From an optimization exercise on the open Yosys and OpenROAD flow, aimed at small area, a short achievable clock period and few clock cycles per item; shortcuts taken in it are not production practice. The RTL was checked by simulation tests, not by an equivalence proof against the original design. Some runs may be left out. An edit can pass the tests and still lose a function that they never use.

==> design/flow/design.v <==
module half_adder(sum, carry_out, a, b);
	input a, b;
	output sum, carry_out;
	xor sum_of_digits(sum, a, b);
	and carry_of_sum(carry_out, a, b);
endmodule
module full_adder(sum, carry_out, a, b, carry_in);
	input a, b, carry_in;
	output sum, carry_out;
	wire temp_sum, first_carry_out, second_carry_out;
	half_adder first_sum(temp_sum, first_carry_out, a, b);
	half_adder second_sum(sum, second_carry_out, temp_sum, carry_in);
	or final_carry_out(carry_out, second_carry_out, first_carry_out);
endmodule
module four_bit_cla(
input [3:0] a, b,
input carry_in,
output [3:0] sum,
output carry_out
);
	wire [3:0] g, p, c;
	wire c1, c2, c3, c_out_wire;
	and g0(g[0], a[0], b[0]);
	and g1(g[1], a[1], b[1]);
	and g2(g[2], a[2], b[2]);
	and g3(g[3], a[3], b[3]);
	or p0(p[0], a[0], b[0]);
	or p1(p[1], a[1], b[1]);
	or p2(p[2], a[2], b[2]);
	or p3(p[3], a[3], b[3]);
	and c0(c[0], carry_in, 1'b1);  
	and pc0(c1, p[0], c[0]);
	or c_out1(c[1], g[0], c1);
	and pc1(c2, p[1], c[1]);
	or c_out2(c[2], g[1], c2);
	and pc2(c3, p[2], c[2]);
	or c_out3(c[3], g[2], c3);
	and pc3(c_out_wire, p[3], c[3]);
	or c_out4(carry_out, g[3], c_out_wire);
	full_adder fa0(sum[0], , a[0], b[0], c[0]);
	full_adder fa1(sum[1], , a[1], b[1], c[1]);
	full_adder fa2(sum[2], , a[2], b[2], c[2]);
	full_adder fa3(sum[3], , a[3], b[3], c[3]);
endmodule
module thirty_two_bit_cla(
input [31:0] a, b,
input carry_in,
output [31:0] sum,
output carry_out
);
	wire [7:0] carry_signals;
	four_bit_cla cla0(a[3:0], b[3:0], carry_in, sum[3:0], carry_signals[0]);
	four_bit_cla cla1(a[7:4], b[7:4], carry_signals[0], sum[7:4], carry_signals[1]);
	four_bit_cla cla2(a[11:8], b[11:8], carry_signals[1], sum[11:8], carry_signals[2]);
	four_bit_cla cla3(a[15:12], b[15:12], carry_signals[2], sum[15:12], carry_signals[3]);
	four_bit_cla cla4(a[19:16], b[19:16], carry_signals[3], sum[19:16], carry_signals[4]);
	four_bit_cla cla5(a[23:20], b[23:20], carry_signals[4], sum[23:20], carry_signals[5]);
	four_bit_cla cla6(a[27:24], b[27:24], carry_signals[5], sum[27:24], carry_signals[6]);
	four_bit_cla cla7(a[31:28], b[31:28], carry_signals[6], sum[31:28], carry_out);
endmodule
module myAnd(
output [31:0] R,
input [31:0] A,
input [31:0] B
);
	and (R[0],A[0],B[0]);
	and (R[1],A[1],B[1]);
	and (R[2],A[2],B[2]);
	and (R[3],A[3],B[3]);
	and (R[4],A[4],B[4]);
	and (R[5],A[5],B[5]);
	and (R[6],A[6],B[6]);
	and (R[7],A[7],B[7]);
	and (R[8],A[8],B[8]);
	and (R[9],A[9],B[9]);
	and (R[10],A[10],B[10]);
	and (R[11],A[11],B[11]);
	and (R[12],A[12],B[12]);
	and (R[13],A[13],B[13]);
	and (R[14],A[14],B[14]);
	and (R[15],A[15],B[15]);
	and (R[16],A[16],B[16]);
	and (R[17],A[17],B[17]);
	and (R[18],A[18],B[18]);
	and (R[19],A[19],B[19]);
	and (R[20],A[20],B[20]);
	and (R[21],A[21],B[21]);
	and (R[22],A[22],B[22]);
	and (R[23],A[23],B[23]);
	and (R[24],A[24],B[24]);
	and (R[25],A[25],B[25]);
	and (R[26],A[26],B[26]);
	and (R[27],A[27],B[27]);
	and (R[28],A[28],B[28]);
	and (R[29],A[29],B[29]);
	and (R[30],A[30],B[30]);
	and (R[31],A[31],B[31]);
endmodule
module myOr(
output [31:0] R,
input [31:0] A,
input [31:0] B
);
	or (R[0],A[0],B[0]);
	or (R[1],A[1],B[1]);
	or (R[2],A[2],B[2]);
	or (R[3],A[3],B[3]);
	or (R[4],A[4],B[4]);
	or (R[5],A[5],B[5]);
	or (R[6],A[6],B[6]);
	or (R[7],A[7],B[7]);
	or (R[8],A[8],B[8]);
	or (R[9],A[9],B[9]);
	or (R[10],A[10],B[10]);
	or (R[11],A[11],B[11]);
	or (R[12],A[12],B[12]);
	or (R[13],A[13],B[13]);
	or (R[14],A[14],B[14]);
	or (R[15],A[15],B[15]);
	or (R[16],A[16],B[16]);
	or (R[17],A[17],B[17]);
	or (R[18],A[18],B[18]);
	or (R[19],A[19],B[19]);
	or (R[20],A[20],B[20]);
	or (R[21],A[21],B[21]);
	or (R[22],A[22],B[22]);
	or (R[23],A[23],B[23]);
	or (R[24],A[24],B[24]);
	or (R[25],A[25],B[25]);
	or (R[26],A[26],B[26]);
	or (R[27],A[27],B[27]);
	or (R[28],A[28],B[28]);
	or (R[29],A[29],B[29]);
	or (R[30],A[30],B[30]);
	or (R[31],A[31],B[31]);
endmodule
module myXor(
output [31:0] R,
input [31:0] A,
input [31:0] B
);
	xor (R[0],A[0],B[0]);
	xor (R[1],A[1],B[1]);
	xor (R[2],A[2],B[2]);
	xor (R[3],A[3],B[3]);
	xor (R[4],A[4],B[4]);
	xor (R[5],A[5],B[5]);
	xor (R[6],A[6],B[6]);
	xor (R[7],A[7],B[7]);
	xor (R[8],A[8],B[8]);
	xor (R[9],A[9],B[9]);
	xor (R[10],A[10],B[10]);
	xor (R[11],A[11],B[11]);
	xor (R[12],A[12],B[12]);
	xor (R[13],A[13],B[13]);
	xor (R[14],A[14],B[14]);
	xor (R[15],A[15],B[15]);
	xor (R[16],A[16],B[16]);
	xor (R[17],A[17],B[17]);
	xor (R[18],A[18],B[18]);
	xor (R[19],A[19],B[19]);
	xor (R[20],A[20],B[20]);
	xor (R[21],A[21],B[21]);
	xor (R[22],A[22],B[22]);
	xor (R[23],A[23],B[23]);
	xor (R[24],A[24],B[24]);
	xor (R[25],A[25],B[25]);
	xor (R[26],A[26],B[26]);
	xor (R[27],A[27],B[27]);
	xor (R[28],A[28],B[28]);
	xor (R[29],A[29],B[29]);
	xor (R[30],A[30],B[30]);
	xor (R[31],A[31],B[31]);
endmodule
module myNor(
output [31:0] R,
input [31:0] A,
input [31:0] B);
	wire [31:0]wOr;
	myOr s0(wOr, A, B);
	not s1(R[0],wOr[0]);
	not s2(R[1],wOr[1]);
	not s3(R[2],wOr[2]);
	not s4(R[3],wOr[3]);
	not s5(R[4],wOr[4]);
	not s6(R[5],wOr[5]);
	not s7(R[6],wOr[6]);
	not s8(R[7],wOr[7]);
	not s9(R[8],wOr[8]);
	not s10(R[9],wOr[9]);
	not s11(R[10],wOr[10]);
	not s12(R[11],wOr[11]);
	not s13(R[12],wOr[12]);
	not s14(R[13],wOr[13]);
	not s15(R[14],wOr[14]);
	not s16(R[15],wOr[15]);
	not s17(R[16],wOr[16]);
	not s18(R[17],wOr[17]);
	not s19(R[18],wOr[18]);
	not s20(R[19],wOr[19]);
	not s21(R[20],wOr[20]);
	not s22(R[21],wOr[21]);
	not s23(R[22],wOr[22]);
	not s24(R[23],wOr[23]);
	not s25(R[24],wOr[24]);
	not s26(R[25],wOr[25]);
	not s27(R[26],wOr[26]);
	not s28(R[27],wOr[27]);
	not s29(R[28],wOr[28]);
	not s30(R[29],wOr[29]);
	not s31(R[30],wOr[30]);
	not s32(R[31],wOr[31]);
endmodule
module setLessThan (
output [31:0]F,
input	[31:0]A,
input	[31:0]B);
	wire [31:0]res;
	wire c;
	thirty_two_bit_cla s0(A,~B, 1'b1, res, c);
	buf s1(F[0],res[31]);
	buf s2(F[1],0);
	buf s3(F[2],0);
	buf s4(F[3],0);
	buf s5(F[4],0);
	buf s6(F[5],0);
	buf s7(F[6],0);
	buf s8(F[7],0);
	buf s9(F[8],0);
	buf s10(F[9],0);
	buf s11(F[10],0);
	buf s12(F[11],0);
	buf s13(F[12],0);
	buf s14(F[13],0);
	buf s15(F[14],0);
	buf s16(F[15],0);
	buf s17(F[16],0);
	buf s18(F[17],0);
	buf s19(F[18],0);
	buf s20(F[19],0);
	buf s21(F[20],0);
	buf s22(F[21],0);
	buf s23(F[22],0);
	buf s24(F[23],0);
	buf s25(F[24],0);
	buf s26(F[25],0);
	buf s27(F[26],0);
	buf s28(F[27],0);
	buf s29(F[28],0);
	buf s30(F[29],0);
	buf s31(F[30],0);
	buf s32(F[31],0);
endmodule
module mod_cu(
input clk,        
input reset,      
input start,      
input comp,       
output reg ld_temp,  
output reg sub,      
output reg done      
);
	parameter 	S_IDLE = 2'b00,
					S_SUBTRACT = 2'b01,
					S_DONE = 2'b10;
	reg [1:0] current_state;
	reg [1:0] next_state;
	always @(posedge clk or posedge reset) begin
		if (reset) begin
			current_state <= S_IDLE;
		end else begin
			current_state <= next_state;
		end
	end
	always @(*) begin
		ld_temp = 1'b0;
		sub = 1'b0;
		done = 1'b0;
		case (current_state)
			S_IDLE: begin
				if (start) begin
					ld_temp = 1'b1;
					next_state = S_SUBTRACT;
				end else begin
					next_state = S_IDLE;
				end
			end
			S_SUBTRACT: begin
				if (!comp) begin
					sub = 1'b0;
					next_state = S_DONE;
				end else begin
				sub = 1'b1;
				next_state = S_SUBTRACT;   
				end
			end
			S_DONE: begin
				done = 1'b1;
				if(!start) begin
					next_state = S_IDLE;   
				end else begin
					next_state = S_DONE;
				end
			end
			default: begin
				next_state = S_IDLE;
			end
		endcase
	end
endmodule
module mod_dp(
input clk,       
input reset,      
input [31:0] A,   
input [31:0] B,   
input ld_temp,    
input sub,        
output reg [31:0] TEMP,  
output comp       
);
	always @(posedge clk or posedge reset) begin
		if (reset) begin
			TEMP <= 0;
		end else if (ld_temp) begin
			TEMP <= A;   
		end else if (sub) begin
			TEMP <= TEMP - B;   
		end
	end
	assign comp = (TEMP >= B);
endmodule
module myMod(
input clk,    
input reset,    
input start,    
input [31:0] A, 
input [31:0] B, 
output [31:0] result, 
output done           
);
wire ld_temp, sub, comp;
mod_cu control_unit(
    .clk(clk),
    .reset(reset),
    .start(start),
    .comp(comp),
    .ld_temp(ld_temp),
    .sub(sub),
    .done(done)
);
mod_dp datapath(
    .clk(clk),
    .reset(reset),
    .A(A),
    .B(B),
    .ld_temp(ld_temp),
    .sub(sub),
    .TEMP(result),
    .comp(comp)
);
endmodule
module mux2x1 (
input [31:0]D0,
input [31:0]D1,
input S,
output [31:0]F);
	wire [31:0]wAnd1;
	wire [31:0]wAnd2;
	wire sNot;
	not n0(sNot, S);
	and a0(wAnd1[0], sNot, D0[0]);
	and a32(wAnd2[0], S, D1[0]);
	or o0(F[0],wAnd1[0],wAnd2[0]);
	and a1(wAnd1[1], sNot, D0[1]);
	and a33(wAnd2[1], S, D1[1]);
	or o1(F[1],wAnd1[1],wAnd2[1]);
	and a2(wAnd1[2], sNot, D0[2]);
	and a34(wAnd2[2], S, D1[2]);
	or o2(F[2],wAnd1[2],wAnd2[2]);
	and a3(wAnd1[3], sNot, D0[3]);
	and a35(wAnd2[3], S, D1[3]);
	or o3(F[3],wAnd1[3],wAnd2[3]);
	and a4(wAnd1[4], sNot, D0[4]);
	and a36(wAnd2[4], S, D1[4]);
	or o4(F[4],wAnd1[4],wAnd2[4]);
	and a5(wAnd1[5], sNot, D0[5]);
	and a37(wAnd2[5], S, D1[5]);
	or o5(F[5],wAnd1[5],wAnd2[5]);
	and a6(wAnd1[6], sNot, D0[6]);
	and a38(wAnd2[6], S, D1[6]);
	or o6(F[6],wAnd1[6],wAnd2[6]);
	and a7(wAnd1[7], sNot, D0[7]);
	and a39(wAnd2[7], S, D1[7]);
	or o7(F[7],wAnd1[7],wAnd2[7]);
	and a8(wAnd1[8], sNot, D0[8]);
	and a40(wAnd2[8], S, D1[8]);
	or o8(F[8],wAnd1[8],wAnd2[8]);
	and a9(wAnd1[9], sNot, D0[9]);
	and a41(wAnd2[9], S, D1[9]);
	or o9(F[9],wAnd1[9],wAnd2[9]);
	and a10(wAnd1[10], sNot, D0[10]);
	and a42(wAnd2[10], S, D1[10]);
	or o10(F[10],wAnd1[10],wAnd2[10]);
	and a11(wAnd1[11], sNot, D0[11]);
	and a43(wAnd2[11], S, D1[11]);
	or o11(F[11],wAnd1[11],wAnd2[11]);
	and a12(wAnd1[12], sNot, D0[12]);
	and a44(wAnd2[12], S, D1[12]);
	or o12(F[12],wAnd1[12],wAnd2[12]);
	and a13(wAnd1[13], sNot, D0[13]);
	and a45(wAnd2[13], S, D1[13]);
	or o13(F[13],wAnd1[13],wAnd2[13]);
	and a14(wAnd1[14], sNot, D0[14]);
	and a46(wAnd2[14], S, D1[14]);
	or o14(F[14],wAnd1[14],wAnd2[14]);
	and a15(wAnd1[15], sNot, D0[15]);
	and a47(wAnd2[15], S, D1[15]);
	or o15(F[15],wAnd1[15],wAnd2[15]);
	and a16(wAnd1[16], sNot, D0[16]);
	and a48(wAnd2[16], S, D1[16]);
	or o16(F[16],wAnd1[16],wAnd2[16]);
	and a17(wAnd1[17], sNot, D0[17]);
	and a49(wAnd2[17], S, D1[17]);
	or o17(F[17],wAnd1[17],wAnd2[17]);
	and a18(wAnd1[18], sNot, D0[18]);
	and a50(wAnd2[18], S, D1[18]);
	or o18(F[18],wAnd1[18],wAnd2[18]);
	and a19(wAnd1[19], sNot, D0[19]);
	and a51(wAnd2[19], S, D1[19]);
	or o19(F[19],wAnd1[19],wAnd2[19]);
	and a20(wAnd1[20], sNot, D0[20]);
	and a52(wAnd2[20], S, D1[20]);
	or o20(F[20],wAnd1[20],wAnd2[20]);
	and a21(wAnd1[21], sNot, D0[21]);
	and a53(wAnd2[21], S, D1[21]);
	or o21(F[21],wAnd1[21],wAnd2[21]);
	and a22(wAnd1[22], sNot, D0[22]);
	and a54(wAnd2[22], S, D1[22]);
	or o22(F[22],wAnd1[22],wAnd2[22]);
	and a23(wAnd1[23], sNot, D0[23]);
	and a55(wAnd2[23], S, D1[23]);
	or o23(F[23],wAnd1[23],wAnd2[23]);
	and a24(wAnd1[24], sNot, D0[24]);
	and a56(wAnd2[24], S, D1[24]);
	or o24(F[24],wAnd1[24],wAnd2[24]);
	and a25(wAnd1[25], sNot, D0[25]);
	and a57(wAnd2[25], S, D1[25]);
	or o25(F[25],wAnd1[25],wAnd2[25]);
	and a26(wAnd1[26], sNot, D0[26]);
	and a58(wAnd2[26], S, D1[26]);
	or o26(F[26],wAnd1[26],wAnd2[26]);
	and a27(wAnd1[27], sNot, D0[27]);
	and a59(wAnd2[27], S, D1[27]);
	or o27(F[27],wAnd1[27],wAnd2[27]);
	and a28(wAnd1[28], sNot, D0[28]);
	and a60(wAnd2[28], S, D1[28]);
	or o28(F[28],wAnd1[28],wAnd2[28]);
	and a29(wAnd1[29], sNot, D0[29]);
	and a61(wAnd2[29], S, D1[29]);
	or o29(F[29],wAnd1[29],wAnd2[29]);
	and a30(wAnd1[30], sNot, D0[30]);
	and a62(wAnd2[30], S, D1[30]);
	or o30(F[30],wAnd1[30],wAnd2[30]);
	and a31(wAnd1[31], sNot, D0[31]);
	and a63(wAnd2[31], S, D1[31]);
	or o31(F[31],wAnd1[31],wAnd2[31]);
endmodule
module mux8x1 (
input [31:0] D0,
input [31:0] D1,
input [31:0] D2,
input [31:0] D3,
input [31:0] D4,
input [31:0] D5,
input [31:0] D6,
input [31:0] D7,
input [2:0]S,
output [31:0] F);
	wire [31:0]W1;
	wire [31:0]W2;
	wire [31:0]W3;
	wire [31:0]W4;
	wire [31:0]W5;
	wire [31:0]W6;
	mux2x1 m1(D0,D1,S[2],W1);
	mux2x1 m2(D2,D3,S[2],W2);
	mux2x1 m3(D4,D5,S[2],W3);
	mux2x1 m4(D6,D7,S[2],W4);
	mux2x1 m5(W1,W2,S[1],W5);
	mux2x1 m6(W3,W4,S[1],W6);
	mux2x1 m7(W5,W6,S[0],F);
endmodule
module alu32 (
input clk, 
input reset,
input start,
input [31:0] A,
input [31:0] B, 
input [2:0] S,
output done,
output [31:0] R
);
	localparam AND = 3'b000;
	localparam OR = 3'b001;
	localparam XOR = 3'b010;
	localparam NOR = 3'b011;
	localparam SLT = 3'b100;
	localparam ADD  = 3'b101;
	localparam SUB = 3'b110;
	localparam MOD = 3'b111;
	wire [31:0] wAnd;
	wire [31:0] wOr;
	wire [31:0] wXor;
	wire [31:0] wNor;
	wire [31:0] wSlt;
	wire [31:0] wCLA_Add;
	wire [31:0] wCLA_Sub;
	wire [31:0] wMod;  
	wire carry_out;
	wire wCarry_out;
	wire wCarry_out_sub;
	wire [31:0] notB = ~B;
	myAnd s1(wAnd, A, B);
	myOr s2(wOr, A, B);
	myXor s3(wXor, A, B);
	myNor s4(wNor, A, B);
	setLessThan s5(wSlt, A, B);
	thirty_two_bit_cla s6(A, B, 1'b0, wCLA_Add, wCarry_out);  
	thirty_two_bit_cla s7(A, notB, 1'b1, wCLA_Sub, wCarry_out_sub);  
	myMod s8(clk,reset,start,A,B,wMod,done);
	mux8x1 sf(wAnd,wSlt,wXor,wCLA_Sub,wOr,wCLA_Add,wNor,wMod,S,R);
endmodule
==> design/flow/run.sh <==
#!/bin/bash
# synth_recipe.tcl (not shown) runs the flow's synth.tcl, then flattens the netlist and writes it again
# the make line also repeats each setting of config.mk as NAME=value (left out here)
make -C /OpenROAD-flow-scripts/flow DESIGN_CONFIG=/design/flow/config.mk WORK_HOME=/design/flow/orfs CLKGATE_MAP_FILE= SYNTH_SCRIPT=/design/flow/synth_recipe.tcl finish
==> design/flow/config.mk <==
export PLATFORM = sky130hd
export DESIGN_NAME = alu32
export DESIGN_NICKNAME = alu32
export VERILOG_FILES = /design/flow/design.v
export SDC_FILE = /design/flow/constraint.sdc
export NUM_CORES = 4
export LEC_CHECK = 0
export CAP_MARGIN = 20
export CORE_MARGIN = 2
export CORE_UTILIZATION = 40
export SLEW_MARGIN = 20
==> design/flow/constraint.sdc <==
create_clock -name core_clock -period 24.0 [get_ports {clk}]
set_input_delay 4.8000 -clock core_clock [delete_from_list [all_inputs] [get_ports {clk}]]
set_output_delay 4.8000 -clock core_clock [all_outputs]
set_load 0.01 [all_outputs]
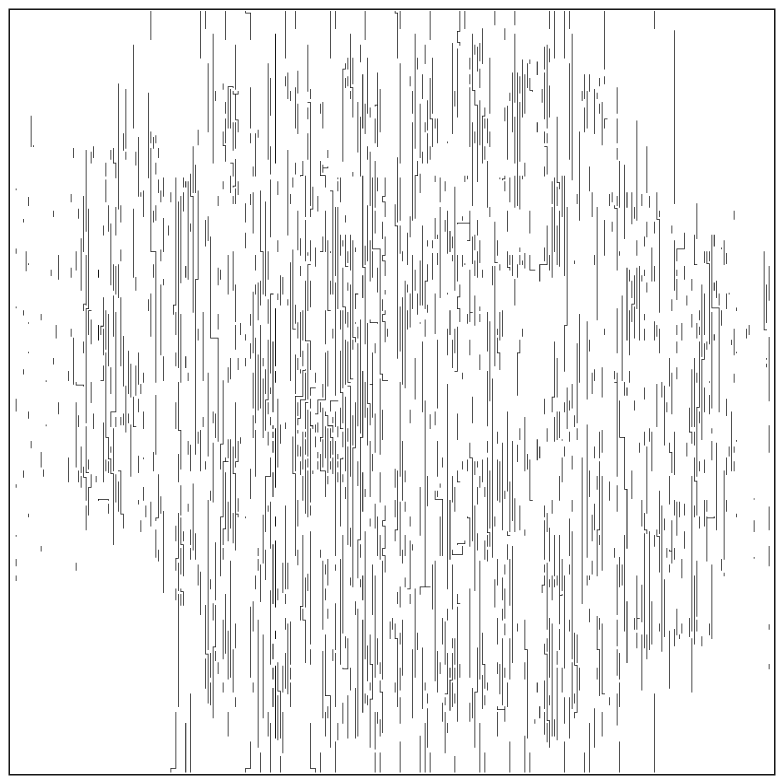
Figure 1: run 1, the metal 2 layer.
The layer carries 8510 microns of wire. The longest straight run is 37.7 microns. 929 nets have wire on it. The layer holds 47% of the routed length. The wires run mostly vertical.
vias: 6428
wirelength, routed: 18.1 mm
met2 Track Usage GR: 31.4%

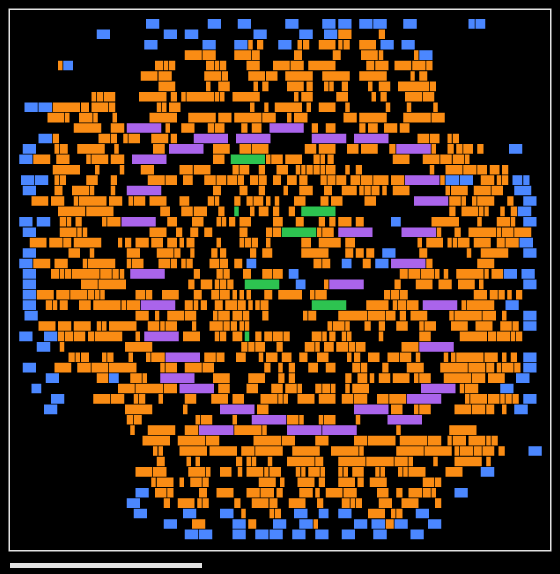
Figure 2: run 1, placed cells, one colour a class.
The bar under the picture is 50 microns long.
clock drivers and dummy loads: shown in green, cells 7, share of their area 1.6%. remaining buffers and delay cells: shown in blue, cells 112, share of their area 13%. registers: shown in purple, cells 34, share of their area 10%. remaining logic cells: shown in orange, cells 808, share of their area 76%.
Final Cell Area: 0.00880 sq mm
core area: 0.0186 sq mm
final core utilization: 47.4%
fraction of area in registers: 9.67%

==> run notes, run 1 <==
status timing/DRC/antenna clean; total CTS buffers 5; Area Overhead vs Synth 17.3%; Tot GR Track Use 18.9%; Min Hold Slack 0.522 ns; startpoint types input port; wire per inst 15.1 microns; Avg Cell Area, Syn 8.43 sq um; chip height 141 microns; Port Buffers 102; chip width 141 microns; root buf cell clkbuf_16; pin count of the biggest net entering global routing 65; Worst R2R Start s8.datapath.TEMP[0]; top layer in use met4; Post-Syn Nets 1118; Final Setup Violations 0; Layout Nets 1189; CP most frequent cell fa_1; Worst R2R Setup Slack 20.83 ns; Seq cells post-synth 34; placed cell areas 0.00866 sq mm; reg2reg end s8.datapath.TEMP[24]; Post CTS Setup Buffer Count 0; IO Pins 103; die area 0.0199 sq mm; synth top area cells fa_1, ha_1, dfrtp_1; CP arrival 18.56 ns; FMAX 42.8 MHz; Worst Reg2Reg Path Length in Cells 11; Bufs and invs on worst path 3; CP Class input port to primary output; grt ovf 0; synthesized area 0.00750 sq mm; Crit path required time 19.20 ns; met1 WL 8.96 mm; first-pass GRT wire length 31.4 mm; initial antenna violation count 0; Sink Count 34; Final Skew 0.00350 ns; Clock Tree Buf Depth 2; Final period util 97.3%; HP Start s8.datapath.TEMP[19]; setup ws final 0.638 ns; critical path fanouts, max 3; register area 851 sq um; Starting Density 40.4%; CTS tree yes; Syn Inst Count 890; placed cell count 1188; layout cells sized above 1 3.85%; CTS Hold Bufs 0; RSZ-0062 raised after global routing no; max-slew violations 0; FP Rows 50; Post-DRT Antenna Nets 0; post-synthesis sequential area ratio 11.3%; DR iter-0 viols 395; via-per-instance ratio 5.38; clk latency of the worst-skew pair 0.28 ns; Worst-path clk slew 0.05 ns; ys async rst share 100%; slowest stage delay, CP 0.51 ns; Worst path depth 38; Ant. Diodes 0; vias in the first global route 6347; Slew @ Worst Pin 0.892 ns; hold endpoint s8.datapath.TEMP[19]; yosys warns 2; top-area cell type share of the netlist area 16.3%; routability cong. 0.909; Crit. End Element primary output; Slowest-stage cell, CP clkdlybuf4s50_1; drt pass-1 iters 4; hpwl dp 14.2 mm; worst slack, placed 0.364 ns; Met2 Wirelength 8.51 mm; Final Hold Viols 0; synth cell count leaders ha_1, nand2_1, inv_1; MaxCap Viol Count 0; H-tree Lvls 2; Hold Crit Class flop to flop; crit-path leading delay family adder cells; setup tns final 0 ns; most common cell in the synthesized netlist ha_1; drt drc 0; fill cell count 1845; area of the multi-input gates 0.00614 sq mm; dominant synthesized flop cell dfrtp_1; minimum clock period 23.36 ns; Relative slew margins 40.5%; WHS Path Cells 2; Synth area leader fa_1; EDFF count, synth 0; Unique masters post-synth 69; PostCTS Resize Cnt 0; wire length on met3 498 microns
Testbench counts for the RTL of run 1, summed over its fixed seeds: cycles 874,027, mods 1,200.
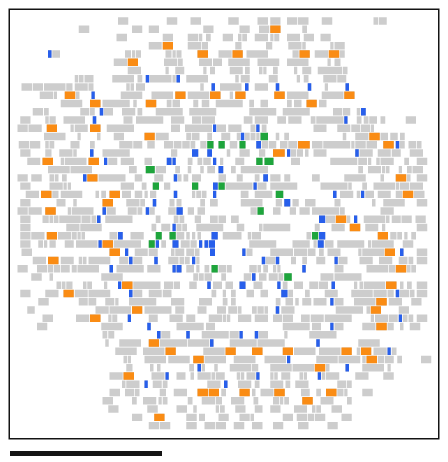
Figure 3: run 1, gate-type map.
The bar under the picture is 50 microns long.
and/or cells: shown in green, cells 18, most used and3_1, where middle. nand cells: shown in blue, cells 100, most used nand2_1. mux cells: shown in orange, cells 67, most used mux2i_1, where all over the die.
multi-input combinational area share: 69.8%
Layout Cells excl Fill: 1195
leading cell type in the layout, fill and taps excluded: clkdlybuf4s50_1

run 1: flip-flops by register name (all words and copies together), names as in the netlist:
register                       count
s8.control_unit.current_state      2
s8.datapath.TEMP                  32
run 1: worst max path at each step:
stage          startpoint     to
6_report             A[0]  R[31]
5_1_grt              A[0]  R[31]
4_1_cts              A[0]   R[0]
3_5_place_dp         A[0]   R[0]
3_3_place_gp         A[0]   R[0]
2_1_floorplan        A[0]   R[0]
run 1: final cells by class:
type	count	area share (%)
Inverter	78	3.33
Sequential cell	34	9.67
Timing Repair Buffer	112	12.3
Tap cell	234	3.33
Clock buffer	7	1.51
Multi-Input combinational cell	730	69.8
run 1: placed cells by master, fill, tap and decap left out, drive strengths merged, types with 5 or more instances in the layout:
| cell type | count |
|---|---|
| a21oi | 75 |
| nand3 | 10 |
| clkdlybuf4s50 | 98 |
| inv | 78 |
| a21o | 15 |
| fa | 61 |
| nor2 | 59 |
| xor2 | 16 |
| nand4 | 5 |
| o21ai | 54 |
| nand2b | 6 |
| clkbuf | 7 |
| dfrtp | 34 |
| nand2 | 79 |
| nor2b | 9 |
| o22ai | 31 |
| mux2i | 65 |
| xnor2 | 46 |
| o221ai | 18 |
| ha | 97 |
| a31oi | 7 |
| buf | 13 |
| a22oi | 5 |
| a211oi | 9 |
| o211ai | 7 |
| and3 | 7 |
run 1: tightest hold or removal path, stage by stage (launching register included):
cell and delay (ns):
dfrtp_1 0.37, nand2_1 0.06, o221ai_1 0.06
run 1: routing by layer:
metal | GRT usage (%) | vias up
met1 | 27.6 | 3055
li1 | - | 3269
met3 | 1.66 | 8
met4 | 2.21 | 0
met5 | 0 | -
met2 | 31.4 | 96
run 1: kinds of logic after synthesis:
group | share of synthesized area (%)
DFF | 11.3
AOI/OAI and AO/OA | 21.7
muxes | 8.97
buffers and inverters | 6.82
adders and majority gates | 32.4
xor gates and xnor gates | 7.24
and+or+nand+nor | 11.5
==> run 2: changes to the inputs <==
==> design/flow/design.v (replaced) <==
module alu32 #(
  parameter K = 2      
) (
input clk,
input reset,
input start,
input [31:0] A,
input [31:0] B,
input [2:0] S,
output done,
output [31:0] R
);
  localparam G  = (32 + K - 1) / K;   
  localparam GW = (G > 16) ? 5 : (G > 8) ? 4 : (G > 4) ? 3 : (G > 2) ? 2 : 1;
  wire        sub = ~S[0];
  wire [31:0] bx  = B ^ {32{sub}};
  wire [31:0] sum = A + bx + {31'd0, sub};
  function [4:0] msb;   
    input [31:0] x;
    integer n;
    begin
      msb = 0;
      for (n = 0; n < 32; n = n + 1) if (x[n]) msb = n;
    end
  endfunction
  wire [4:0] la = msb(A);
  wire [4:0] lb = msb(B);
  wire [5:0] df = {1'b0, la} - {1'b0, lb};
  wire [GW-1:0] gs = df[5] ? {GW{1'b0}} : df[4:0] / K;
  reg          busy;     
  reg          done_r;
  reg          hold_r;   
  reg [GW-1:0] g;
  reg [31:0]   rem;
  wire          first = ~busy & ~done_r;
  wire [GW-1:0] gc    = first ? gs : g;
  wire [K*G-1:0] a_ext = {{(K*G-32){1'b0}}, A};
  wire [K-1:0]  chunk = a_ext >> (K * gc);
  wire [K*G-1:0] a_sh = a_ext >> (K * gs);
  wire [31+K:0] x_in  = first ? {{K{1'b0}}, a_sh[31:0]} : {rem, chunk};
  reg [32:0] x;
  reg [32:0] d;
  reg [31:0] y;
  integer j;
  always @* begin
    y = x_in[31+K:K];
    for (j = K - 1; j >= 0; j = j - 1) begin
      x = {y, x_in[j]};
      d = x - {1'b0, B};
      y = d[32] ? x[31:0] : d[31:0];
    end
  end
  always @(posedge clk or posedge reset) begin
    if (reset) begin
      busy <= 1'b0; done_r <= 1'b0; hold_r <= 1'b0; g <= 0;
    end else if (!start) begin
      busy <= 1'b0; done_r <= 1'b0;
    end else if (!done_r) begin
      g <= gc - 1'b1;
      hold_r <= first & (gs == 0);
      if (gc <= 1) begin busy <= 1'b0; done_r <= 1'b1; end
      else busy <= 1'b1;
    end
  end
  always @(posedge clk) begin
    if (start && !done_r) rem <= y;
  end
  wire [31:0] modr = hold_r ? rem : y;
  assign done = done_r;
  reg [31:0] r;
  always @* begin
    case (S)
      3'b000: r = A & B;
      3'b001: r = A | B;
      3'b010: r = A ^ B;
      3'b011: r = ~(A | B);
      3'b100: r = {31'd0, sum[31]};
      3'b101: r = sum;
      3'b110: r = sum;
      default: r = modr;
    endcase
  end
  assign R = r;
endmodule
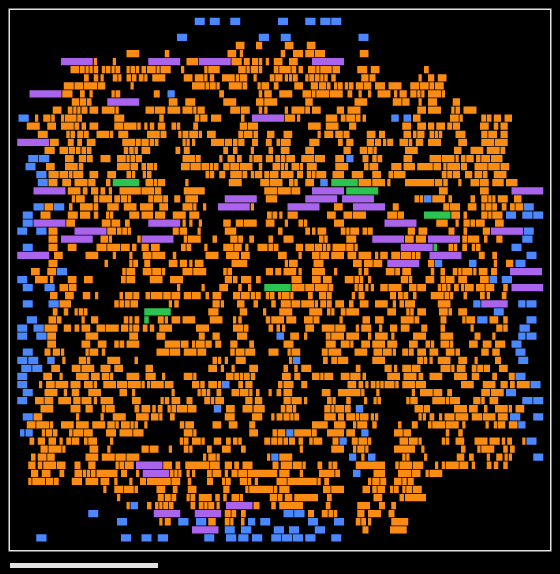
Figure 4: run 2, placed cells, one colour a class.
The bar under the picture is 50 microns long.
remaining buffers and delay cells: shown in blue, cells 130, share of their area 8.9%. clock drivers and dummy loads: shown in green, cells 8, share of their area 1.2%. remaining logic cells: shown in orange, cells 1562, share of their area 82%. registers: shown in purple, cells 39, share of their area 8.3%.
final core utilization: 45.5%
FP Rows: 65

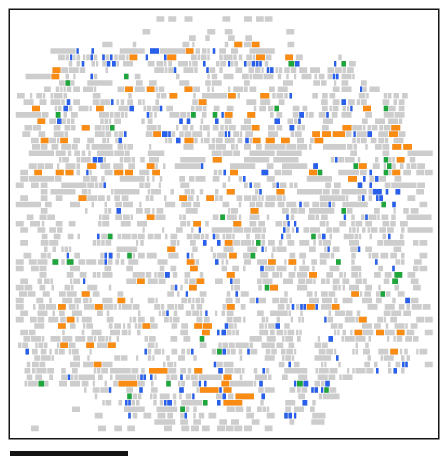
Figure 5: run 2, gate-type map.
The bar under the picture is 50 microns long.
nand cells: shown in blue, cells 179, most used nand2_1, where all over the die. mux cells: shown in orange, cells 109, most used mux2i_1, where all over the die. and/or cells: shown in green, cells 39, most used and2_1, where all over the die.
multi-input combinational area share: 75.4%
Layout Cells excl Fill: 2141

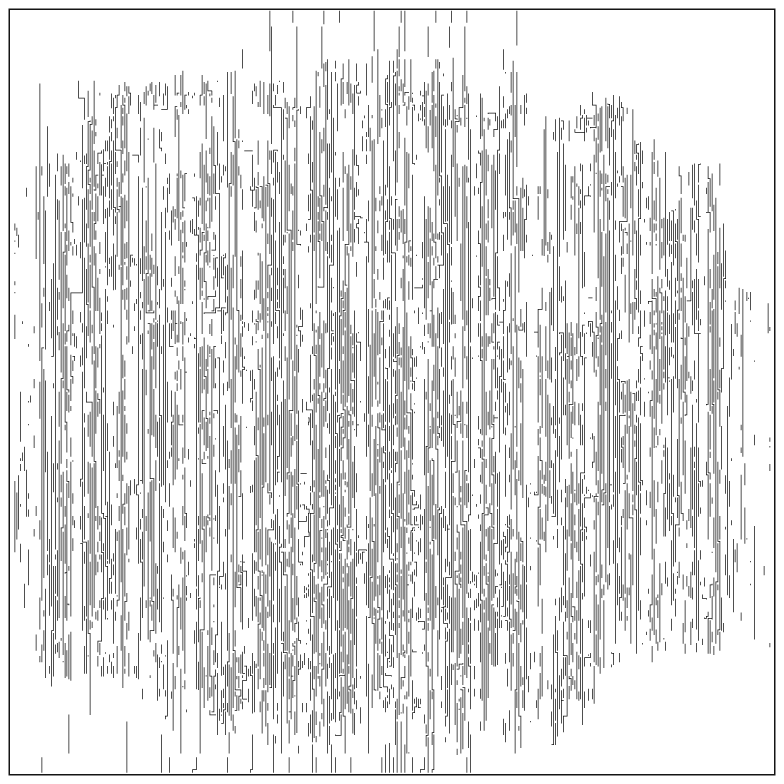
Figure 6: run 2, the metal 2 layer.
The layer carries 24.4 mm of wire. The longest straight run is 89.1 microns.
met2 Track Usage GR: 53.1%
vias: 13800
wirelength, routed: 54.6 mm

==> run 2 against run 1 <==
  * Synthesized cell count is 89% higher
  * Register-to-register slack lost 6.8 ns
  * Flip-flop and latch count grew 5
  * Critical path type unchanged
  * Non-clock buffer count rose by 18
  * Still clean on timing, DRC and antenna
==> run notes, run 2 <==
Final Skew 0.0151 ns (+0.0116 ns); setup tns final 0 ns (unchanged); status timing/DRC/antenna clean; die area 0.0331 sq mm (+67%); root buf cell clkbuf_16; DR iter-0 viols 1568 (+300%); CP Class input port to primary output; synthesized area 0.0127 sq mm (+69%); critical path fanouts, max 25 (+22); vias in the first global route 13000 (+110%); chip width 182 microns (+29%); IO Pins 103 (unchanged); Final Setup Violations 0 (unchanged); first-pass GRT wire length 81.9 mm (+160%); top-area cell type share of the netlist area 16.1% (-0.17 points); hpwl dp 43.5 mm (+210%); wire per inst 25.5 microns (+69%); register area 0.00114 sq mm (+34%); Avg Cell Area, Syn 7.53 sq um (-11%); Ant. Diodes 0 (unchanged); Starting Density 40.4% (about the same); Relative slew margins 23.8% (-17 points); FMAX 43.4 MHz (+1.3%); EDFF count, synth 32 (+32); most frequent cells in the layout ha_1, nor2_1, inv_1; Layout Nets 1975 (+66%); ys async rst share 17.9% (-82 points); crit-path leading delay family compound AO/OA/AOI/OAI gates; Slew @ Worst Pin 1.11 ns (+0.222 ns); max-slew violations 0 (unchanged); Unique masters post-synth 93 (+35%); Synth area leader ha_1; area of the multi-input gates 0.0108 sq mm (+75%); critical path startpoint B[5]; Worst-path clk slew 0.07 ns (+0.02 ns); CP arrival 18.26 ns (-0.30 ns); Most flops, register rem; most common cell in the synthesized netlist ha_1; Post-Syn Nets 1919 (+72%); Clock Tree Buf Depth 2 (unchanged); Worst R2R Start done_r; via-per-instance ratio 6.47 (+20%); core area 0.0314 sq mm (+69%); dominant synthesized flop cell edfxtp_1; startpoint types input port; fill cell count 3194 (+73%); clk latency of the worst-skew pair 0.32 ns (+0.04 ns); Slowest-stage cell, CP a221oi_1; Hold Crit Class flop to flop; slowest stage delay, CP 0.60 ns (+0.09 ns); Worst R2R Setup Slack 13.99 ns (-6.84 ns); drt pass-1 iters 9 (+5); Crit path required time 19.20 ns (about the same); leading cell type in the layout, fill and taps excluded ha_1; RSZ-0062 raised after global routing no; Port Buffers 102 (unchanged); total CTS buffers 5 (unchanged); max FFs per register 32 (unchanged); minimum clock period 23.06 ns (-0.306 ns); Crit. End Element primary output; Bufs and invs on worst path 6 (+3); MaxCap Viol Count 0 (unchanged); CP most frequent cell a21o_1; Seq cells post-synth 39 (+15%); Area Overhead vs Synth 12.7%; synth top area cells ha_1, xnor2_1, edfxtp_1; post-synthesis sequential area ratio 8.97% (-2.4 points); Top Registers rem: 32 flops, g: 4 flops; Post-DRT Antenna Nets 0 (unchanged); grt ovf 0 (unchanged); Sink Count 39 (+15%); Worst path depth 47 (+24%); initial antenna violation count 0 (unchanged); synth cell count leaders ha_1, nor2_1, inv_1; Tot GR Track Use 32.4% (+13 points); Final Hold Viols 0 (unchanged); pin count of the biggest net entering global routing 62 (-4.6%); Final period util 96.1% (-1.3 points); CTS tree yes; Syn Inst Count 1682 (+89%); reg2reg end rem[29]; crit path capture R[26]; routability cong. 1.07 (+18%); H-tree Lvls 2 (unchanged); Worst Reg2Reg Path Length in Cells 31 (+20); chip height 182 microns (+29%); layout cells sized above 1 5.75% (+1.9 points); drt drc 0 (unchanged); yosys warns 1 (-1)
Testbench counts for the RTL of run 2, summed over its fixed seeds: cycles 4,225, mods 1,200.
-- run 2: changes by cell type in the layout (fill, tap and decap cells not counted), sizes merged, moves of 26 or more --
cell    delta
inv       +50
a211oi    +35
a221oi    +32
nor2      +89
nor3      +26
edfxtp    +32
ha        +66
nand2     +39
xnor2     +66
dfrtp     -27
fa        -57
a21oi     +45
o21ai     +60
a21o      +26
-- run 2: metrics by stage --
step	setup WS, ns	instances	cell area [sq um]	hold slack (ns)
detailed placement	0.975	2131	14100	0.566
floorplan	4.27	1682	12700	0.501
CTS	0.906	2139	14200	0.583
global placement	1.22	2131	14100	0.557
finish	0.944	2141	14300	0.588
global route	0.0826	2141	14300	0.641
-- run 2: cell families after synthesis --
group,Yosys count,share of synthesized area (%)
fa+ha+maj,167,16.7
compound gates,580,32.3
flops,39,8.97
xor+xnor,149,10.4
simple gates,428,15.8
mux,109,9.32
buf+inv,210,6.52
-- run 2: final cells by class --
type / instances / share of cell area (%)
multi-input combinational: 1433 / 75.4
timing repair buffer: 130 / 8.57
sequential: 39 / 7.96
tap: 402 / 3.52
inverter: 129 / 3.39
clock buffer: 5 / 0.877
clock inverter: 3 / 0.272
-- run 2: layer usage --
metal  vias to the layer above  routed length (microns)  global-route usage [%]
li1                       6414                        -                       -
met1                      6512                    22500                    41.5
met2                       755                    24400                    53.1
met3                       161                     4250                    4.23
met4                         0                     3360                    16.9
met5                         -                        0                       0
-- run 2: how the worst min path moves through the flow --
stage / from / endpoint / slack (ns) / depth (start not counted)
final: g[1] / g[1] / 0.59 / 2
after global routing: g[1] / g[1] / 0.64 / 2
after CTS: g[1] / g[1] / 0.58 / 2
after detailed placement: g[1] / g[1] / 0.57 / 2
after global placement: g[1] / g[1] / 0.56 / 2
after floorplan: g[1] / g[1] / 0.50 / 2
-- run 2: what timing repair did --
action | in CTS | in global routing
resized for setup | 0 | 4
setup buffers | 0 | 2
setup endpoints to repair | 0 | 21
hold buffers | 0 | 0
==> run 3: changes to the inputs <==
==> design/flow/design.v (replaced) <==
module alu_logic (
input  [31:0] A,
input  [31:0] B,
input  [2:0]  S,
output [31:0] sum,
output [31:0] lres
);
  wire        sub = S[2] & ~S[0];
  wire [31:0] bx  = B ^ {32{sub}};
  wire [31:0] g0  = A & bx;
  wire [31:0] p0  = A ^ bx;
  reg  [31:0] G, P;
  integer l, i;
  always @* begin
    G = g0; P = p0;
    G[0] = g0[0] | (p0[0] & sub);
    for (l = 0; l < 5; l = l + 1)
      for (i = 0; i < 32; i = i + 1)
        if ((i >> l) & 1) begin
          G[i] = G[i] | (P[i] & G[((i >> l) << l) - 1]);
          P[i] = P[i] & P[((i >> l) << l) - 1];
        end
  end
  wire [31:0] c  = {G[30:0], sub};
  wire [31:0] s  = p0 ^ c;
  wire        slt = (S[1:0] == 2'b00);
  assign sum = slt ? {31'd0, s[31]} : s;
  wire [31:0] o = p0 | g0;
  assign lres = S[1] ? (S[0] ? ~o : p0) : (S[0] ? o : g0);
endmodule
module mod_step (
input  [31:0] r,
input         a,
input  [31:0] b,
output [31:0] y
);
  wire [32:0] x = {r, a};
  wire [32:0] nb = {1'b1, ~b};
  wire [32:0] g0 = x & nb;
  wire [32:0] p0 = x ^ nb;
  reg  [32:0] G, P;
  integer l, i;
  always @* begin
    G = g0; P = p0;
    G[0] = g0[0] | p0[0];
    for (l = 0; l < 6; l = l + 1)
      for (i = 0; i < 33; i = i + 1)
        if ((i >> l) & 1) begin
          G[i] = G[i] | (P[i] & G[((i >> l) << l) - 1]);
          P[i] = P[i] & P[((i >> l) << l) - 1];
        end
  end
  wire [32:0] c = {G[31:0], 1'b1};
  wire nob = G[32];    
  wire [31:0] d = p0[31:0] ^ c[31:0];
  assign y = nob ? d : x[31:0];
endmodule
module alu32 #(
  parameter K = 2      
) (
input clk,
input reset,
input start,
input [31:0] A,
input [31:0] B,
input [2:0] S,
output done,
output [31:0] R
);
  localparam G  = (32 + K - 1) / K;   
  localparam GW = (G > 16) ? 5 : (G > 8) ? 4 : (G > 4) ? 3 : (G > 2) ? 2 : 1;
  wire [31:0] sum;
  wire [31:0] lres;
  alu_logic u_alu (.A(A), .B(B), .S(S), .sum(sum), .lres(lres));
  function [4:0] msb;   
    input [31:0] x;
    integer n;
    begin
      msb = 0;
      for (n = 0; n < 32; n = n + 1) if (x[n]) msb = n;
    end
  endfunction
  wire [4:0] la = msb(A);
  wire [4:0] lb = msb(B);
  wire [5:0] df = {1'b0, la} - {1'b0, lb};
  wire [4:0] dq = df[4:0] / K;
  wire [GW-1:0] gs = df[5] ? 0 : dq[GW-1:0];
  reg          busy;
  reg          done_r;
  reg [GW-1:0] g;
  reg [31:0]   rem;
  wire          first = ~busy & ~done_r;
  wire [GW-1:0] gc    = first ? gs : g;
  wire [K*G-1:0] a_ext = {{(K*G-32){1'b0}}, A};
  wire [K*G-1:0] a_sh  = a_ext >> (K * gc);
  wire [31+K:0] x_in   = {first ? {{K{1'b0}}, a_sh[31:K]} : rem, a_sh[K-1:0]};
  wire [31:0] yy [0:K];
  assign yy[K] = x_in[31+K:K];
  genvar j;
  generate for (j = K - 1; j >= 0; j = j - 1) begin : st
    mod_step u (.r(yy[j+1]), .a(x_in[j]), .b(B), .y(yy[j]));
  end endgenerate
  wire [31:0] y = yy[0];
  always @(posedge clk or posedge reset) begin
    if (reset) begin
      busy <= 1'b0; done_r <= 1'b0; g <= 0;
    end else if (!start) begin
      busy <= 1'b0; done_r <= 1'b0;
    end else if (!done_r) begin
      g <= gc - 1'b1;
      if (gc == 0) begin busy <= 1'b0; done_r <= 1'b1; end
      else busy <= 1'b1;
    end
  end
  always @(posedge clk) begin
    if (start && !done_r) rem <= y;
  end
  assign done = done_r;
  assign R = (S == 3'b111) ? rem : (S[2] ? sum : lres);
endmodule
==> run 3 against run 2 <==
  * Sequential share of layout area up 0.83 points
  * Core utilization increased by 0.26 points
  * Global-route usage decreased by 3.1 points
  * Cell count decreased by 9.5%
  * Critical path depth is 2 lower
  * Clock-buffer cell count rose by 1
  * Design area decreased by 11%
  * First-iteration DRC count is 11% lower
  * Highest routed layer unchanged
==> run notes, run 3 <==
status timing/DRC/antenna clean; synth top area cells ha_1, edfxtp_1, a21oi_1; Hold Crit Class flop to flop; Top Registers rem: 32 flops, g: 4 flops; core area 0.0276 sq mm (-12%); startpoint types input port; CP most frequent cell a21o_1; DR iter-0 viols 1391 (-11%); chip width 171 microns (-6.0%); first-pass GRT wire length 65.9 mm (-19%); total CTS buffers 5 (unchanged); Tot GR Track Use 29.3% (-3.1 points); worst slack, placed 5.88 ns (+4.91 ns); CP Class input port to flop; Seq cells post-synth 38 (-2.6%); RSZ-0062 raised after global routing no; grt ovf 0 (unchanged); Syn Inst Count 1506 (-10%); MaxCap Viol Count 0 (unchanged); most common cell in the synthesized netlist inv_1; fill cell count 2863 (-10%); wire per inst 22.6 microns (-11%); Avg Cell Area, Syn 7.42 sq um (-1.5%); post-synthesis sequential area ratio 9.95% (+0.98 points); area of the multi-input gates 0.00924 sq mm (-14%); ys async rst share 15.8% (-2.2 points); Final Hold Viols 0 (unchanged); yosys warns 3 (+2); drt drc 0 (unchanged); FMAX 55.5 MHz (+28%); Clock Tree Buf Depth 2 (unchanged); Crit path required time 24.05 ns (+4.85 ns); IO Pins 103 (unchanged); synthesized area 0.0112 sq mm (-12%); layout cells sized above 1 6.09% (+0.34 points); Slew @ Worst Pin 0.918 ns (-0.196 ns); register area 0.00111 sq mm (-2.2%); clk latency of the worst-skew pair 0.29 ns (-0.03 ns); Most flops, register rem; Synth area leader ha_1; root buf cell clkbuf_16; routability cong. 0.998 (-6.7%); placed cell count 1929 (-9.5%); max-slew violations 0 (unchanged); synth cell count leaders inv_1, ha_1, a21oi_1; Final period util 75.1% (-21 points); PostCTS Resize Cnt 0 (unchanged); H-tree Lvls 2 (unchanged); Final Setup Violations 0 (unchanged); Sink Count 38 (-2.6%); Final Skew 0.00688 ns (-0.00825 ns); via-per-instance ratio 6.15 (-4.9%); EDFF count, synth 32 (unchanged); max FFs per register 32 (unchanged); setup ws final 5.98 ns (+5.03 ns); Post CTS Setup Buffer Count 0 (unchanged); Post-DRT Antenna Nets 0 (unchanged); Unique masters post-synth 86 (-7.5%)
Testbench counts for the RTL of run 3, summed over its fixed seeds: cycles 5,118, mods 1,200.
## run 3: final timing paths
path | startpoint | endpoint | slack (ns) | cells past startpoint
worst max-delay path | A[5] | rem[16] | 5.98 | 45
worst min-delay path | g[0] | g[0] | 0.51 | 2
worst max register to register | done_r | rem[16] | 12.88 | 34
worst min register to register | g[0] | g[0] | 0.51 | 2
max in group asynchronous | reset | g[3] | 19.08 | 2
min in group asynchronous | reset | busy | 4.72 | 2
## run 3: area by class of cell
cell class	count	area share, %
multi-input combinational	1254	73.2
inverter	139	4.15
clock inverter	2	0.0792
timing repair buffer	120	9.03
sequential	38	8.80
tap	378	3.74
clock buffer	6	1.02
## run 3: cells by family (layout without fill, tap and decap cells)
group	after synthesis	after routing	synth area share, %
mux	85	85	8.66
compound gates	530	530	31.9
simple gates	387	387	16.3
fa+ha+maj	147	147	17.5
xor+xnor	105	105	8.23
flops	38	38	9.95
buf+inv	214	267	7.44
## run 3: through the flow
stage	hold slack [ns]	area, sq um	util, %
CTS	0.505	12600	45.7
floorplan	0.449	11200	-
detailed placement	0.492	12500	45.2
global placement	0.489	12500	45.2
global route	0.529	12600	45.7
finish	0.506	12600	45.7
## run 3: metal layers
| metal | part of all wire (%) | vias to the layer above | routed length, microns | GRT usage (%) |
|---|---|---|---|---|
| met3 | 8.0 | 82 | 3490 | 2.36 |
| met2 | 43 | 541 | 18600 | 44.4 |
| met4 | 4.0 | 0 | 1740 | 10.9 |
| li1 | - | 5621 | - | - |
| met1 | 45 | 5664 | 19900 | 43.0 |
| met5 | 0 | - | 0 | 0 |
## run 3: critical path, delay by kind of cell
family          cells  cell delay, ns
fa+ha+maj           3            1.09
simple gates        8            2.15
xor+xnor            1            0.24
buf+inv             4            1.31
compound gates     29            8.39
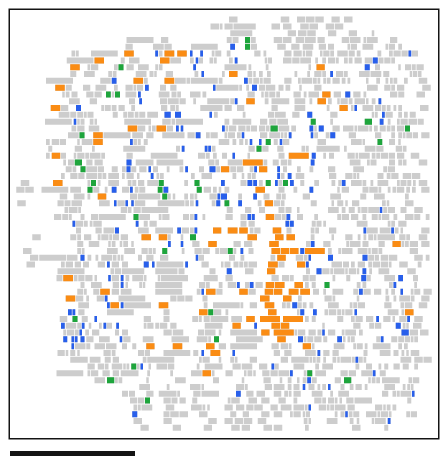
Figure 7: run 3, gate-type map.
The bar under the picture is 50 microns long.
mux cells: shown in orange, cells 85, most used mux2i_1. nand cells: shown in blue, cells 170, most used nand2_1. and/or cells: shown in green, cells 38, most used and2_1.
Layout Cells excl Fill: 1937
multi-input combinational area share: 73.2%
leading cell type in the layout, fill and taps excluded: inv_1

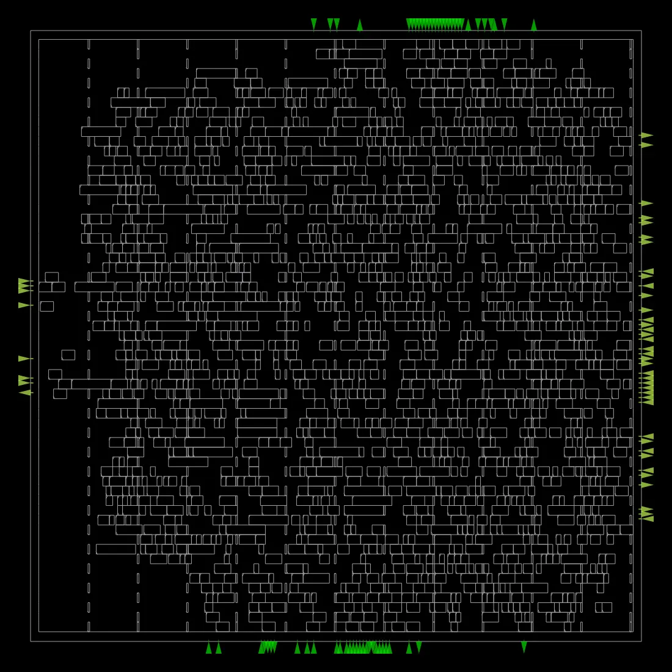
Figure 8: run 3, placed standard cells.
final core utilization: 45.7%
fraction of area in registers: 8.80%
seq_cells: 38

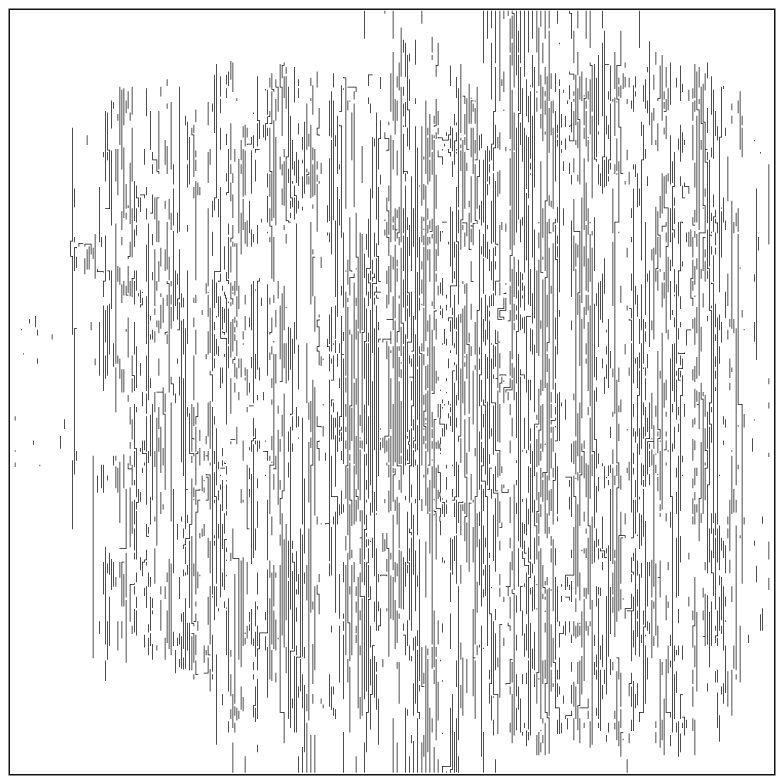
Figure 9: run 3, the metal 2 layer.
1437 nets have wire on it. The layer holds 43% of the routed length. The wires run mostly vertical. The layer carries 18600 microns of wire.
met2 Track Usage GR: 44.4%
wirelength, routed: 43.8 mm
vias: 11900

==> run 4: changes to the inputs <==
--- a/design/flow/config.mk
+++ b/design/flow/config.mk
@@ -5,7 +5,8 @@
 export SDC_FILE = /design/flow/constraint.sdc
 export NUM_CORES = 4
 export LEC_CHECK = 0
+export ABC_AREA = 1
 export CAP_MARGIN = 20
 export CORE_MARGIN = 2
-export CORE_UTILIZATION = 40
+export CORE_UTILIZATION = 55
 export SLEW_MARGIN = 20
==> run 4 against run 3 <==
  * Still clean
  * Register-to-register slack got worse by 0.18 ns
  * Cell count rose by 5.5%
  * First-iteration DRC count fell by 22%
  * Highest routed layer unchanged
  * Clock skew shrank 0.0015 ns
  * Fmax increased by 2.6%
  * Global-route usage up 5.3 points
  * Sequential share of layout area rose by 0.69 points
  * Design area decreased by 7.3%
==> run notes, run 4 <==
Hold Crit Class flop to flop; clk latency of the worst-skew pair 0.29 ns (about the same); Min Hold Slack 0.487 ns (-0.0196 ns); Slowest-stage cell, CP clkdlybuf4s50_1; H-tree Lvls 2 (unchanged); Layout Nets 2026; Clock Tree Buf Depth 2 (unchanged); slowest stage delay, CP 0.54 ns; reg2reg end rem[17]; wire per inst 17.1 microns (-24%); Post-Syn Nets 1977; layout cells sized above 1 4.86% (-1.2 points); Worst-path clk slew 0.06 ns; critical path fanouts, max 39; drt drc 0 (unchanged); critical path startpoint B[2]; CP Class input port to flop; MaxCap Viol Count 0 (unchanged); Most flops, register rem; Seq cells post-synth 38 (unchanged); Top Registers rem: 32 flops, g: 4 flops; Worst R2R Start done_r; yosys warns 3 (unchanged); minimum clock period 17.56 ns; Post-Synth Adder-Cell Area 18.6% (+1.1 points); Final Hold Viols 0 (unchanged); placed cell areas 0.0116 sq mm (-7.4%); Post-DRT Antenna Nets 0 (unchanged); first-pass GRT wire length 55.3 mm (-16%); CP most frequent cell nand2_1; Crit path required time 24.02 ns (-0.03 ns); hold endpoint g[2]; startpoint types input port; synthesized area 0.0105 sq mm (-5.8%); Layout Cells excl Fill 2044 (+5.5%); chip height 142 microns; crit-path leading delay family simple AND/OR/NAND/NOR gates; initial antenna violation count 0; HP Start g[2]; Worst Reg2Reg Path Length in Cells 74 (+120%); synth top area cells nand2_1, ha_1, nand3_1; vias 11900 (-0.10%); grt ovf 0 (unchanged); DR iter-0 viols 1079 (-22%); CTS tree yes; Synth area leader nand2_1; Unique masters post-synth 49 (-43%); Post CTS Setup Buffer Count 0 (unchanged); WHS Path Cells 2 (unchanged); max-slew violations 0 (unchanged); CTS Hold Bufs 0; root buf cell clkbuf_16; pin count of the biggest net entering global routing 85; Simple-Gate Fraction of Synth Area 38.9% (+23 points); fill cell count 1933 (-32%); complex-gate fraction of the synthesized area 14.3% (-18 points); vias in the first global route 10500; placed cell count 2036 (+5.5%); PostCTS Resize Cnt 0 (unchanged); Sink Count 38 (unchanged); Worst R2R Setup Slack 12.70 ns (-0.18 ns); Syn Inst Count 1760 (+17%); max FFs per register 32 (unchanged); largest family of logic cells by synthesized area simple AND/OR/NAND/NOR gates; chip width 142 microns (-17%); top-area cell type share of the netlist area 18.5%; routability cong. 0.975 (-2.3%); ys async rst share 15.8% (unchanged); Final Skew 0.00540 ns (-0.00148 ns); wirelength, routed 35.0 mm (-20%); drt pass-1 iters 5; synth cell count leaders nand2_1, nand3_1, inv_1; via-per-instance ratio 5.82 (-5.3%); mux contribution to synthesized area 0% (-8.7 points); Starting Density 56.1%; post-synthesis xor/xnor area fraction 6.24% (-2.0 points); Final period util 73.2% (-1.9 points); Ant. Diodes 0; total CTS buffers 5 (unchanged); Final Setup Violations 0 (unchanged); Bufs and invs on worst path 11 (+7); EDFF count, synth 32 (unchanged); RSZ-0062 raised after global routing no; Tot GR Track Use 34.6% (+5.3 points); Area Overhead vs Synth 11.2%; status timing/DRC/antenna clean; post-synthesis sequential area ratio 10.6% (+0.61 points); most common cell in the synthesized netlist nand2_1; setup tns final 0 ns; hpwl dp 27.8 mm; FMAX 57.0 MHz (+2.6%); dominant synthesized flop cell edfxtp_1; CP arrival 17.58 ns; Avg Cell Area, Syn 5.98 sq um (-19%); Slew @ Worst Pin 1.09 ns (+0.172 ns); Relative slew margins 27.0%; die area 0.0203 sq mm
[run 4: cell types whose count changed in the layout (fill, tap and decap cells not counted), sizes merged, moves of 26 or more]
cell and change:
mux2 -33, mux2i -47, nor3 -30, nand2 +437, a21oi -56, inv +78, xnor2 -52, nand3 +231
o221ai -26, nor2 -27, a21o -35, o21a -44
[run 4: stage by stage]
stage	setup slack, ns
after CTS	6.53
final	6.44
after global routing	4.99
after global placement	6.58
after detailed placement	6.25
after floorplan	9.74
[run 4: cells by family after synthesis]
kind of cell | count (synthesis)
AO/OA/AOI/OAI | 260
XOR/XNOR | 75
adder cells (fa/ha/maj) | 147
buffers and inverters | 294
flip-flops | 38
AND/OR/NAND/NOR | 946
[run 4: layout make-up]
cell class	instances	area, sq um	area share, %
timing repair buffer	115	1110	9.51
clock buffer	5	125	1.07
multi-input combinational	1428	8220	70.2
inverter	221	831	7.10
tap	234	293	2.50
clock inverter	3	11.3	0.0962
sequential	38	1110	9.49
[run 4: how the worst max path moves through the flow]
stage	to	slack [ns]	cells after the start
final	rem[17]	6.44	106
after global routing	rem[17]	4.99	108
after CTS	rem[17]	6.53	106
after detailed placement	rem[17]	6.25	106
after global placement	rem[2]	6.58	106
after floorplan	rem[22]	9.74	103
[run 4: worst register-to-register path, delay by kind of cell, from the launching register on]
family	cells	cell delay, ns
buffers and inverters	11	2.72
DFF	1	0.43
and+or+nand+nor	45	5.07
AOI/OAI and AO/OA	15	1.85
adders and majority gates	3	1.00
[run 4: routing by layer]
metal,part of all wire [%],track usage (%),vias to the layer above
met5,0,0,-
met1,47,52.8,5481
met3,9.6,4.34,39
li1,-,-,5883
met2,41,51.9,493
met4,1.7,7.19,0
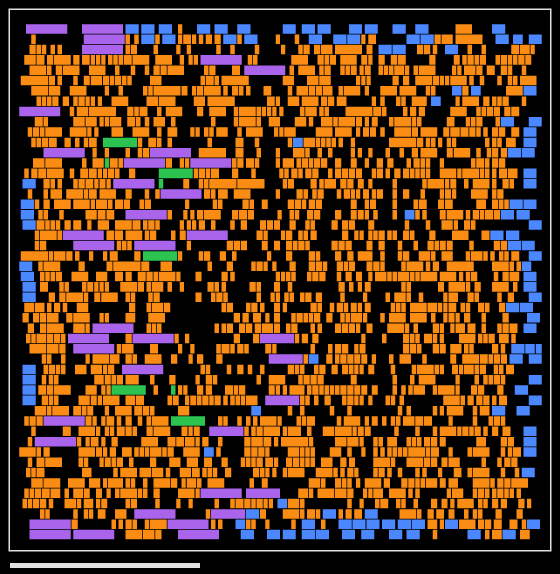
Figure 10: run 4, placed cells, one colour a class.
The bar under the picture is 50 microns long.
registers: shown in purple, cells 38, share of their area 9.7%. remaining buffers and delay cells: shown in blue, cells 115, share of their area 9.8%. remaining logic cells: shown in orange, cells 1649, share of their area 79%. clock drivers and dummy loads: shown in green, cells 8, share of their area 1.2%.
Final Cell Area: 0.0117 sq mm
fraction of area in registers: 9.49%
final core utilization: 62.4%
core area: 0.0188 sq mm

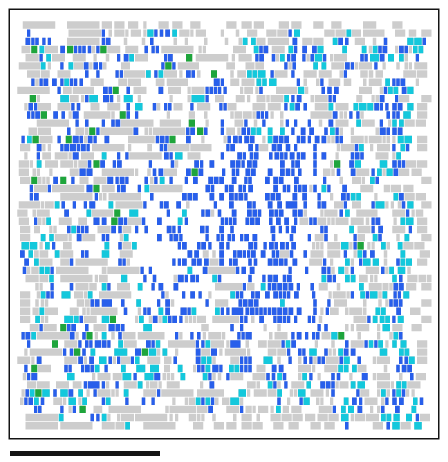
Figure 11: run 4, gate-type map.
The bar under the picture is 50 microns long.
aoi and oai cells: shown in cyan, cells 255, most used o21ai_0, where all over the die. nand cells: shown in blue, cells 812, most used nand2_1, where all over the die. and/or cells: shown in green, cells 35, most used or2_2.
leading cell type in the layout, fill and taps excluded: nand2_1
multi-input combinational area share: 70.2%

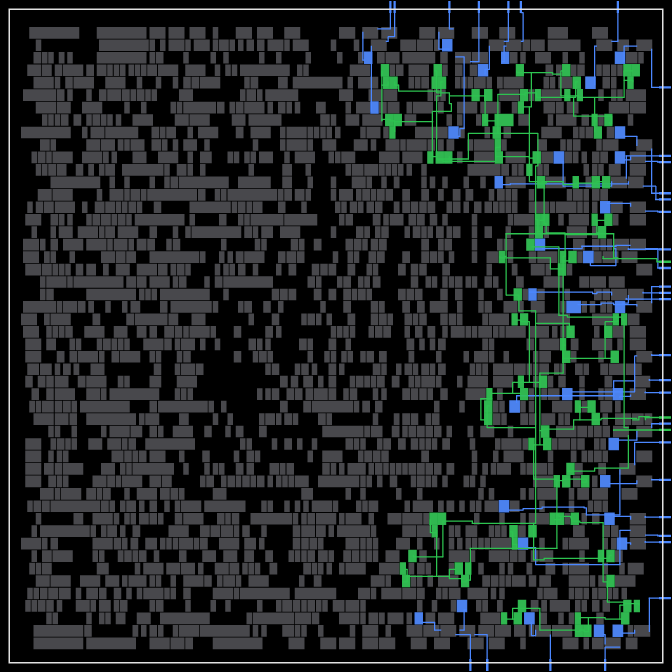
Figure 12: run 4, wires at chosen ports, followed through buffers.
S: shown in green, bits 3, direction input, end cells 103, buffers 4, wire 1000 microns. R: shown in blue, bits 32, direction output, end cells 32, buffers 32, wire 579 microns.
IO Pins: 103
Port Buffers: 102

==> run 5: changes to the inputs <==
--- a/design/flow/design.v
+++ b/design/flow/design.v
@@ -27,6 +27,38 @@
   assign sum = slt ? {31'd0, s[31]} : s;
   wire [31:0] o = p0 | g0;
   assign lres = S[1] ? (S[0] ? ~o : p0) : (S[0] ? o : g0);
+endmodule
+module mod_msb (
+input  [31:0] x,
+output [4:0]  m
+);
+  wire [15:0] v1, p1;
+  wire [7:0]  v2;
+  wire [15:0] p2;
+  wire [3:0]  v3;
+  wire [11:0] p3;
+  wire [1:0]  v4;
+  wire [7:0]  p4;
+  genvar i;
+  generate
+    for (i = 0; i < 16; i = i + 1) begin : l1
+      assign v1[i] = x[2*i+1] | x[2*i];
+      assign p1[i] = x[2*i+1];
+    end
+    for (i = 0; i < 8; i = i + 1) begin : l2
+      assign v2[i] = v1[2*i+1] | v1[2*i];
+      assign p2[2*i+1:2*i] = {v1[2*i+1], v1[2*i+1] ? p1[2*i+1] : p1[2*i]};
+    end
+    for (i = 0; i < 4; i = i + 1) begin : l3
+      assign v3[i] = v2[2*i+1] | v2[2*i];
+      assign p3[3*i+2:3*i] = {v2[2*i+1], v2[2*i+1] ? p2[4*i+3:4*i+2] : p2[4*i+1:4*i]};
+    end
+    for (i = 0; i < 2; i = i + 1) begin : l4
+      assign v4[i] = v3[2*i+1] | v3[2*i];
+      assign p4[4*i+3:4*i] = {v3[2*i+1], v3[2*i+1] ? p3[6*i+5:6*i+3] : p3[6*i+2:6*i]};
+    end
+  endgenerate
+  assign m = {v4[1], v4[1] ? p4[7:4] : p4[3:0]};
 endmodule
 module mod_step (
 input  [31:0] r,
@@ -72,16 +104,9 @@
   wire [31:0] sum;
   wire [31:0] lres;
   alu_logic u_alu (.A(A), .B(B), .S(S), .sum(sum), .lres(lres));
-  function [4:0] msb;   
-    input [31:0] x;
-    integer n;
-    begin
-      msb = 0;
-      for (n = 0; n < 32; n = n + 1) if (x[n]) msb = n;
-    end
-  endfunction
-  wire [4:0] la = msb(A);
-  wire [4:0] lb = msb(B);
+  wire [4:0] la, lb;
+  mod_msb ua (.x(A), .m(la));
+  mod_msb ub (.x(B), .m(lb));
   wire [5:0] df = {1'b0, la} - {1'b0, lb};
   wire [4:0] dq = df[4:0] / K;
   wire [GW-1:0] gs = df[5] ? 0 : dq[GW-1:0];
==> design/flow/config.mk (replaced) <==
export PLATFORM = sky130hd
export DESIGN_NAME = alu32
export DESIGN_NICKNAME = alu32
export VERILOG_FILES = /design/flow/design.v
export SDC_FILE = /design/flow/constraint.sdc
export NUM_CORES = 4
export LEC_CHECK = 0
export CAP_MARGIN = 20
export CORE_MARGIN = 2
export CORE_UTILIZATION = 40
export SLEW_MARGIN = 20
==> run 5 against run 4 <==
  * Critical path depth down 62
  * Largest cell class unchanged
  * Highest routed layer unchanged
  * Flip-flop and latch count unchanged
  * Non-clock buffer count up 6
  * Synthesized area up 1.9%
  * Global-route usage down 6.8 points
  * Die area up 39%
==> run notes, run 5 <==
pin count of the biggest net entering global routing 90 (+5.9%); IO Pins 103 (unchanged); WHS Path Cells 2 (unchanged); Slowest-stage cell, CP a2111oi_0; FP Rows 59; top-area cell type share of the netlist area 15.3% (-3.2 points); CTS Hold Bufs 0 (unchanged); yosys warns 3 (unchanged); dominant synthesized flop cell edfxtp_1; Layout Cells excl Fill 1827 (-11%); max-slew violations 0 (unchanged); reg2reg end rem[1]; first-pass GRT wire length 61.3 mm (+11%); slowest stage delay, CP 0.88 ns (+0.34 ns); Slew @ Worst Pin 1.11 ns (+0.0181 ns); Sink Count 38 (unchanged); grt ovf 0 (unchanged); Bufs and invs on worst path 6 (-5); H-tree Lvls 2 (unchanged); Worst R2R Setup Slack 12.86 ns (+0.16 ns); root buf cell clkbuf_16; most common cell in the synthesized netlist inv_1; crit path capture rem[1]; Clock Tree Buf Depth 2 (unchanged); max FFs per register 32 (unchanged); Final Skew 0.00459 ns (-0.000807 ns); Avg Cell Area, Syn 7.46 sq um (+25%); HP Start g[3]; synthesized area 0.0107 sq mm (+1.9%); Worst path depth 44 (-58%); leading cell type in the layout, fill and taps excluded inv_1; Final period util 73.1% (about the same); ys async rst share 15.8% (unchanged); Tot GR Track Use 27.8% (-6.8 points); total CTS buffers 5 (unchanged); Crit path required time 24.13 ns (+0.11 ns); Final Setup Violations 0 (unchanged); Ant. Diodes 0 (unchanged); Port Buffers 102 (unchanged); vias in the first global route 10700 (+1.7%); Unique masters post-synth 83 (+69%); hpwl dp 32.3 mm (+16%); crit-path leading delay family compound AO/OA/AOI/OAI gates; synth cell count leaders inv_1, ha_1, a21oi_1; Seq cells post-synth 38 (unchanged); Post-DRT Antenna Nets 0 (unchanged); Most flops, register rem; Top Registers rem: 32 flops, g: 4 flops; placed cell count 1819 (-11%); chip height 168 microns (+18%); minimum clock period 17.55 ns (-0.00325 ns); clk latency of the worst-skew pair 0.29 ns (about the same); via-per-instance ratio 6.23 (+7.0%); critical path fanouts, max 28 (-28%); PostCTS Resize Cnt 0 (unchanged); drt drc 0 (unchanged); most frequent cells in the layout inv_1, ha_1, a21oi_1; initial antenna violation count 0 (unchanged); Hold Crit Class flop to flop; EDFF count, synth 32 (unchanged); hold endpoint g[3]; post-synthesis sequential area ratio 10.4% (-0.19 points); setup tns final 0 ns (unchanged); Post CTS Setup Buffer Count 0 (unchanged); startpoint types input port; Final Hold Viols 0 (unchanged); Worst R2R Start done_r; die area 0.0281 sq mm (+39%); CP arrival 17.69 ns (+0.11 ns); Crit. End Element flop; DR iter-0 viols 1352 (+25%); MaxCap Viol Count 0 (unchanged); synth top area cells ha_1, edfxtp_1, xnor2_1; core area 0.0262 sq mm (+40%); Starting Density 40.9% (-15 points); Area Overhead vs Synth 13.9%; drt pass-1 iters 8 (+3); routability cong. 1.08 (+10%); critical path startpoint B[4]; Synth area leader ha_1; layout cells sized above 1 6.84% (+2.0 points); Layout Nets 1708 (-16%); Syn Inst Count 1437 (-18%); Post-Syn Nets 1654 (-16%); Worst-path clk slew 0.06 ns (about the same); Relative slew margins 25.7% (-1.4 points); RSZ-0062 raised after global routing no; CTS tree yes; status timing/DRC/antenna clean; chip width 168 microns (+18%); FMAX 57.0 MHz (about the same); Worst Reg2Reg Path Length in Cells 36 (-51%); CP Class input port to flop
Testbench counts for the RTL of run 5, summed over its fixed seeds: cycles 5,118, mods 1,200.
==> run 5: cell types whose count changed in the layout (fill, tap and decap cells not counted), sizes merged, moves of 41 or more <==
cell   before  now
nand2     540  111
nand3     266   12
inv       216  135
xnor2      18   69
a21oi      70  114
o21a        1   42
==> run 5: cells by family after synthesis <==
| kind of cell | count (synthesis) | share of synthesized area, % |
|---|---|---|
| AO/OA/AOI/OAI | 506 | 32.1 |
| flip-flops | 38 | 10.4 |
| XOR/XNOR | 99 | 8.09 |
| adder cells (fa/ha/maj) | 147 | 18.3 |
| AND/OR/NAND/NOR | 359 | 16.0 |
| multiplexers | 78 | 7.74 |
| buffers and inverters | 210 | 7.50 |
==> run 5: final cells by class <==
class	count	area [sq um]
Tap cell	335	419
Sequential cell	38	1110
Inverter	136	510
Fill cell	2627	14000
Multi-Input combinational cell	1189	8830
Clock buffer	8	189
Timing Repair Buffer	121	1150
==> run 5: through the flow <==
stage | setup WS [ns] | instance area (sq um) | hold WS, ns | utilization, %
after floorplan | 9.20 | 10700 | 0.472 | -
after global placement | 6.69 | 12000 | 0.506 | 45.9
after detailed placement | 6.50 | 12000 | 0.514 | 45.9
after CTS | 6.73 | 12200 | 0.527 | 46.6
after global routing | 5.80 | 12200 | 0.551 | 46.6
final | 6.45 | 12200 | 0.528 | 46.6
==> run 5: worst reg2reg max path, delay by kind of cell, from the launching register on <==
family / cells / cell delay (ns)
AOI/OAI and AO/OA: 22 / 6.43
adders and majority gates: 2 / 0.59
buffers and inverters: 4 / 1.19
DFF: 1 / 0.43
muxes: 1 / 0.23
and+or+nand+nor: 7 / 2.11
==> run 5: layer usage <==
layer | GRT usage, % | share of wire, % | up-vias | routed length, microns
met5 | 0 | 0 | - | 0
met4 | 10.5 | 4.0 | 0 | 1620
met3 | 4.14 | 8.6 | 105 | 3460
met2 | 42.8 | 43 | 541 | 17200
met1 | 39.1 | 44 | 5368 | 17800
li1 | - | - | 5363 | -
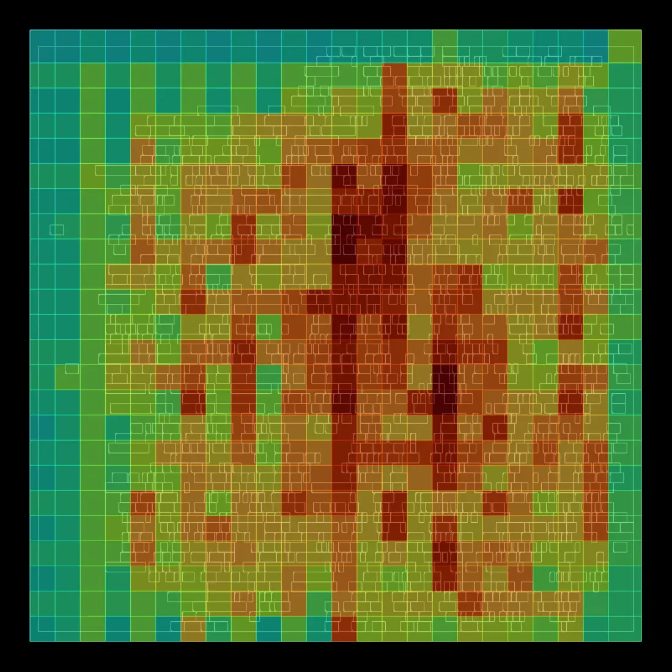
Figure 13: run 5, routing congestion map.
met2 Track Usage GR: 42.8%
GR Util met3: 4.14%
global-route track usage on met1: 39.1%
final core utilization: 46.6%
wire per inst: 21.9 microns

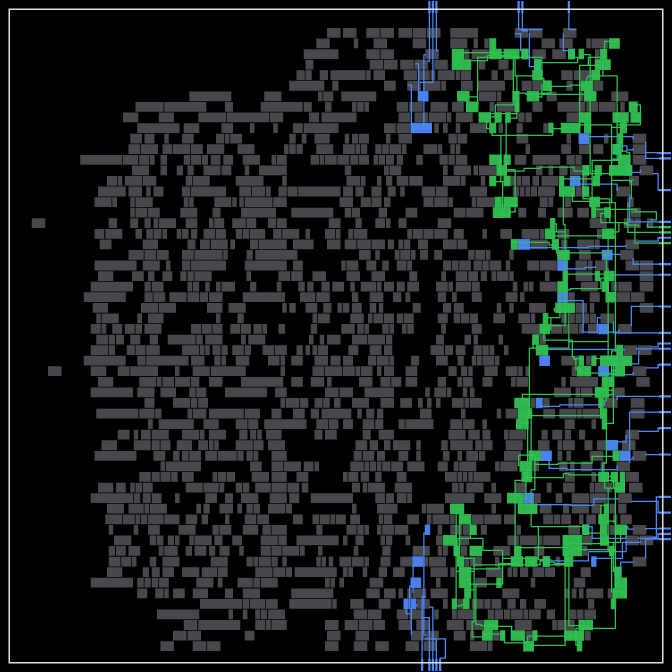
Figure 14: run 5, wires at chosen ports, followed through buffers.
R: shown in blue, bits 32, direction output, end cells 32, buffers 32, wire 727 microns. S: shown in green, bits 3, direction input, end cells 176, buffers 6, wire 1720 microns.

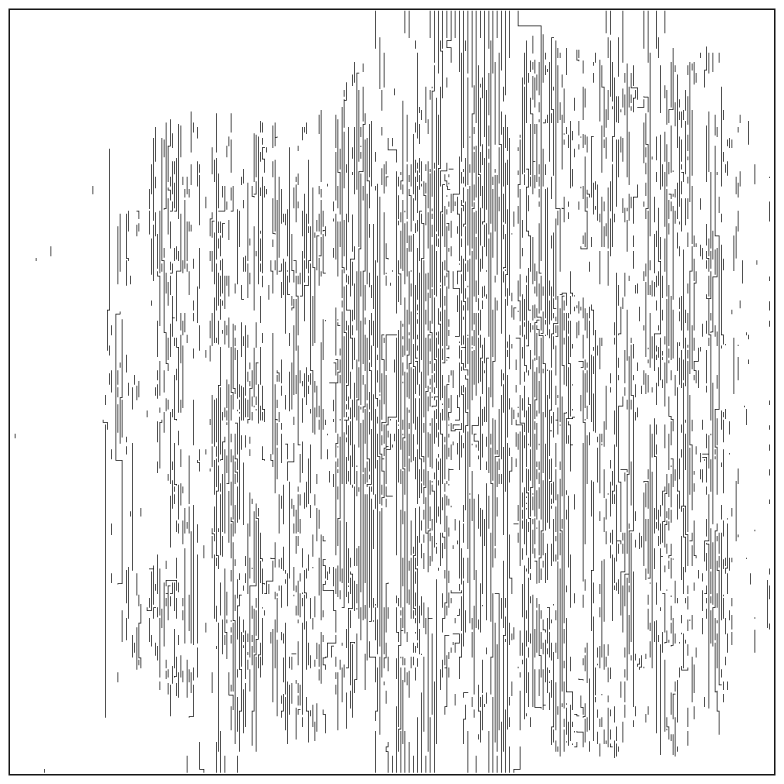
Figure 15: run 5, the metal 2 layer.
The layer carries 17200 microns of wire. 1388 nets have wire on it. The wires run mostly vertical. The longest straight run is 64.3 microns.
vias: 11400
wirelength, routed: 40.1 mm

==> run 6: changes to the inputs <==
--- a/design/flow/design.v
+++ b/design/flow/design.v
@@ -108,37 +108,34 @@
   mod_msb ua (.x(A), .m(la));
   mod_msb ub (.x(B), .m(lb));
   wire [5:0] df = {1'b0, la} - {1'b0, lb};
-  wire [4:0] dq = df[4:0] / K;
-  wire [GW-1:0] gs = df[5] ? 0 : dq[GW-1:0];
+  wire [4:0] gs = df[5] ? 5'd0 : ((df[4:0] + 5'd1) >> 1) | {df[4:0] == 5'd31, 4'd0};
   reg          busy;
   reg          done_r;
-  reg [GW-1:0] g;
+  reg [4:0]    g;
   reg [31:0]   rem;
-  wire          first = ~busy & ~done_r;
-  wire [GW-1:0] gc    = first ? gs : g;
-  wire [K*G-1:0] a_ext = {{(K*G-32){1'b0}}, A};
-  wire [K*G-1:0] a_sh  = a_ext >> (K * gc);
-  wire [31+K:0] x_in   = {first ? {{K{1'b0}}, a_sh[31:K]} : rem, a_sh[K-1:0]};
-  wire [31:0] yy [0:K];
-  assign yy[K] = x_in[31+K:K];
-  genvar j;
-  generate for (j = K - 1; j >= 0; j = j - 1) begin : st
-    mod_step u (.r(yy[j+1]), .a(x_in[j]), .b(B), .y(yy[j]));
-  end endgenerate
-  wire [31:0] y = yy[0];
+  wire        first = ~busy & ~done_r;
+  wire [4:0]  gc    = first ? gs : g;
+  wire [65:0] a_sh  = {32'd0, A, 2'b00} >> {gc, 1'b0};
+  reg  [1:0]  c_r;     
+  wire [31:0] y1, y;
+  mod_step u1 (.r(rem), .a(c_r[1]), .b(B), .y(y1));
+  mod_step u2 (.r(first ? {1'b0, a_sh[33:3]} : y1), .a(first ? a_sh[2] : c_r[0]), .b(B), .y(y));
   always @(posedge clk or posedge reset) begin
     if (reset) begin
-      busy <= 1'b0; done_r <= 1'b0; g <= 0;
+      busy <= 1'b0; done_r <= 1'b0; g <= 5'd0;
     end else if (!start) begin
       busy <= 1'b0; done_r <= 1'b0;
     end else if (!done_r) begin
-      g <= gc - 1'b1;
-      if (gc == 0) begin busy <= 1'b0; done_r <= 1'b1; end
+      g <= gc - 5'd1;
+      if (gc == 5'd0) begin busy <= 1'b0; done_r <= 1'b1; end
       else busy <= 1'b1;
     end
   end
   always @(posedge clk) begin
-    if (start && !done_r) rem <= y;
+    if (start && !done_r) begin
+      rem <= y;
+      c_r <= a_sh[1:0];
+    end
   end
   assign done = done_r;
   assign R = (S == 3'b111) ? rem : (S[2] ? sum : lres);
--- a/design/flow/config.mk
+++ b/design/flow/config.mk
@@ -5,7 +5,8 @@
 export SDC_FILE = /design/flow/constraint.sdc
 export NUM_CORES = 4
 export LEC_CHECK = 0
+export ABC_AREA = 1
 export CAP_MARGIN = 20
 export CORE_MARGIN = 2
-export CORE_UTILIZATION = 40
+export CORE_UTILIZATION = 55
 export SLEW_MARGIN = 20
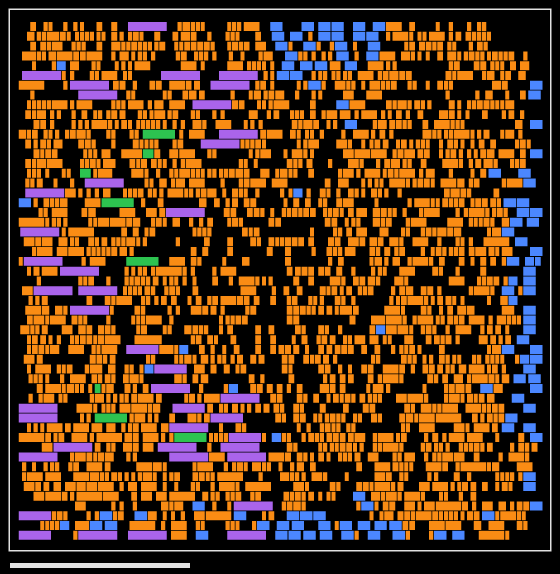
Figure 16: run 6, placed cells, one colour a class.
The bar under the picture is 50 microns long.
remaining buffers and delay cells: shown in blue, cells 114, share of their area 8.7%. remaining logic cells: shown in orange, cells 1916, share of their area 81%. registers: shown in purple, cells 41, share of their area 9.5%. clock drivers and dummy loads: shown in green, cells 8, share of their area 1.2%.
fraction of area in registers: 9.21%
final core utilization: 61.8%
FP Rows: 53
core area: 0.0210 sq mm

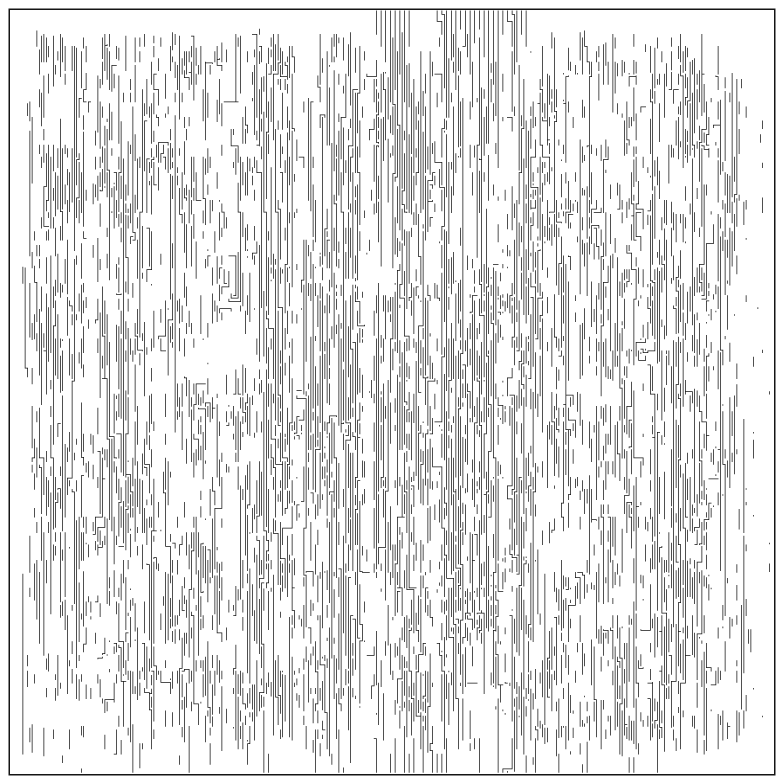
Figure 17: run 6, the metal 2 layer.
The longest straight run is 62.2 microns. 1769 nets have wire on it. The layer holds 42% of the routed length.
wirelength, routed: 42.5 mm
met2 Track Usage GR: 53.9%

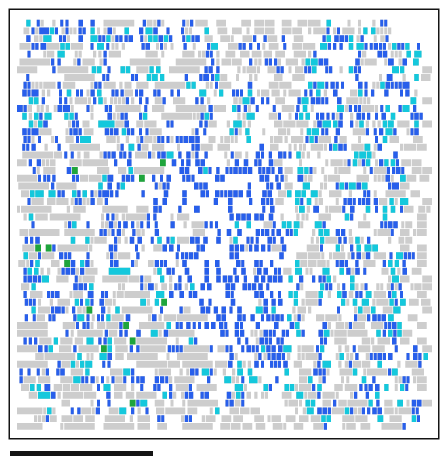
Figure 18: run 6, gate-type map.
The bar under the picture is 50 microns long.
nand cells: shown in blue, cells 944, most used nand2_1, where all over the die. and/or cells: shown in green, cells 12, most used and2_1. aoi and oai cells: shown in cyan, cells 291, most used a21oi_1, where all over the die.
Layout Cells excl Fill: 2354
multi-input combinational area share: 70.9%

==> run 6 against run 5 <==
  * Still clean
  * Setup slack better by 2.8 ns
  * Cell count is 29% higher
  * Die area is 20% lower
  * Synthesized cell count is 41% higher
  * Via count is 21% higher
  * Clock skew is 0.0017 ns higher
  * First-iteration DRC count is 7.1% higher
  * Sequential share of layout area is 0.11 points higher
  * Critical path type is now input port to primary output
  * Highest routed layer unchanged
==> run notes, run 6 <==
status timing/DRC/antenna clean; CP Class input port to primary output; CTS Hold Bufs 0 (unchanged); post-synthesis xor/xnor area fraction 4.70% (-3.4 points); met1 WL 18.8 mm (+5.4%); die area 0.0225 sq mm (-20%); max-slew violations 0 (unchanged); max FFs per register 32 (unchanged); Worst-path clk slew 0.07 ns (about the same); largest family of logic cells by synthesized area simple AND/OR/NAND/NOR gates; synthesized area 0.0117 sq mm (+9.5%); via-per-instance ratio 5.85 (-6.1%); Sink Count 41 (+7.9%); CP most frequent cell nand2_1; Final Skew 0.00629 ns (+0.00170 ns); initial antenna violation count 0 (unchanged); complex-gate fraction of the synthesized area 15.4% (-17 points); drt drc 0 (unchanged); pin count of the biggest net entering global routing 86 (-4.4%); Synth area leader nand2_1; root buf cell clkbuf_16; most common cell in the synthesized netlist nand2_1; Area Overhead vs Synth 10.6%; vias in the first global route 12200 (+14%); Ant. Diodes 0 (unchanged); wire per inst 18.0 microns (-18%); Relative slew margins 37.0% (+11 points); grt ovf 0 (unchanged); Hold Crit Class flop to flop; startpoint types input port; critical path fanouts, max 35 (+25%); RSZ-0062 raised after global routing no; chip width 150 microns (-10%); Crit. End Element primary output; routability cong. 0.993 (-7.8%); Post-DRT Antenna Nets 0 (unchanged); layout cells sized above 1 3.13% (-3.7 points); Final period util 61.6% (-12 points); Post-Synth Adder-Cell Area 17.0% (-1.3 points); Post CTS Setup Buffer Count 0 (unchanged); ys async rst share 17.1% (+1.3 points); CTS tree yes; Syn Inst Count 2031 (+41%); IO Pins 103 (unchanged); Post-Syn Nets 2251 (+36%); Bufs and invs on worst path 7 (+1); total CTS buffers 5 (unchanged); vias 13800 (+21%); Final Setup Violations 0 (unchanged); Unique masters post-synth 52 (-37%); post-synthesis sequential area ratio 10.2% (-0.18 points); most frequent cells in the layout nand2_1, nand3_1, inv_1; setup ws final 9.22 ns (+2.78 ns); clk latency of the worst-skew pair 0.30 ns (about the same); DR iter-0 viols 1448 (+7.1%); yosys warns 3 (unchanged); Simple-Gate Fraction of Synth Area 41.1% (+25 points); CP arrival 9.98 ns (-7.71 ns); Starting Density 55.9% (+15 points); worst slack, placed 9.25 ns (+2.75 ns); Most flops, register rem; Top Registers rem: 32 flops, g: 5 flops, c_r: 2 flops; drt pass-1 iters 6 (-2); Met2 Wirelength 17.6 mm (+2.5%); synth cell count leaders nand2_1, nand3_1, inv_1; hpwl dp 33.4 mm (+3.4%); chip height 150 microns (-10%); Slowest-stage cell, CP nor2_4; top layer in use met4; Clock Tree Buf Depth 2 (unchanged); wire length on met3 4.84 mm (+40%); EDFF count, synth 34 (+6.3%); crit-path leading delay family buffers and inverters; MaxCap Viol Count 0 (unchanged); mux contribution to synthesized area 0% (-7.7 points); minimum clock period 14.78 ns (-2.78 ns); Port Buffers 102 (unchanged); H-tree Lvls 2 (unchanged); dominant synthesized flop cell edfxtp_1; critical-path cell list clkdlybuf4s50_1 -> inv_2 -> nor2_4 -> buf_4 -> xor2_1 -> inv_1 -> fa_1 -> nand2_1 -> nand2_1 -> o21ai_0 -> inv_1 -> nand2_1 -> nand2_1 -> nand3_1 -> nand2_1 -> inv_1 -> fa_1 -> o311ai_0 -> clkdlybuf4s50_1; top-area cell type share of the netlist area 19.8% (+4.5 points); Slew @ Worst Pin 0.944 ns (-0.165 ns); Avg Cell Area, Syn 5.78 sq um (-23%); leading cell type in the layout, fill and taps excluded nand2_1; Crit path required time 19.20 ns (-4.93 ns); synth top area cells nand2_1, ha_1, nand3_1; Layout Nets 2298 (+35%); FMAX 67.7 MHz (+19%); Final Hold Viols 0 (unchanged); first-pass GRT wire length 65.2 mm (+6.4%); Seq cells post-synth 41 (+7.9%); PostCTS Resize Cnt 0 (unchanged); Tot GR Track Use 37.0% (+9.2 points); setup tns final 0 ns (unchanged); slowest stage delay, CP 0.62 ns (-0.26 ns)
Testbench counts for the RTL of run 6, summed over its fixed seeds: cycles 5,650, mods 1,200.
run 6: cell count changes in the layout (fill, tap and decap cells not counted), moves of 39 or more:
cell	delta
mux2_2	-39
inv_1	+115
nand3_1	+292
o21a_1	-40
xnor2_1	-56
mux2i_1	-39
nand2_1	+508
run 6: tightest hold or removal path, delay by kind of cell, from the launching register on:
family           cells  cell delay [ns]
AO/OA/AOI/OAI        1             0.06
AND/OR/NAND/NOR      1             0.05
flip-flops           1             0.35
run 6: kinds of logic (layout without fill, tap and decap cells):
family / after synthesis / count (layout)
and+or+nand+nor: 1133 / 1133
DFF: 41 / 41
adders and majority gates: 150 / 150
buffers and inverters: 337 / 385
AOI/OAI and AO/OA: 307 / 307
xor gates and xnor gates: 63 / 63
run 6: layout make-up:
cell class              count  area, sq um
flip-flops and latches     41         1200
inverters                 263          987
multi-input cells        1653         9210
clock buffers               5          125
well taps                 275          344
clock inverters             3         22.5
repair buffers            114         1110
fillers                  2185         8040
run 6: final timing paths:
| check | startpoint | to | slack, ns | cells past startpoint |
|---|---|---|---|---|
| max | S[2] | R[16] | 9.22 | 19 |
| min | g[0] | g[0] | 0.49 | 2 |
| max reg2reg | done_r | rem[1] | 17.49 | 29 |
| min reg2reg | g[0] | g[0] | 0.49 | 2 |
| max in group asynchronous | reset | g[2] | 18.92 | 2 |
| min in group asynchronous | reset | busy | 4.80 | 2 |
run 6: stage by stage:
step                      utilization, %  cells  hold slack (ns)  cell area (sq um)
final                               61.8   2354            0.490              13000
after global routing                61.8   2354            0.516              13000
after CTS                           61.8   2354            0.492              13000
after detailed placement            61.1   2346            0.475              12800
after global placement              61.1   2346            0.467              12800
after floorplan                        -   2031            0.453              11700
run 6: per-layer routing:
| layer | global-route usage [%] | vias up |
|---|---|---|
| met3 | 6.12 | 82 |
| met5 | 0 | - |
| li1 | - | 6774 |
| met2 | 53.9 | 635 |
| met4 | 12.0 | 0 |
| met1 | 55.2 | 6279 |
==> run 7: changes to the inputs <==
==> design/flow/flow/run.sh (new file) <==
#!/bin/bash
# The standard layout, with the port buffers that it inserts on every input
# and output made plain buf_2 cells instead of the resizer's default choice.
set -euo pipefail
export BUFFER_PORTS_ARGS="-buffer_cell sky130_fd_sc_hd__buf_2"
bash standard.sh > standard_flow.log 2>&1
==> design/flow/standard.sh (new file) <==
#!/bin/bash
# synth_recipe.tcl (not shown) runs the flow's synth.tcl, then flattens the netlist and writes it again
# the make line also repeats each setting of config.mk as NAME=value (left out here)
make -C /OpenROAD-flow-scripts/flow DESIGN_CONFIG=/design/flow/config.mk WORK_HOME=/design/flow/orfs CLKGATE_MAP_FILE= SYNTH_SCRIPT=/design/flow/synth_recipe.tcl "${@:-finish}"
removed: design/flow/run.sh
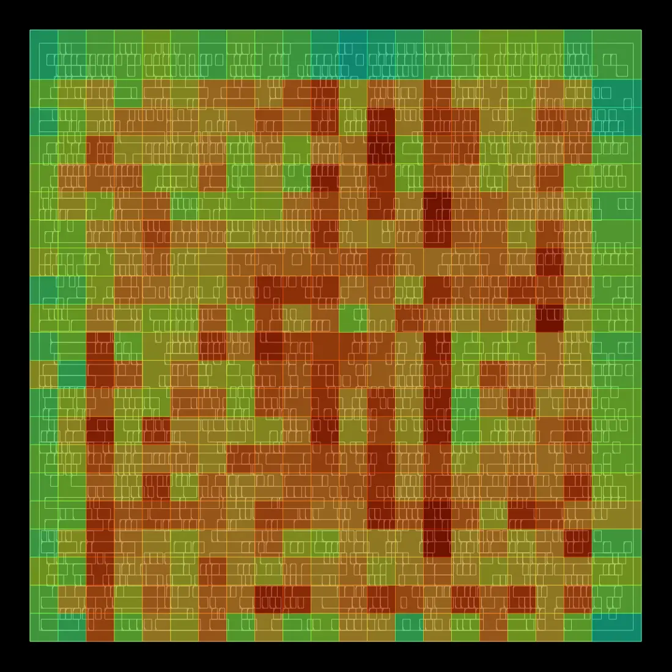
Figure 19: run 7, routing congestion map.
Tot GR Track Use: 36.9%
wire per inst: 18.1 microns

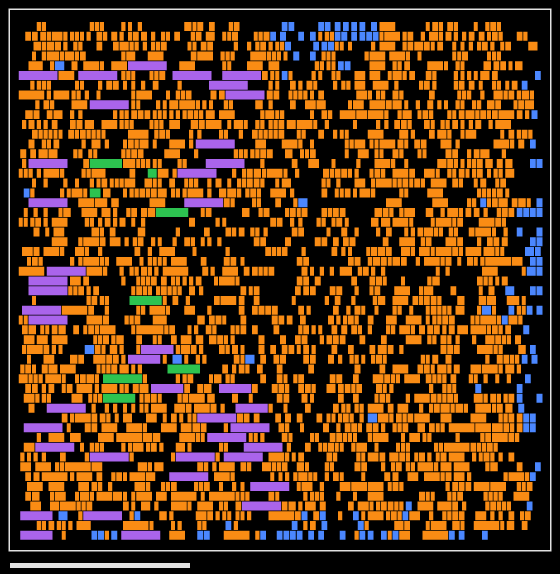
Figure 20: run 7, placed cells, one colour a class.
The bar under the picture is 50 microns long.
registers: shown in purple, cells 41, share of their area 9.8%. clock drivers and dummy loads: shown in green, cells 8, share of their area 1.4%. remaining buffers and delay cells: shown in blue, cells 113, share of their area 4.9%. remaining logic cells: shown in orange, cells 1916, share of their area 84%.
Final Cell Area: 0.0125 sq mm
final core utilization: 59.4%
fraction of area in registers: 9.57%

==> run 7 against run 6 <==
  * Critical path depth down 3
  * Design area is 3.8% lower
  * Flip-flop and latch count is the same
  * Highest routed layer unchanged
==> run notes, run 7 <==
Ant. Diodes 0 (unchanged); synthesized area 0.0117 sq mm (unchanged); Avg Cell Area, Syn 5.78 sq um (unchanged); Crit. End Element primary output; status timing/DRC/antenna clean; synth cell count leaders nand2_1, nand3_1, inv_1; Slew @ Worst Pin 0.916 ns (-0.0274 ns); dominant synthesized flop cell edfxtp_1; slowest stage delay, CP 0.47 ns (-0.15 ns); grt ovf 0 (unchanged); initial antenna violation count 0 (unchanged); most common cell in the synthesized netlist nand2_1; vias 13700 (-0.24%); Clock Tree Buf Depth 2 (unchanged); wirelength, routed 42.6 mm (+0.32%); critical path startpoint S[0]; Bufs and invs on worst path 6 (-1); worst slack, placed 10.63 ns (+1.38 ns); fill cell count 2193 (+0.37%); most frequent cells in the layout nand2_1, nand3_1, inv_1; Most flops, register rem; Crit path required time 19.20 ns (about the same); placed cell areas 0.0123 sq mm (-4.0%); crit path capture R[17]; Worst R2R Start done_r; chip width 150 microns (unchanged); max FFs per register 32 (unchanged); clk latency of the worst-skew pair 0.30 ns (about the same); IO Pins 103 (unchanged); Top Registers rem: 32 flops, g: 5 flops, c_r: 2 flops; Final period util 56.1% (-5.5 points); minimum clock period 13.47 ns (-1.31 ns); Simple-Gate Fraction of Synth Area 41.1% (unchanged); Layout Cells excl Fill 2353 (-0.042%); total CTS buffers 5 (unchanged); critical-path cell list buf_2 -> buf_4 -> nor2_4 -> buf_4 -> xor2_1 -> ha_1 -> inv_1 -> nor3_1 -> nand3_1 -> nand2_1 -> inv_1 -> fa_1 -> xnor2_1 -> a21oi_1 -> a21oi_1 -> buf_2; layout cells sized above 1 7.94% (+4.8 points); Worst R2R Setup Slack 17.31 ns (-0.18 ns); largest family of logic cells by synthesized area simple AND/OR/NAND/NOR gates; register area 0.00120 sq mm (unchanged); Worst-path clk slew 0.07 ns (about the same); first-pass GRT wire length 65.0 mm (-0.27%); Final Hold Viols 0 (unchanged); setup tns final 0 ns (unchanged); die area 0.0225 sq mm (unchanged); Synth area leader nand2_1; drt drc 0 (unchanged); post-synthesis sequential area ratio 10.2% (unchanged); CP Class input port to primary output; critical path fanouts, max 85 (+140%); yosys warns 3 (unchanged); vias in the first global route 12200 (+0.17%); Hold Crit Class flop to flop; placed cell count 2345 (-0.043%); Unique masters post-synth 52 (unchanged); area of the multi-input gates 0.00921 sq mm (unchanged); post-synthesis xor/xnor area fraction 4.70% (unchanged); max-slew violations 0 (unchanged); chip height 150 microns (unchanged); Slowest-stage cell, CP nor2_4; via-per-instance ratio 5.84 (-0.20%); Layout Nets 2297 (-0.044%); Worst Reg2Reg Path Length in Cells 29 (unchanged); EDFF count, synth 34 (unchanged); Starting Density 55.9% (unchanged); root buf cell clkbuf_16; Post-Syn Nets 2251 (unchanged); Seq cells post-synth 41 (unchanged); complex-gate fraction of the synthesized area 15.4% (unchanged); Area Overhead vs Synth 6.41%; H-tree Lvls 2 (unchanged); Post CTS Setup Buffer Count 0 (unchanged); leading cell type in the layout, fill and taps excluded nand2_1; startpoint types input port; Sink Count 41 (unchanged); Final Setup Violations 0 (unchanged); synth top area cells nand2_1, ha_1, nand3_1; Min Hold Slack 0.496 ns (+0.00593 ns); routability cong. 0.996 (+0.36%); core area 0.0210 sq mm (unchanged); hpwl dp 33.6 mm (+0.74%); pin count of the biggest net entering global routing 86 (unchanged); Relative slew margins 38.8% (+1.8 points); reg2reg end rem[4]; drt pass-1 iters 7 (+1); FMAX 74.2 MHz (+9.7%); crit-path leading delay family simple AND/OR/NAND/NOR gates; Final Skew 0.00966 ns (+0.00337 ns); Worst path depth 16 (-3); RSZ-0062 raised after global routing no; FP Rows 53 (unchanged); DR iter-0 viols 1256 (-13%); mux contribution to synthesized area 0% (unchanged); Syn Inst Count 2031 (unchanged); PostCTS Resize Cnt 0 (unchanged); CTS Hold Bufs 0 (unchanged); Post-Synth Adder-Cell Area 17.0% (unchanged); setup ws final 10.53 ns (+1.31 ns); MaxCap Viol Count 0 (unchanged); ys async rst share 17.1% (unchanged); Post-DRT Antenna Nets 0 (unchanged); CP arrival 8.67 ns (-1.31 ns); CTS tree yes; top-area cell type share of the netlist area 19.8% (unchanged); Port Buffers 102 (unchanged)
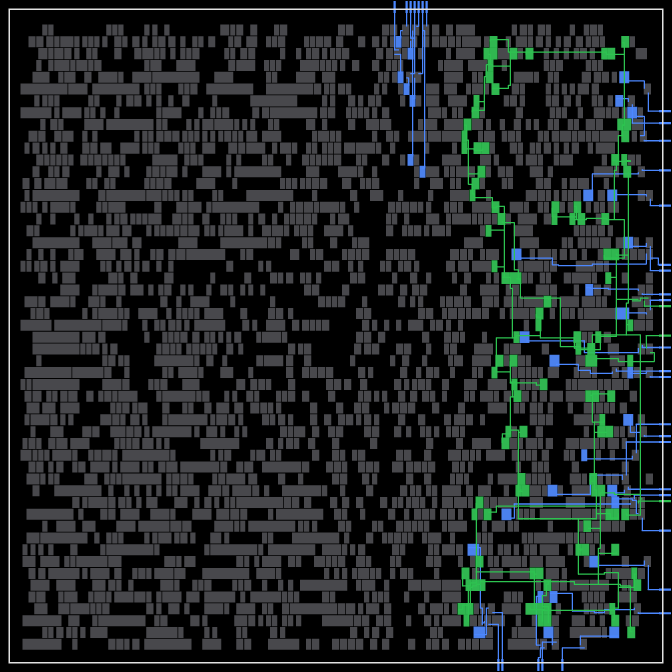
Figure 21: run 7, wires at chosen ports, followed through buffers.
S: shown in green, bits 3, direction input, end cells 104, buffers 4, wire 879 microns. R: shown in blue, bits 32, direction output, end cells 32, buffers 32, wire 632 microns.

-- run 7: cell counts after synthesis --
Identical to the previous run, type by type.
-- run 7: cell type report --
class	instances	share of cell area, %
Clock buffer	5	1.00
Clock inverter	3	0.370
Inverter	263	7.90
Multi-Input combinational cell	1653	73.7
Sequential cell	41	9.57
Tap cell	275	2.75
Timing Repair Buffer	113	4.75
-- run 7: kinds of logic (layout without fill, tap and decap cells) --
logic type      Yosys count  in the layout
buf+inv                 337            384
xor+xnor                 63             63
simple gates           1133           1133
fa+ha+maj               150            150
compound gates          307            307
flops                    41             41
-- run 7: worst min-delay path by stage --
stage | from | end | slack (ns) | cells after the start
after floorplan | g[0] | g[0] | 0.45 | 2
after global placement | g[0] | g[0] | 0.47 | 2
after detailed placement | g[0] | g[0] | 0.48 | 2
after CTS | g[0] | g[0] | 0.50 | 2
after global routing | g[0] | g[0] | 0.52 | 2
final | g[0] | g[0] | 0.50 | 2
-- run 7: per-layer routing --
metal	routed length (microns)	track usage [%]	share of wire (%)	vias up
met2	17800	55.6	42	685
met1	18700	54.3	44	6212
li1	-	-	-	6784
met3	5300	7.39	12	56
met5	0	0	0	-
met4	761	7.74	1.8	0
-- run 7: worst reg2reg max path: cells and delay by family, from the launching register on --
kind                     cells  cell delay [ns]
buffers and inverters        6             1.46
flip-flops                   1             0.44
adder cells (fa/ha/maj)      2             0.53
AO/OA/AOI/OAI                2             0.46
AND/OR/NAND/NOR             19             3.58
==> run 8: changes to the inputs <==
==> design/flow/flow/run.sh (replaced) <==
#!/bin/bash
# The standard layout, with plain buf_2 port buffers, and timing repair
# aiming past the period.
set -euo pipefail
export BUFFER_PORTS_ARGS="-buffer_cell sky130_fd_sc_hd__buf_2"
export SETUP_SLACK_MARGIN=11.5
bash standard.sh > standard_flow.log 2>&1
==> run 8 against run 7 <==
  * Via count increased by 2.8%
  * Global-route usage increased by 0.92 points
  * Synthesized cell count unchanged
  * Critical path type unchanged
  * Setup slack improved by 1.1 ns
  * Synthesized area unchanged
  * Core utilization increased by 3.2 points
  * Still clean
  * Sequential share of layout area decreased by 0.48 points
  * Cell count increased by 1.2%
==> run notes, run 8 <==
status timing/DRC/antenna clean; Hold Crit Class flop to flop; ys async rst share 17.1% (unchanged); MaxCap Viol Count 0 (unchanged); total CTS buffers 5 (unchanged); Unique masters post-synth 52 (unchanged); critical path fanouts, max 5 (-94%); synthesized area 0.0117 sq mm (unchanged); root buf cell clkbuf_16; max FFs per register 32 (unchanged); RSZ-0062 raised after global routing no; Relative slew margins 38.5% (-0.33 points); setup tns final 0 ns (unchanged); global-route track usage on met1 54.1% (-0.16 points); chip height 150 microns (unchanged); largest family of logic cells by synthesized area simple AND/OR/NAND/NOR gates; Post-DRT Antenna Nets 0 (unchanged); Final Skew 0.0133 ns (+0.00368 ns); Avg Cell Area, Syn 5.78 sq um (unchanged); post-synthesis xor/xnor area fraction 4.70% (unchanged); Worst Reg2Reg Path Length in Cells 24 (-17%); HP Start g[1]; grt ovf 0 (unchanged); Post-Syn Nets 2251 (unchanged); Syn Inst Count 2031 (unchanged); wire length on met3 6.05 mm (+14%); leading cell type in the layout, fill and taps excluded nand2_1; setup ws final 11.59 ns (+1.06 ns); mux contribution to synthesized area 0% (unchanged); initial antenna violation count 0 (unchanged); post-synthesis sequential area ratio 10.2% (unchanged); GR Util met3 10.1% (+2.7 points); drt drc 0 (unchanged); Final Setup Violations 0 (unchanged); Worst R2R Setup Slack 17.87 ns (+0.56 ns); worst slack, placed 10.63 ns (-0.00210 ns); Sink Count 41 (unchanged); clk latency of the worst-skew pair 0.30 ns (about the same); Clock Tree Buf Depth 2 (unchanged); Final period util 51.7% (-4.4 points); minimum clock period 12.41 ns (-1.06 ns); via-per-instance ratio 5.93 (+1.5%); Crit. End Element primary output; Starting Density 55.9% (unchanged); H-tree Lvls 2 (unchanged); Min Hold Slack 0.493 ns (-0.00340 ns); Final Hold Viols 0 (unchanged); routability cong. 1.01 (+1.6%); FP Rows 53 (unchanged); Ant. Diodes 0 (unchanged); drt pass-1 iters 6 (-1); core area 0.0210 sq mm (unchanged); Simple-Gate Fraction of Synth Area 41.1% (unchanged); Met2 Wirelength 19.2 mm (+7.8%); yosys warns 3 (unchanged); hold endpoint g[1]; startpoint types input port; pin count of the biggest net entering global routing 49 (-43%); layout cells sized above 1 11.4% (+3.5 points); FMAX 80.6 MHz (+8.5%); Synth area leader nand2_1; Top Registers rem: 32 flops, g: 5 flops, c_r: 2 flops; placed cell areas 0.0123 sq mm (unchanged); die area 0.0225 sq mm (unchanged); top layer in use met4; chip width 150 microns (unchanged); Layout Nets 2326 (+1.3%); Slew @ Worst Pin 0.921 ns (+0.00493 ns); hpwl dp 34.0 mm (+1.0%); Worst R2R Start done_r; CP arrival 7.61 ns (-1.06 ns); met1 WL 18.9 mm (+0.81%); Most flops, register rem; Post-Synth Adder-Cell Area 17.0% (unchanged); IO Pins 103 (unchanged); Seq cells post-synth 41 (unchanged); DR iter-0 viols 1361 (+8.4%); synth top area cells nand2_1, ha_1, nand3_1; EDFF count, synth 34 (unchanged); vias in the first global route 12300 (+0.79%); WHS Path Cells 2 (unchanged); CP Class input port to primary output; dominant synthesized flop cell edfxtp_1; Port Buffers 102 (unchanged); Area Overhead vs Synth 12.1%; synth cell count leaders nand2_1, nand3_1, inv_1; top-area cell type share of the netlist area 19.8% (unchanged)
-- run 8: cell families after synthesis --
| logic type | Yosys count |
|---|---|
| AO/OA/AOI/OAI | 307 |
| XOR/XNOR | 63 |
| adder cells (fa/ha/maj) | 150 |
| buffers and inverters | 337 |
| flip-flops | 41 |
| AND/OR/NAND/NOR | 1133 |
-- run 8: final cells by class --
cell class	instances	area, sq um
inverter	263	1010
tap	275	344
sequential	41	1200
multi-input combinational	1654	9510
fill	2137	7860
timing repair buffer	140	925
clock buffer	6	129
timing repair inverter	1	8.76
clock inverter	2	38.8
-- run 8: worst max path at each step --
stage / from / end / slack [ns] / cells past startpoint
final: S[0] / R[16] / 11.59 / 18
after global routing: S[0] / R[22] / 11.43 / 23
after CTS: S[0] / R[16] / 11.50 / 18
after detailed placement: S[0] / R[16] / 10.63 / 18
after global placement: S[0] / R[16] / 10.73 / 18
after floorplan: S[0] / R[16] / 11.51 / 18
-- run 8: timing repair --
| action | in CTS | in global routing |
|---|---|---|
| buffers inserted | 10 | 15 |
| gates resized for setup | 26 | 56 |
| pin swaps | 3 | 17 |
| gates cloned | 1 | 4 |
| hold buffers | 0 | 0 |
| endpoints found under the setup margin | 57 | 53 |
-- run 8: per-stage QoR --
stage / cells
2_1_floorplan: 2031
5_1_grt: 2382
3_5_place_dp: 2344
3_3_place_gp: 2344
6_report: 2382
4_1_cts: 2363
-- run 8: critical path, stage by stage --
cell and delay (ns):
buf_6 0.12, buf_12 0.14, nor2_4 0.18, buf_6 0.14, buf_6 0.12, xor2_2 0.24, inv_1 0.07, ha_1 0.21
a21oi_2 0.18, nor2_2 0.06, nor3_2 0.13, nand2_2 0.12, nand3_2 0.11, nand2_4 0.07, inv_4 0.06, fa_2 0.42
o311ai_2 0.27, buf_2 0.17
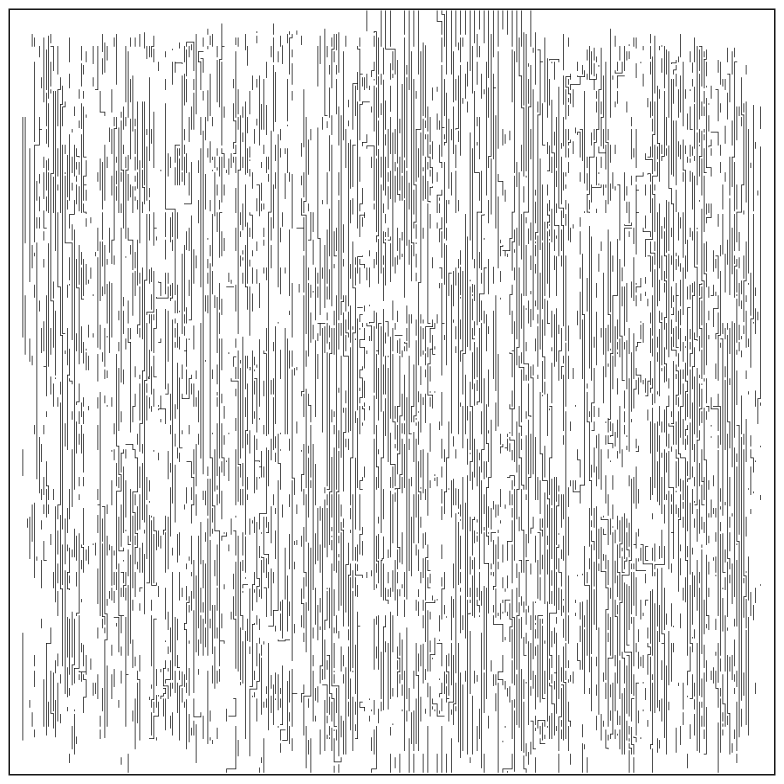
Figure 22: run 8, the metal 2 layer.
1850 nets have wire on it. The layer carries 19200 microns of wire.
wirelength, routed: 45.2 mm
vias: 14100
met2 Track Usage GR: 56.2%

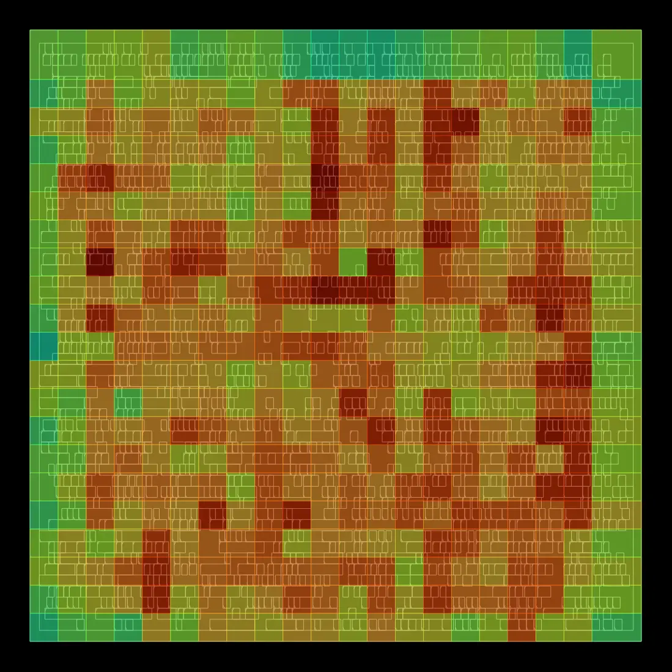
Figure 23: run 8, routing congestion map.
Tot GR Track Use: 37.8%
GRT busiest layer: met2

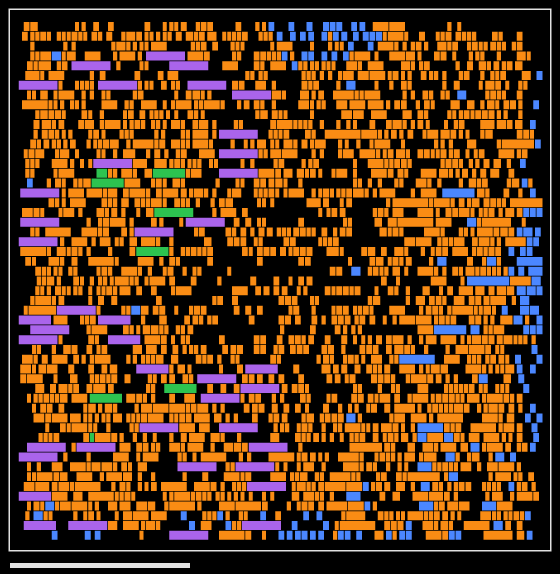
Figure 24: run 8, placed cells, one colour a class.
The bar under the picture is 50 microns long.
remaining logic cells: shown in orange, cells 1918, share of their area 82%. clock drivers and dummy loads: shown in green, cells 8, share of their area 1.3%. registers: shown in purple, cells 41, share of their area 9.3%. remaining buffers and delay cells: shown in blue, cells 140, share of their area 7.2%.
Final Cell Area: 0.0132 sq mm
fraction of area in registers: 9.09%
final core utilization: 62.6%

Figure 25. Placed standard cells (run 8).
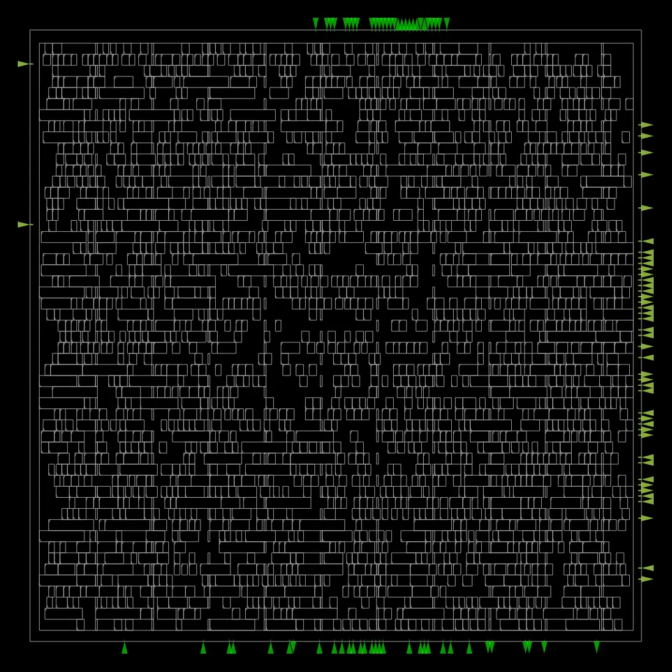

==> run 9: changes to the inputs <==
--- a/design/flow/design.v
+++ b/design/flow/design.v
@@ -14,12 +14,16 @@
   always @* begin
     G = g0; P = p0;
     G[0] = g0[0] | (p0[0] & sub);
-    for (l = 0; l < 5; l = l + 1)
-      for (i = 0; i < 32; i = i + 1)
-        if ((i >> l) & 1) begin
-          G[i] = G[i] | (P[i] & G[((i >> l) << l) - 1]);
-          P[i] = P[i] & P[((i >> l) << l) - 1];
-        end
+    for (l = 1; l < 32; l = l * 2)
+      for (i = 2*l - 1; i < 32; i = i + 2*l) begin
+        G[i] = G[i] | (P[i] & G[i-l]);
+        P[i] = P[i] & P[i-l];
+      end
+    for (l = 16; l >= 1; l = l / 2)
+      for (i = 3*l - 1; i < 32; i = i + 2*l) begin
+        G[i] = G[i] | (P[i] & G[i-l]);
+        P[i] = P[i] & P[i-l];
+      end
   end
   wire [31:0] c  = {G[30:0], sub};
   wire [31:0] s  = p0 ^ c;
@@ -75,12 +79,16 @@
   always @* begin
     G = g0; P = p0;
     G[0] = g0[0] | p0[0];
-    for (l = 0; l < 6; l = l + 1)
-      for (i = 0; i < 33; i = i + 1)
-        if ((i >> l) & 1) begin
-          G[i] = G[i] | (P[i] & G[((i >> l) << l) - 1]);
-          P[i] = P[i] & P[((i >> l) << l) - 1];
-        end
+    for (l = 1; l < 33; l = l * 2)
+      for (i = 2*l - 1; i < 33; i = i + 2*l) begin
+        G[i] = G[i] | (P[i] & G[i-l]);
+        P[i] = P[i] & P[i-l];
+      end
+    for (l = 16; l >= 1; l = l / 2)
+      for (i = 3*l - 1; i < 33; i = i + 2*l) begin
+        G[i] = G[i] | (P[i] & G[i-l]);
+        P[i] = P[i] & P[i-l];
+      end
   end
   wire [32:0] c = {G[31:0], 1'b1};
   wire nob = G[32];    
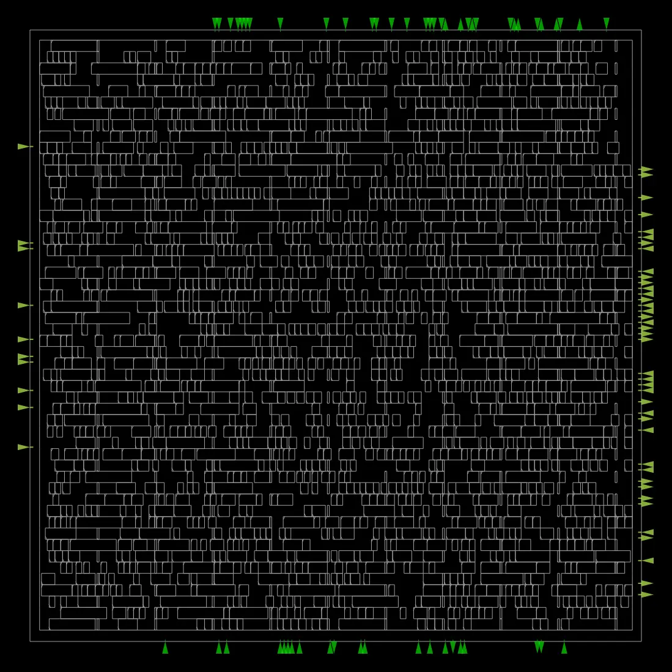
Figure 26: run 9, placed standard cells.
final core utilization: 63.2%
FP Rows: 52

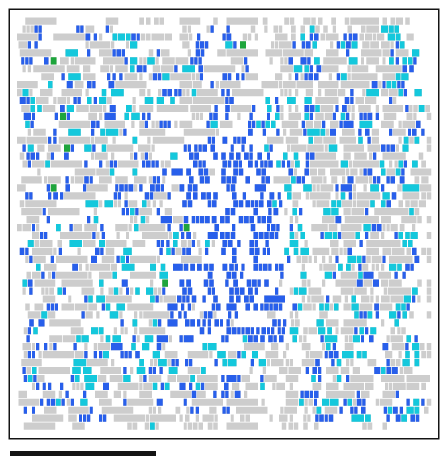
Figure 27: run 9, gate-type map.
The bar under the picture is 50 microns long.
aoi and oai cells: shown in cyan, cells 276, most used o21ai_0, where all over the die. nand cells: shown in blue, cells 707, most used nand2_1, where all over the die. and/or cells: shown in green, cells 7, most used and2_1.
Layout Cells excl Fill: 2062
multi-input combinational area share: 72.2%

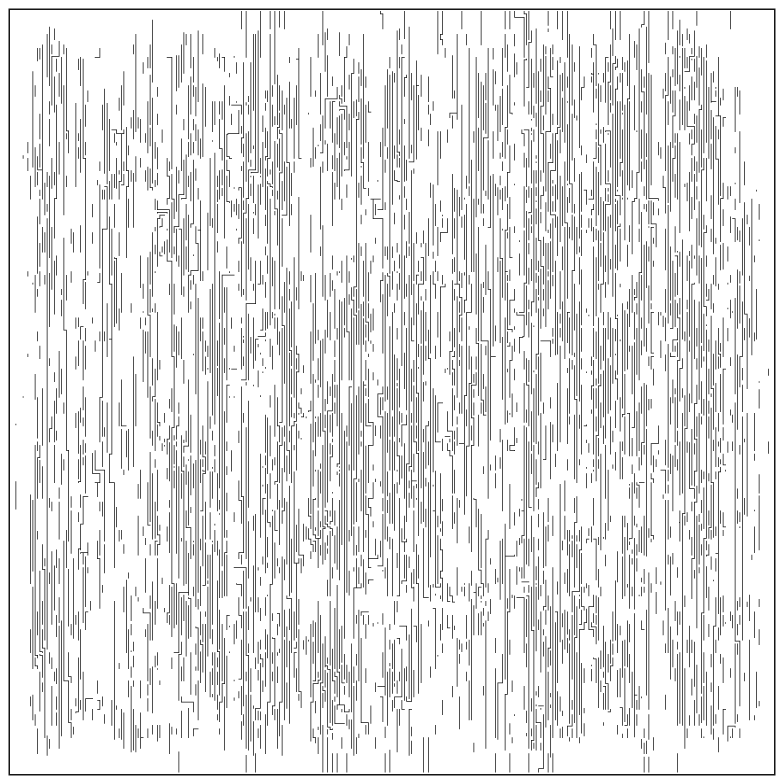
Figure 28: run 9, the metal 2 layer.
The longest straight run is 82.6 microns. 1624 nets have wire on it. The wires run mostly vertical.
vias: 12200
met2 Track Usage GR: 55.7%
wirelength, routed: 40.6 mm

==> run 9 against run 8 <==
  * Routed wire length is 10% lower
  * Sequential share of layout area is 0.32 points higher
  * Fmax down 2.9%
  * Die area shrank 4.6%
  * Design area decreased by 3.4%
  * Setup slack got worse by 0.38 ns
  * Clock-buffer cell count grew 2
  * Register-to-register slack lost 0.11 ns
  * Cell count down 13%
  * Clock skew shrank 0.0053 ns
  * Non-clock buffer count up 4
  * Core utilization grew 0.63 points
  * Critical endpoint is now R[0]
==> run notes, run 9 <==
Layout Nets 2044 (-12%); synthesized area 0.0112 sq mm (-4.8%); Sink Count 41 (unchanged); fill cell count 1877 (-12%); routability cong. 0.993 (-1.9%); synth top area cells ha_1, nand2_1, nand3_1; Seq cells post-synth 41 (unchanged); register area 0.00120 sq mm (unchanged); Ant. Diodes 0 (unchanged); dominant synthesized flop cell edfxtp_1; GRT busiest layer met2; Most flops, register rem; core area 0.0201 sq mm (-4.4%); CP arrival 7.99 ns (+0.38 ns); wire length on met3 4.60 mm (-24%); drt drc 0 (unchanged); Unique masters post-synth 58 (+12%); startpoint types input port; layout cells sized above 1 16.5% (+5.1 points); Min Hold Slack 0.492 ns (-0.000288 ns); max FFs per register 32 (unchanged); H-tree Lvls 2 (unchanged); GR Util met3 6.69% (-3.4 points); status timing/DRC/antenna clean
Testbench counts for the RTL of run 9, summed over its fixed seeds: cycles 5,650, mods 1,200.
run 9: cell count changes after synthesis, moves of 19 or more:
cell,before,now
nand2_1,619,441
nand3_1,304,236
nor2_1,148,86
inv_1,250,201
fa_1,16,49
a21oi_1,97,73
o21ai_0,95,76
run 9: how the worst min path moves through the flow:
stage	startpoint	endpoint	slack, ns
after global placement	g[0]	g[0]	0.47
after global routing	g[0]	g[0]	0.55
after detailed placement	g[0]	g[0]	0.48
after CTS	g[0]	g[0]	0.49
after floorplan	g[0]	g[0]	0.45
final	g[0]	g[0]	0.49
run 9: cells by family after synthesis:
group	count (synthesis)	share of synthesized area (%)
compound gates	292	16.4
simple gates	824	32.1
xor+xnor	77	6.03
fa+ha+maj	183	23.8
buf+inv	293	11.0
flops	41	10.7
run 9: cell type report:
class	instances	share of cell area, %
Multi-Input combinational cell	1377	72.2
Sequential cell	41	9.41
Timing Repair Buffer	144	7.79
Inverter	221	6.70
Tap cell	270	2.66
Clock buffer	8	1.15
Timing Repair inverter	1	0.0689
run 9: metrics by stage:
| step | worst slack [ns] | area [sq um] | util (%) | cells |
|---|---|---|---|---|
| after floorplan | 11.51 | 11200 | - | 1710 |
| after global placement | 9.97 | 11700 | 58.3 | 2018 |
| after CTS | 11.15 | 12400 | 61.8 | 2055 |
| after global routing | 11.08 | 12700 | 63.2 | 2062 |
| after detailed placement | 9.88 | 11700 | 58.3 | 2018 |
| final | 11.21 | 12700 | 63.2 | 2062 |
run 9: what timing repair did:
action / 4_1_cts / 5_1_grt
setup buffers: 25 / 6
gates resized for setup: 50 / 42
setup endpoints to repair: 32 / 56
gates cloned: 4 / 1
pin swaps: 38 / 34

==> layout pictures side by side <==
Wires at chosen ports, followed through buffers.
image #1
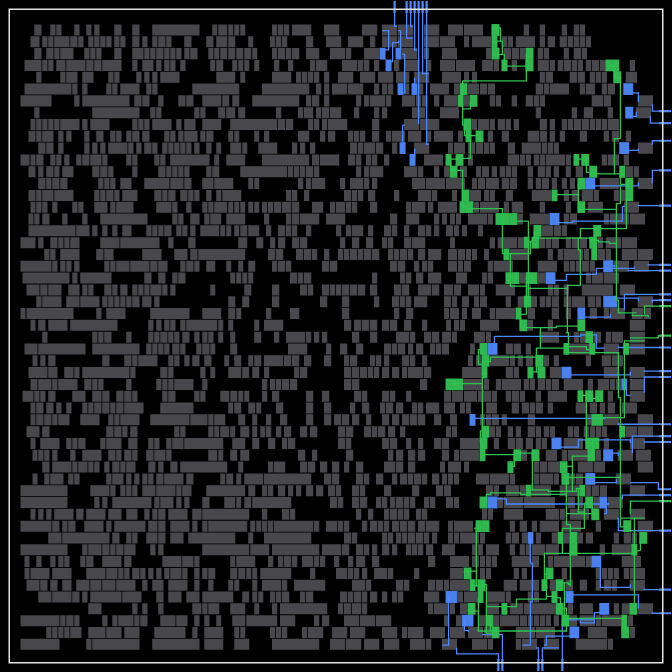
image #2
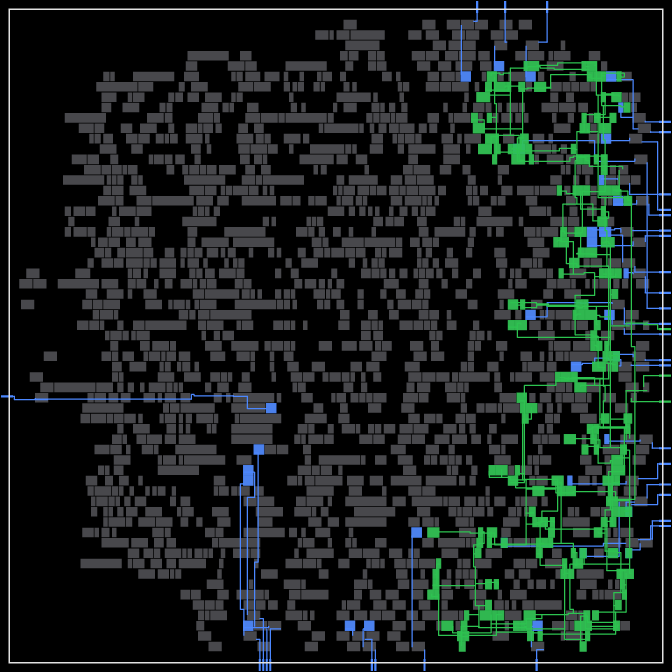
image #3
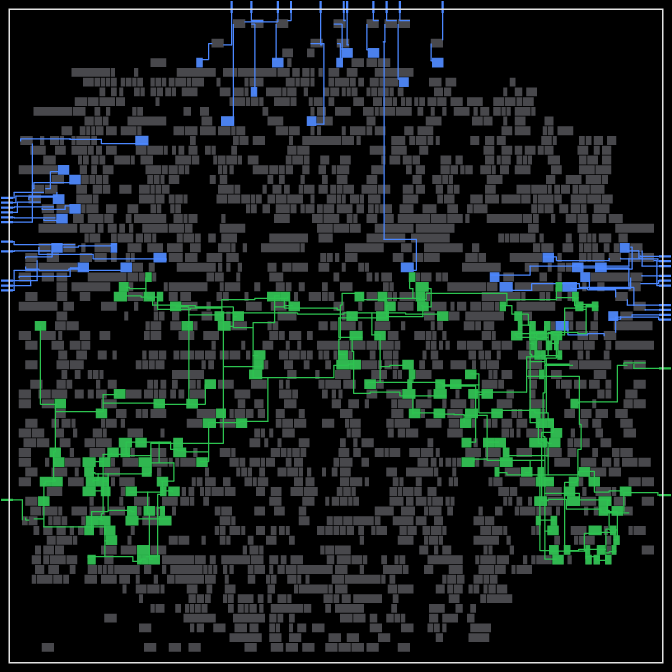
image #4
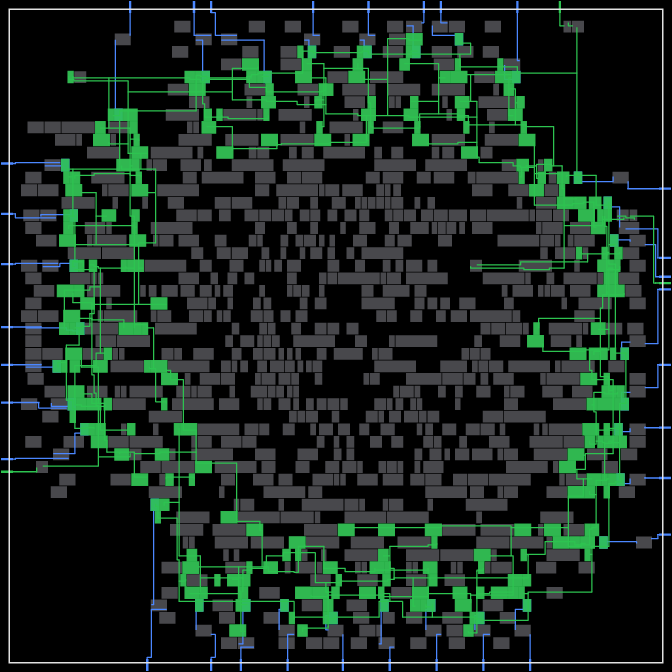
image #5
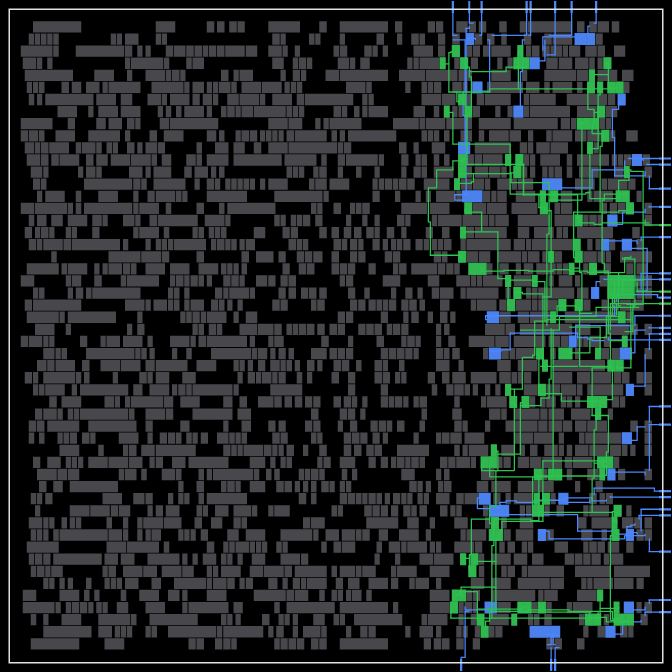
run 3 -> image #2
run 1 -> image #4
run 6 -> image #1
run 9 -> image #5
run 2 -> image #3
- fewest cells: image #4


## Gallery

Routing congestion map.
Plate I
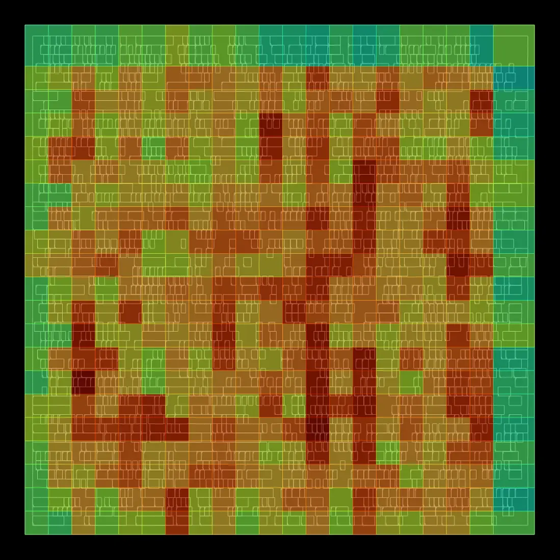
Plate II
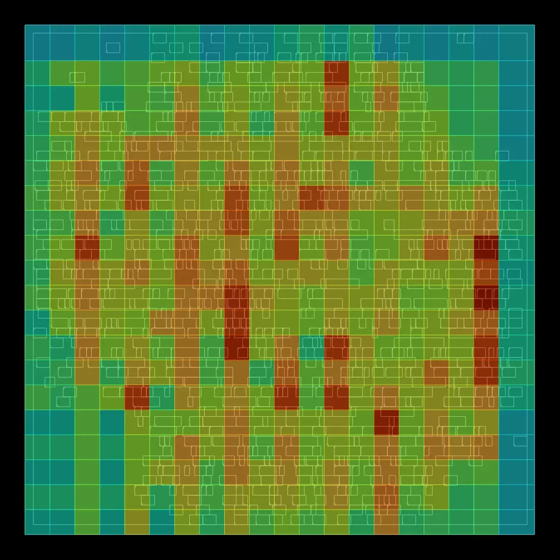
Plate III
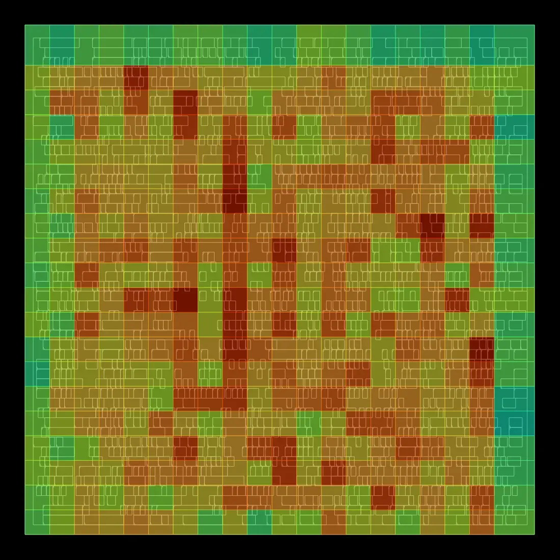
The one with the lowest track usage is Plate II.
The one with the lowest utilization is Plate II.
Plate III comes from run 4.
Plate I comes from run 6.
Plate II comes from run 1.

what the ideal ports hide:
No port has a modelled driver above. Below, the same layouts with a new extraction and two added sets of constraints. Step 1: set_driving_cell puts a clkbuf_16 on clk and a buf_2 on each other input, an assumption about the parent block. Step 2 moves the port delays by t, midway between the first and last clock arrival at a register: inputs arrive t later, outputs are due t later. That takes back most of the time a late clock gives input paths. a / b / c = ideal ports / drivers / drivers and shift; a / b = the first two.
run | t, ns | setup WS [ns] | worst setup path after step 2 | latest minus earliest clock arrival (ns) | worst register clock-pin slew, ns
run 1 | 0.322 | 0.638 / 0.612 / 0.612 | input to output | 0.003 / 0.004 | 0.05 / 0.05
run 2 | 0.361 | 0.944 / 0.916 / 0.916 | input to output | 0.015 / 0.015 | 0.08 / 0.08
run 3 | 0.324 | 5.979 / 5.988 / 5.665 | input to register | 0.007 / 0.007 | 0.06 / 0.06
run 4 | 0.325 | 6.442 / 6.459 / 6.134 | input to register | 0.005 / 0.006 | 0.06 / 0.06
run 5 | 0.327 | 6.446 / 6.457 / 6.131 | input to register | 0.005 / 0.005 | 0.06 / 0.06
run 6 | 0.335 | 9.221 / 9.197 / 9.197 | input to output | 0.007 / 0.006 | 0.07 / 0.07
run 7 | 0.330 | 10.531 / 10.512 / 10.512 | input to output | 0.010 / 0.010 | 0.07 / 0.07
run 8 | 0.335 | 11.587 / 11.554 / 11.554 | input to output | 0.013 / 0.013 | 0.07 / 0.07
run 9 | 0.335 | 11.211 / 11.164 / 11.164 | input to output | 0.008 / 0.008 | 0.07 / 0.07
After both steps setup and hold are still met in every run listed. For run 5, which loses most, drivers alone change the setup slack by +0.011 ns; drivers and shift together by -0.315 ns.
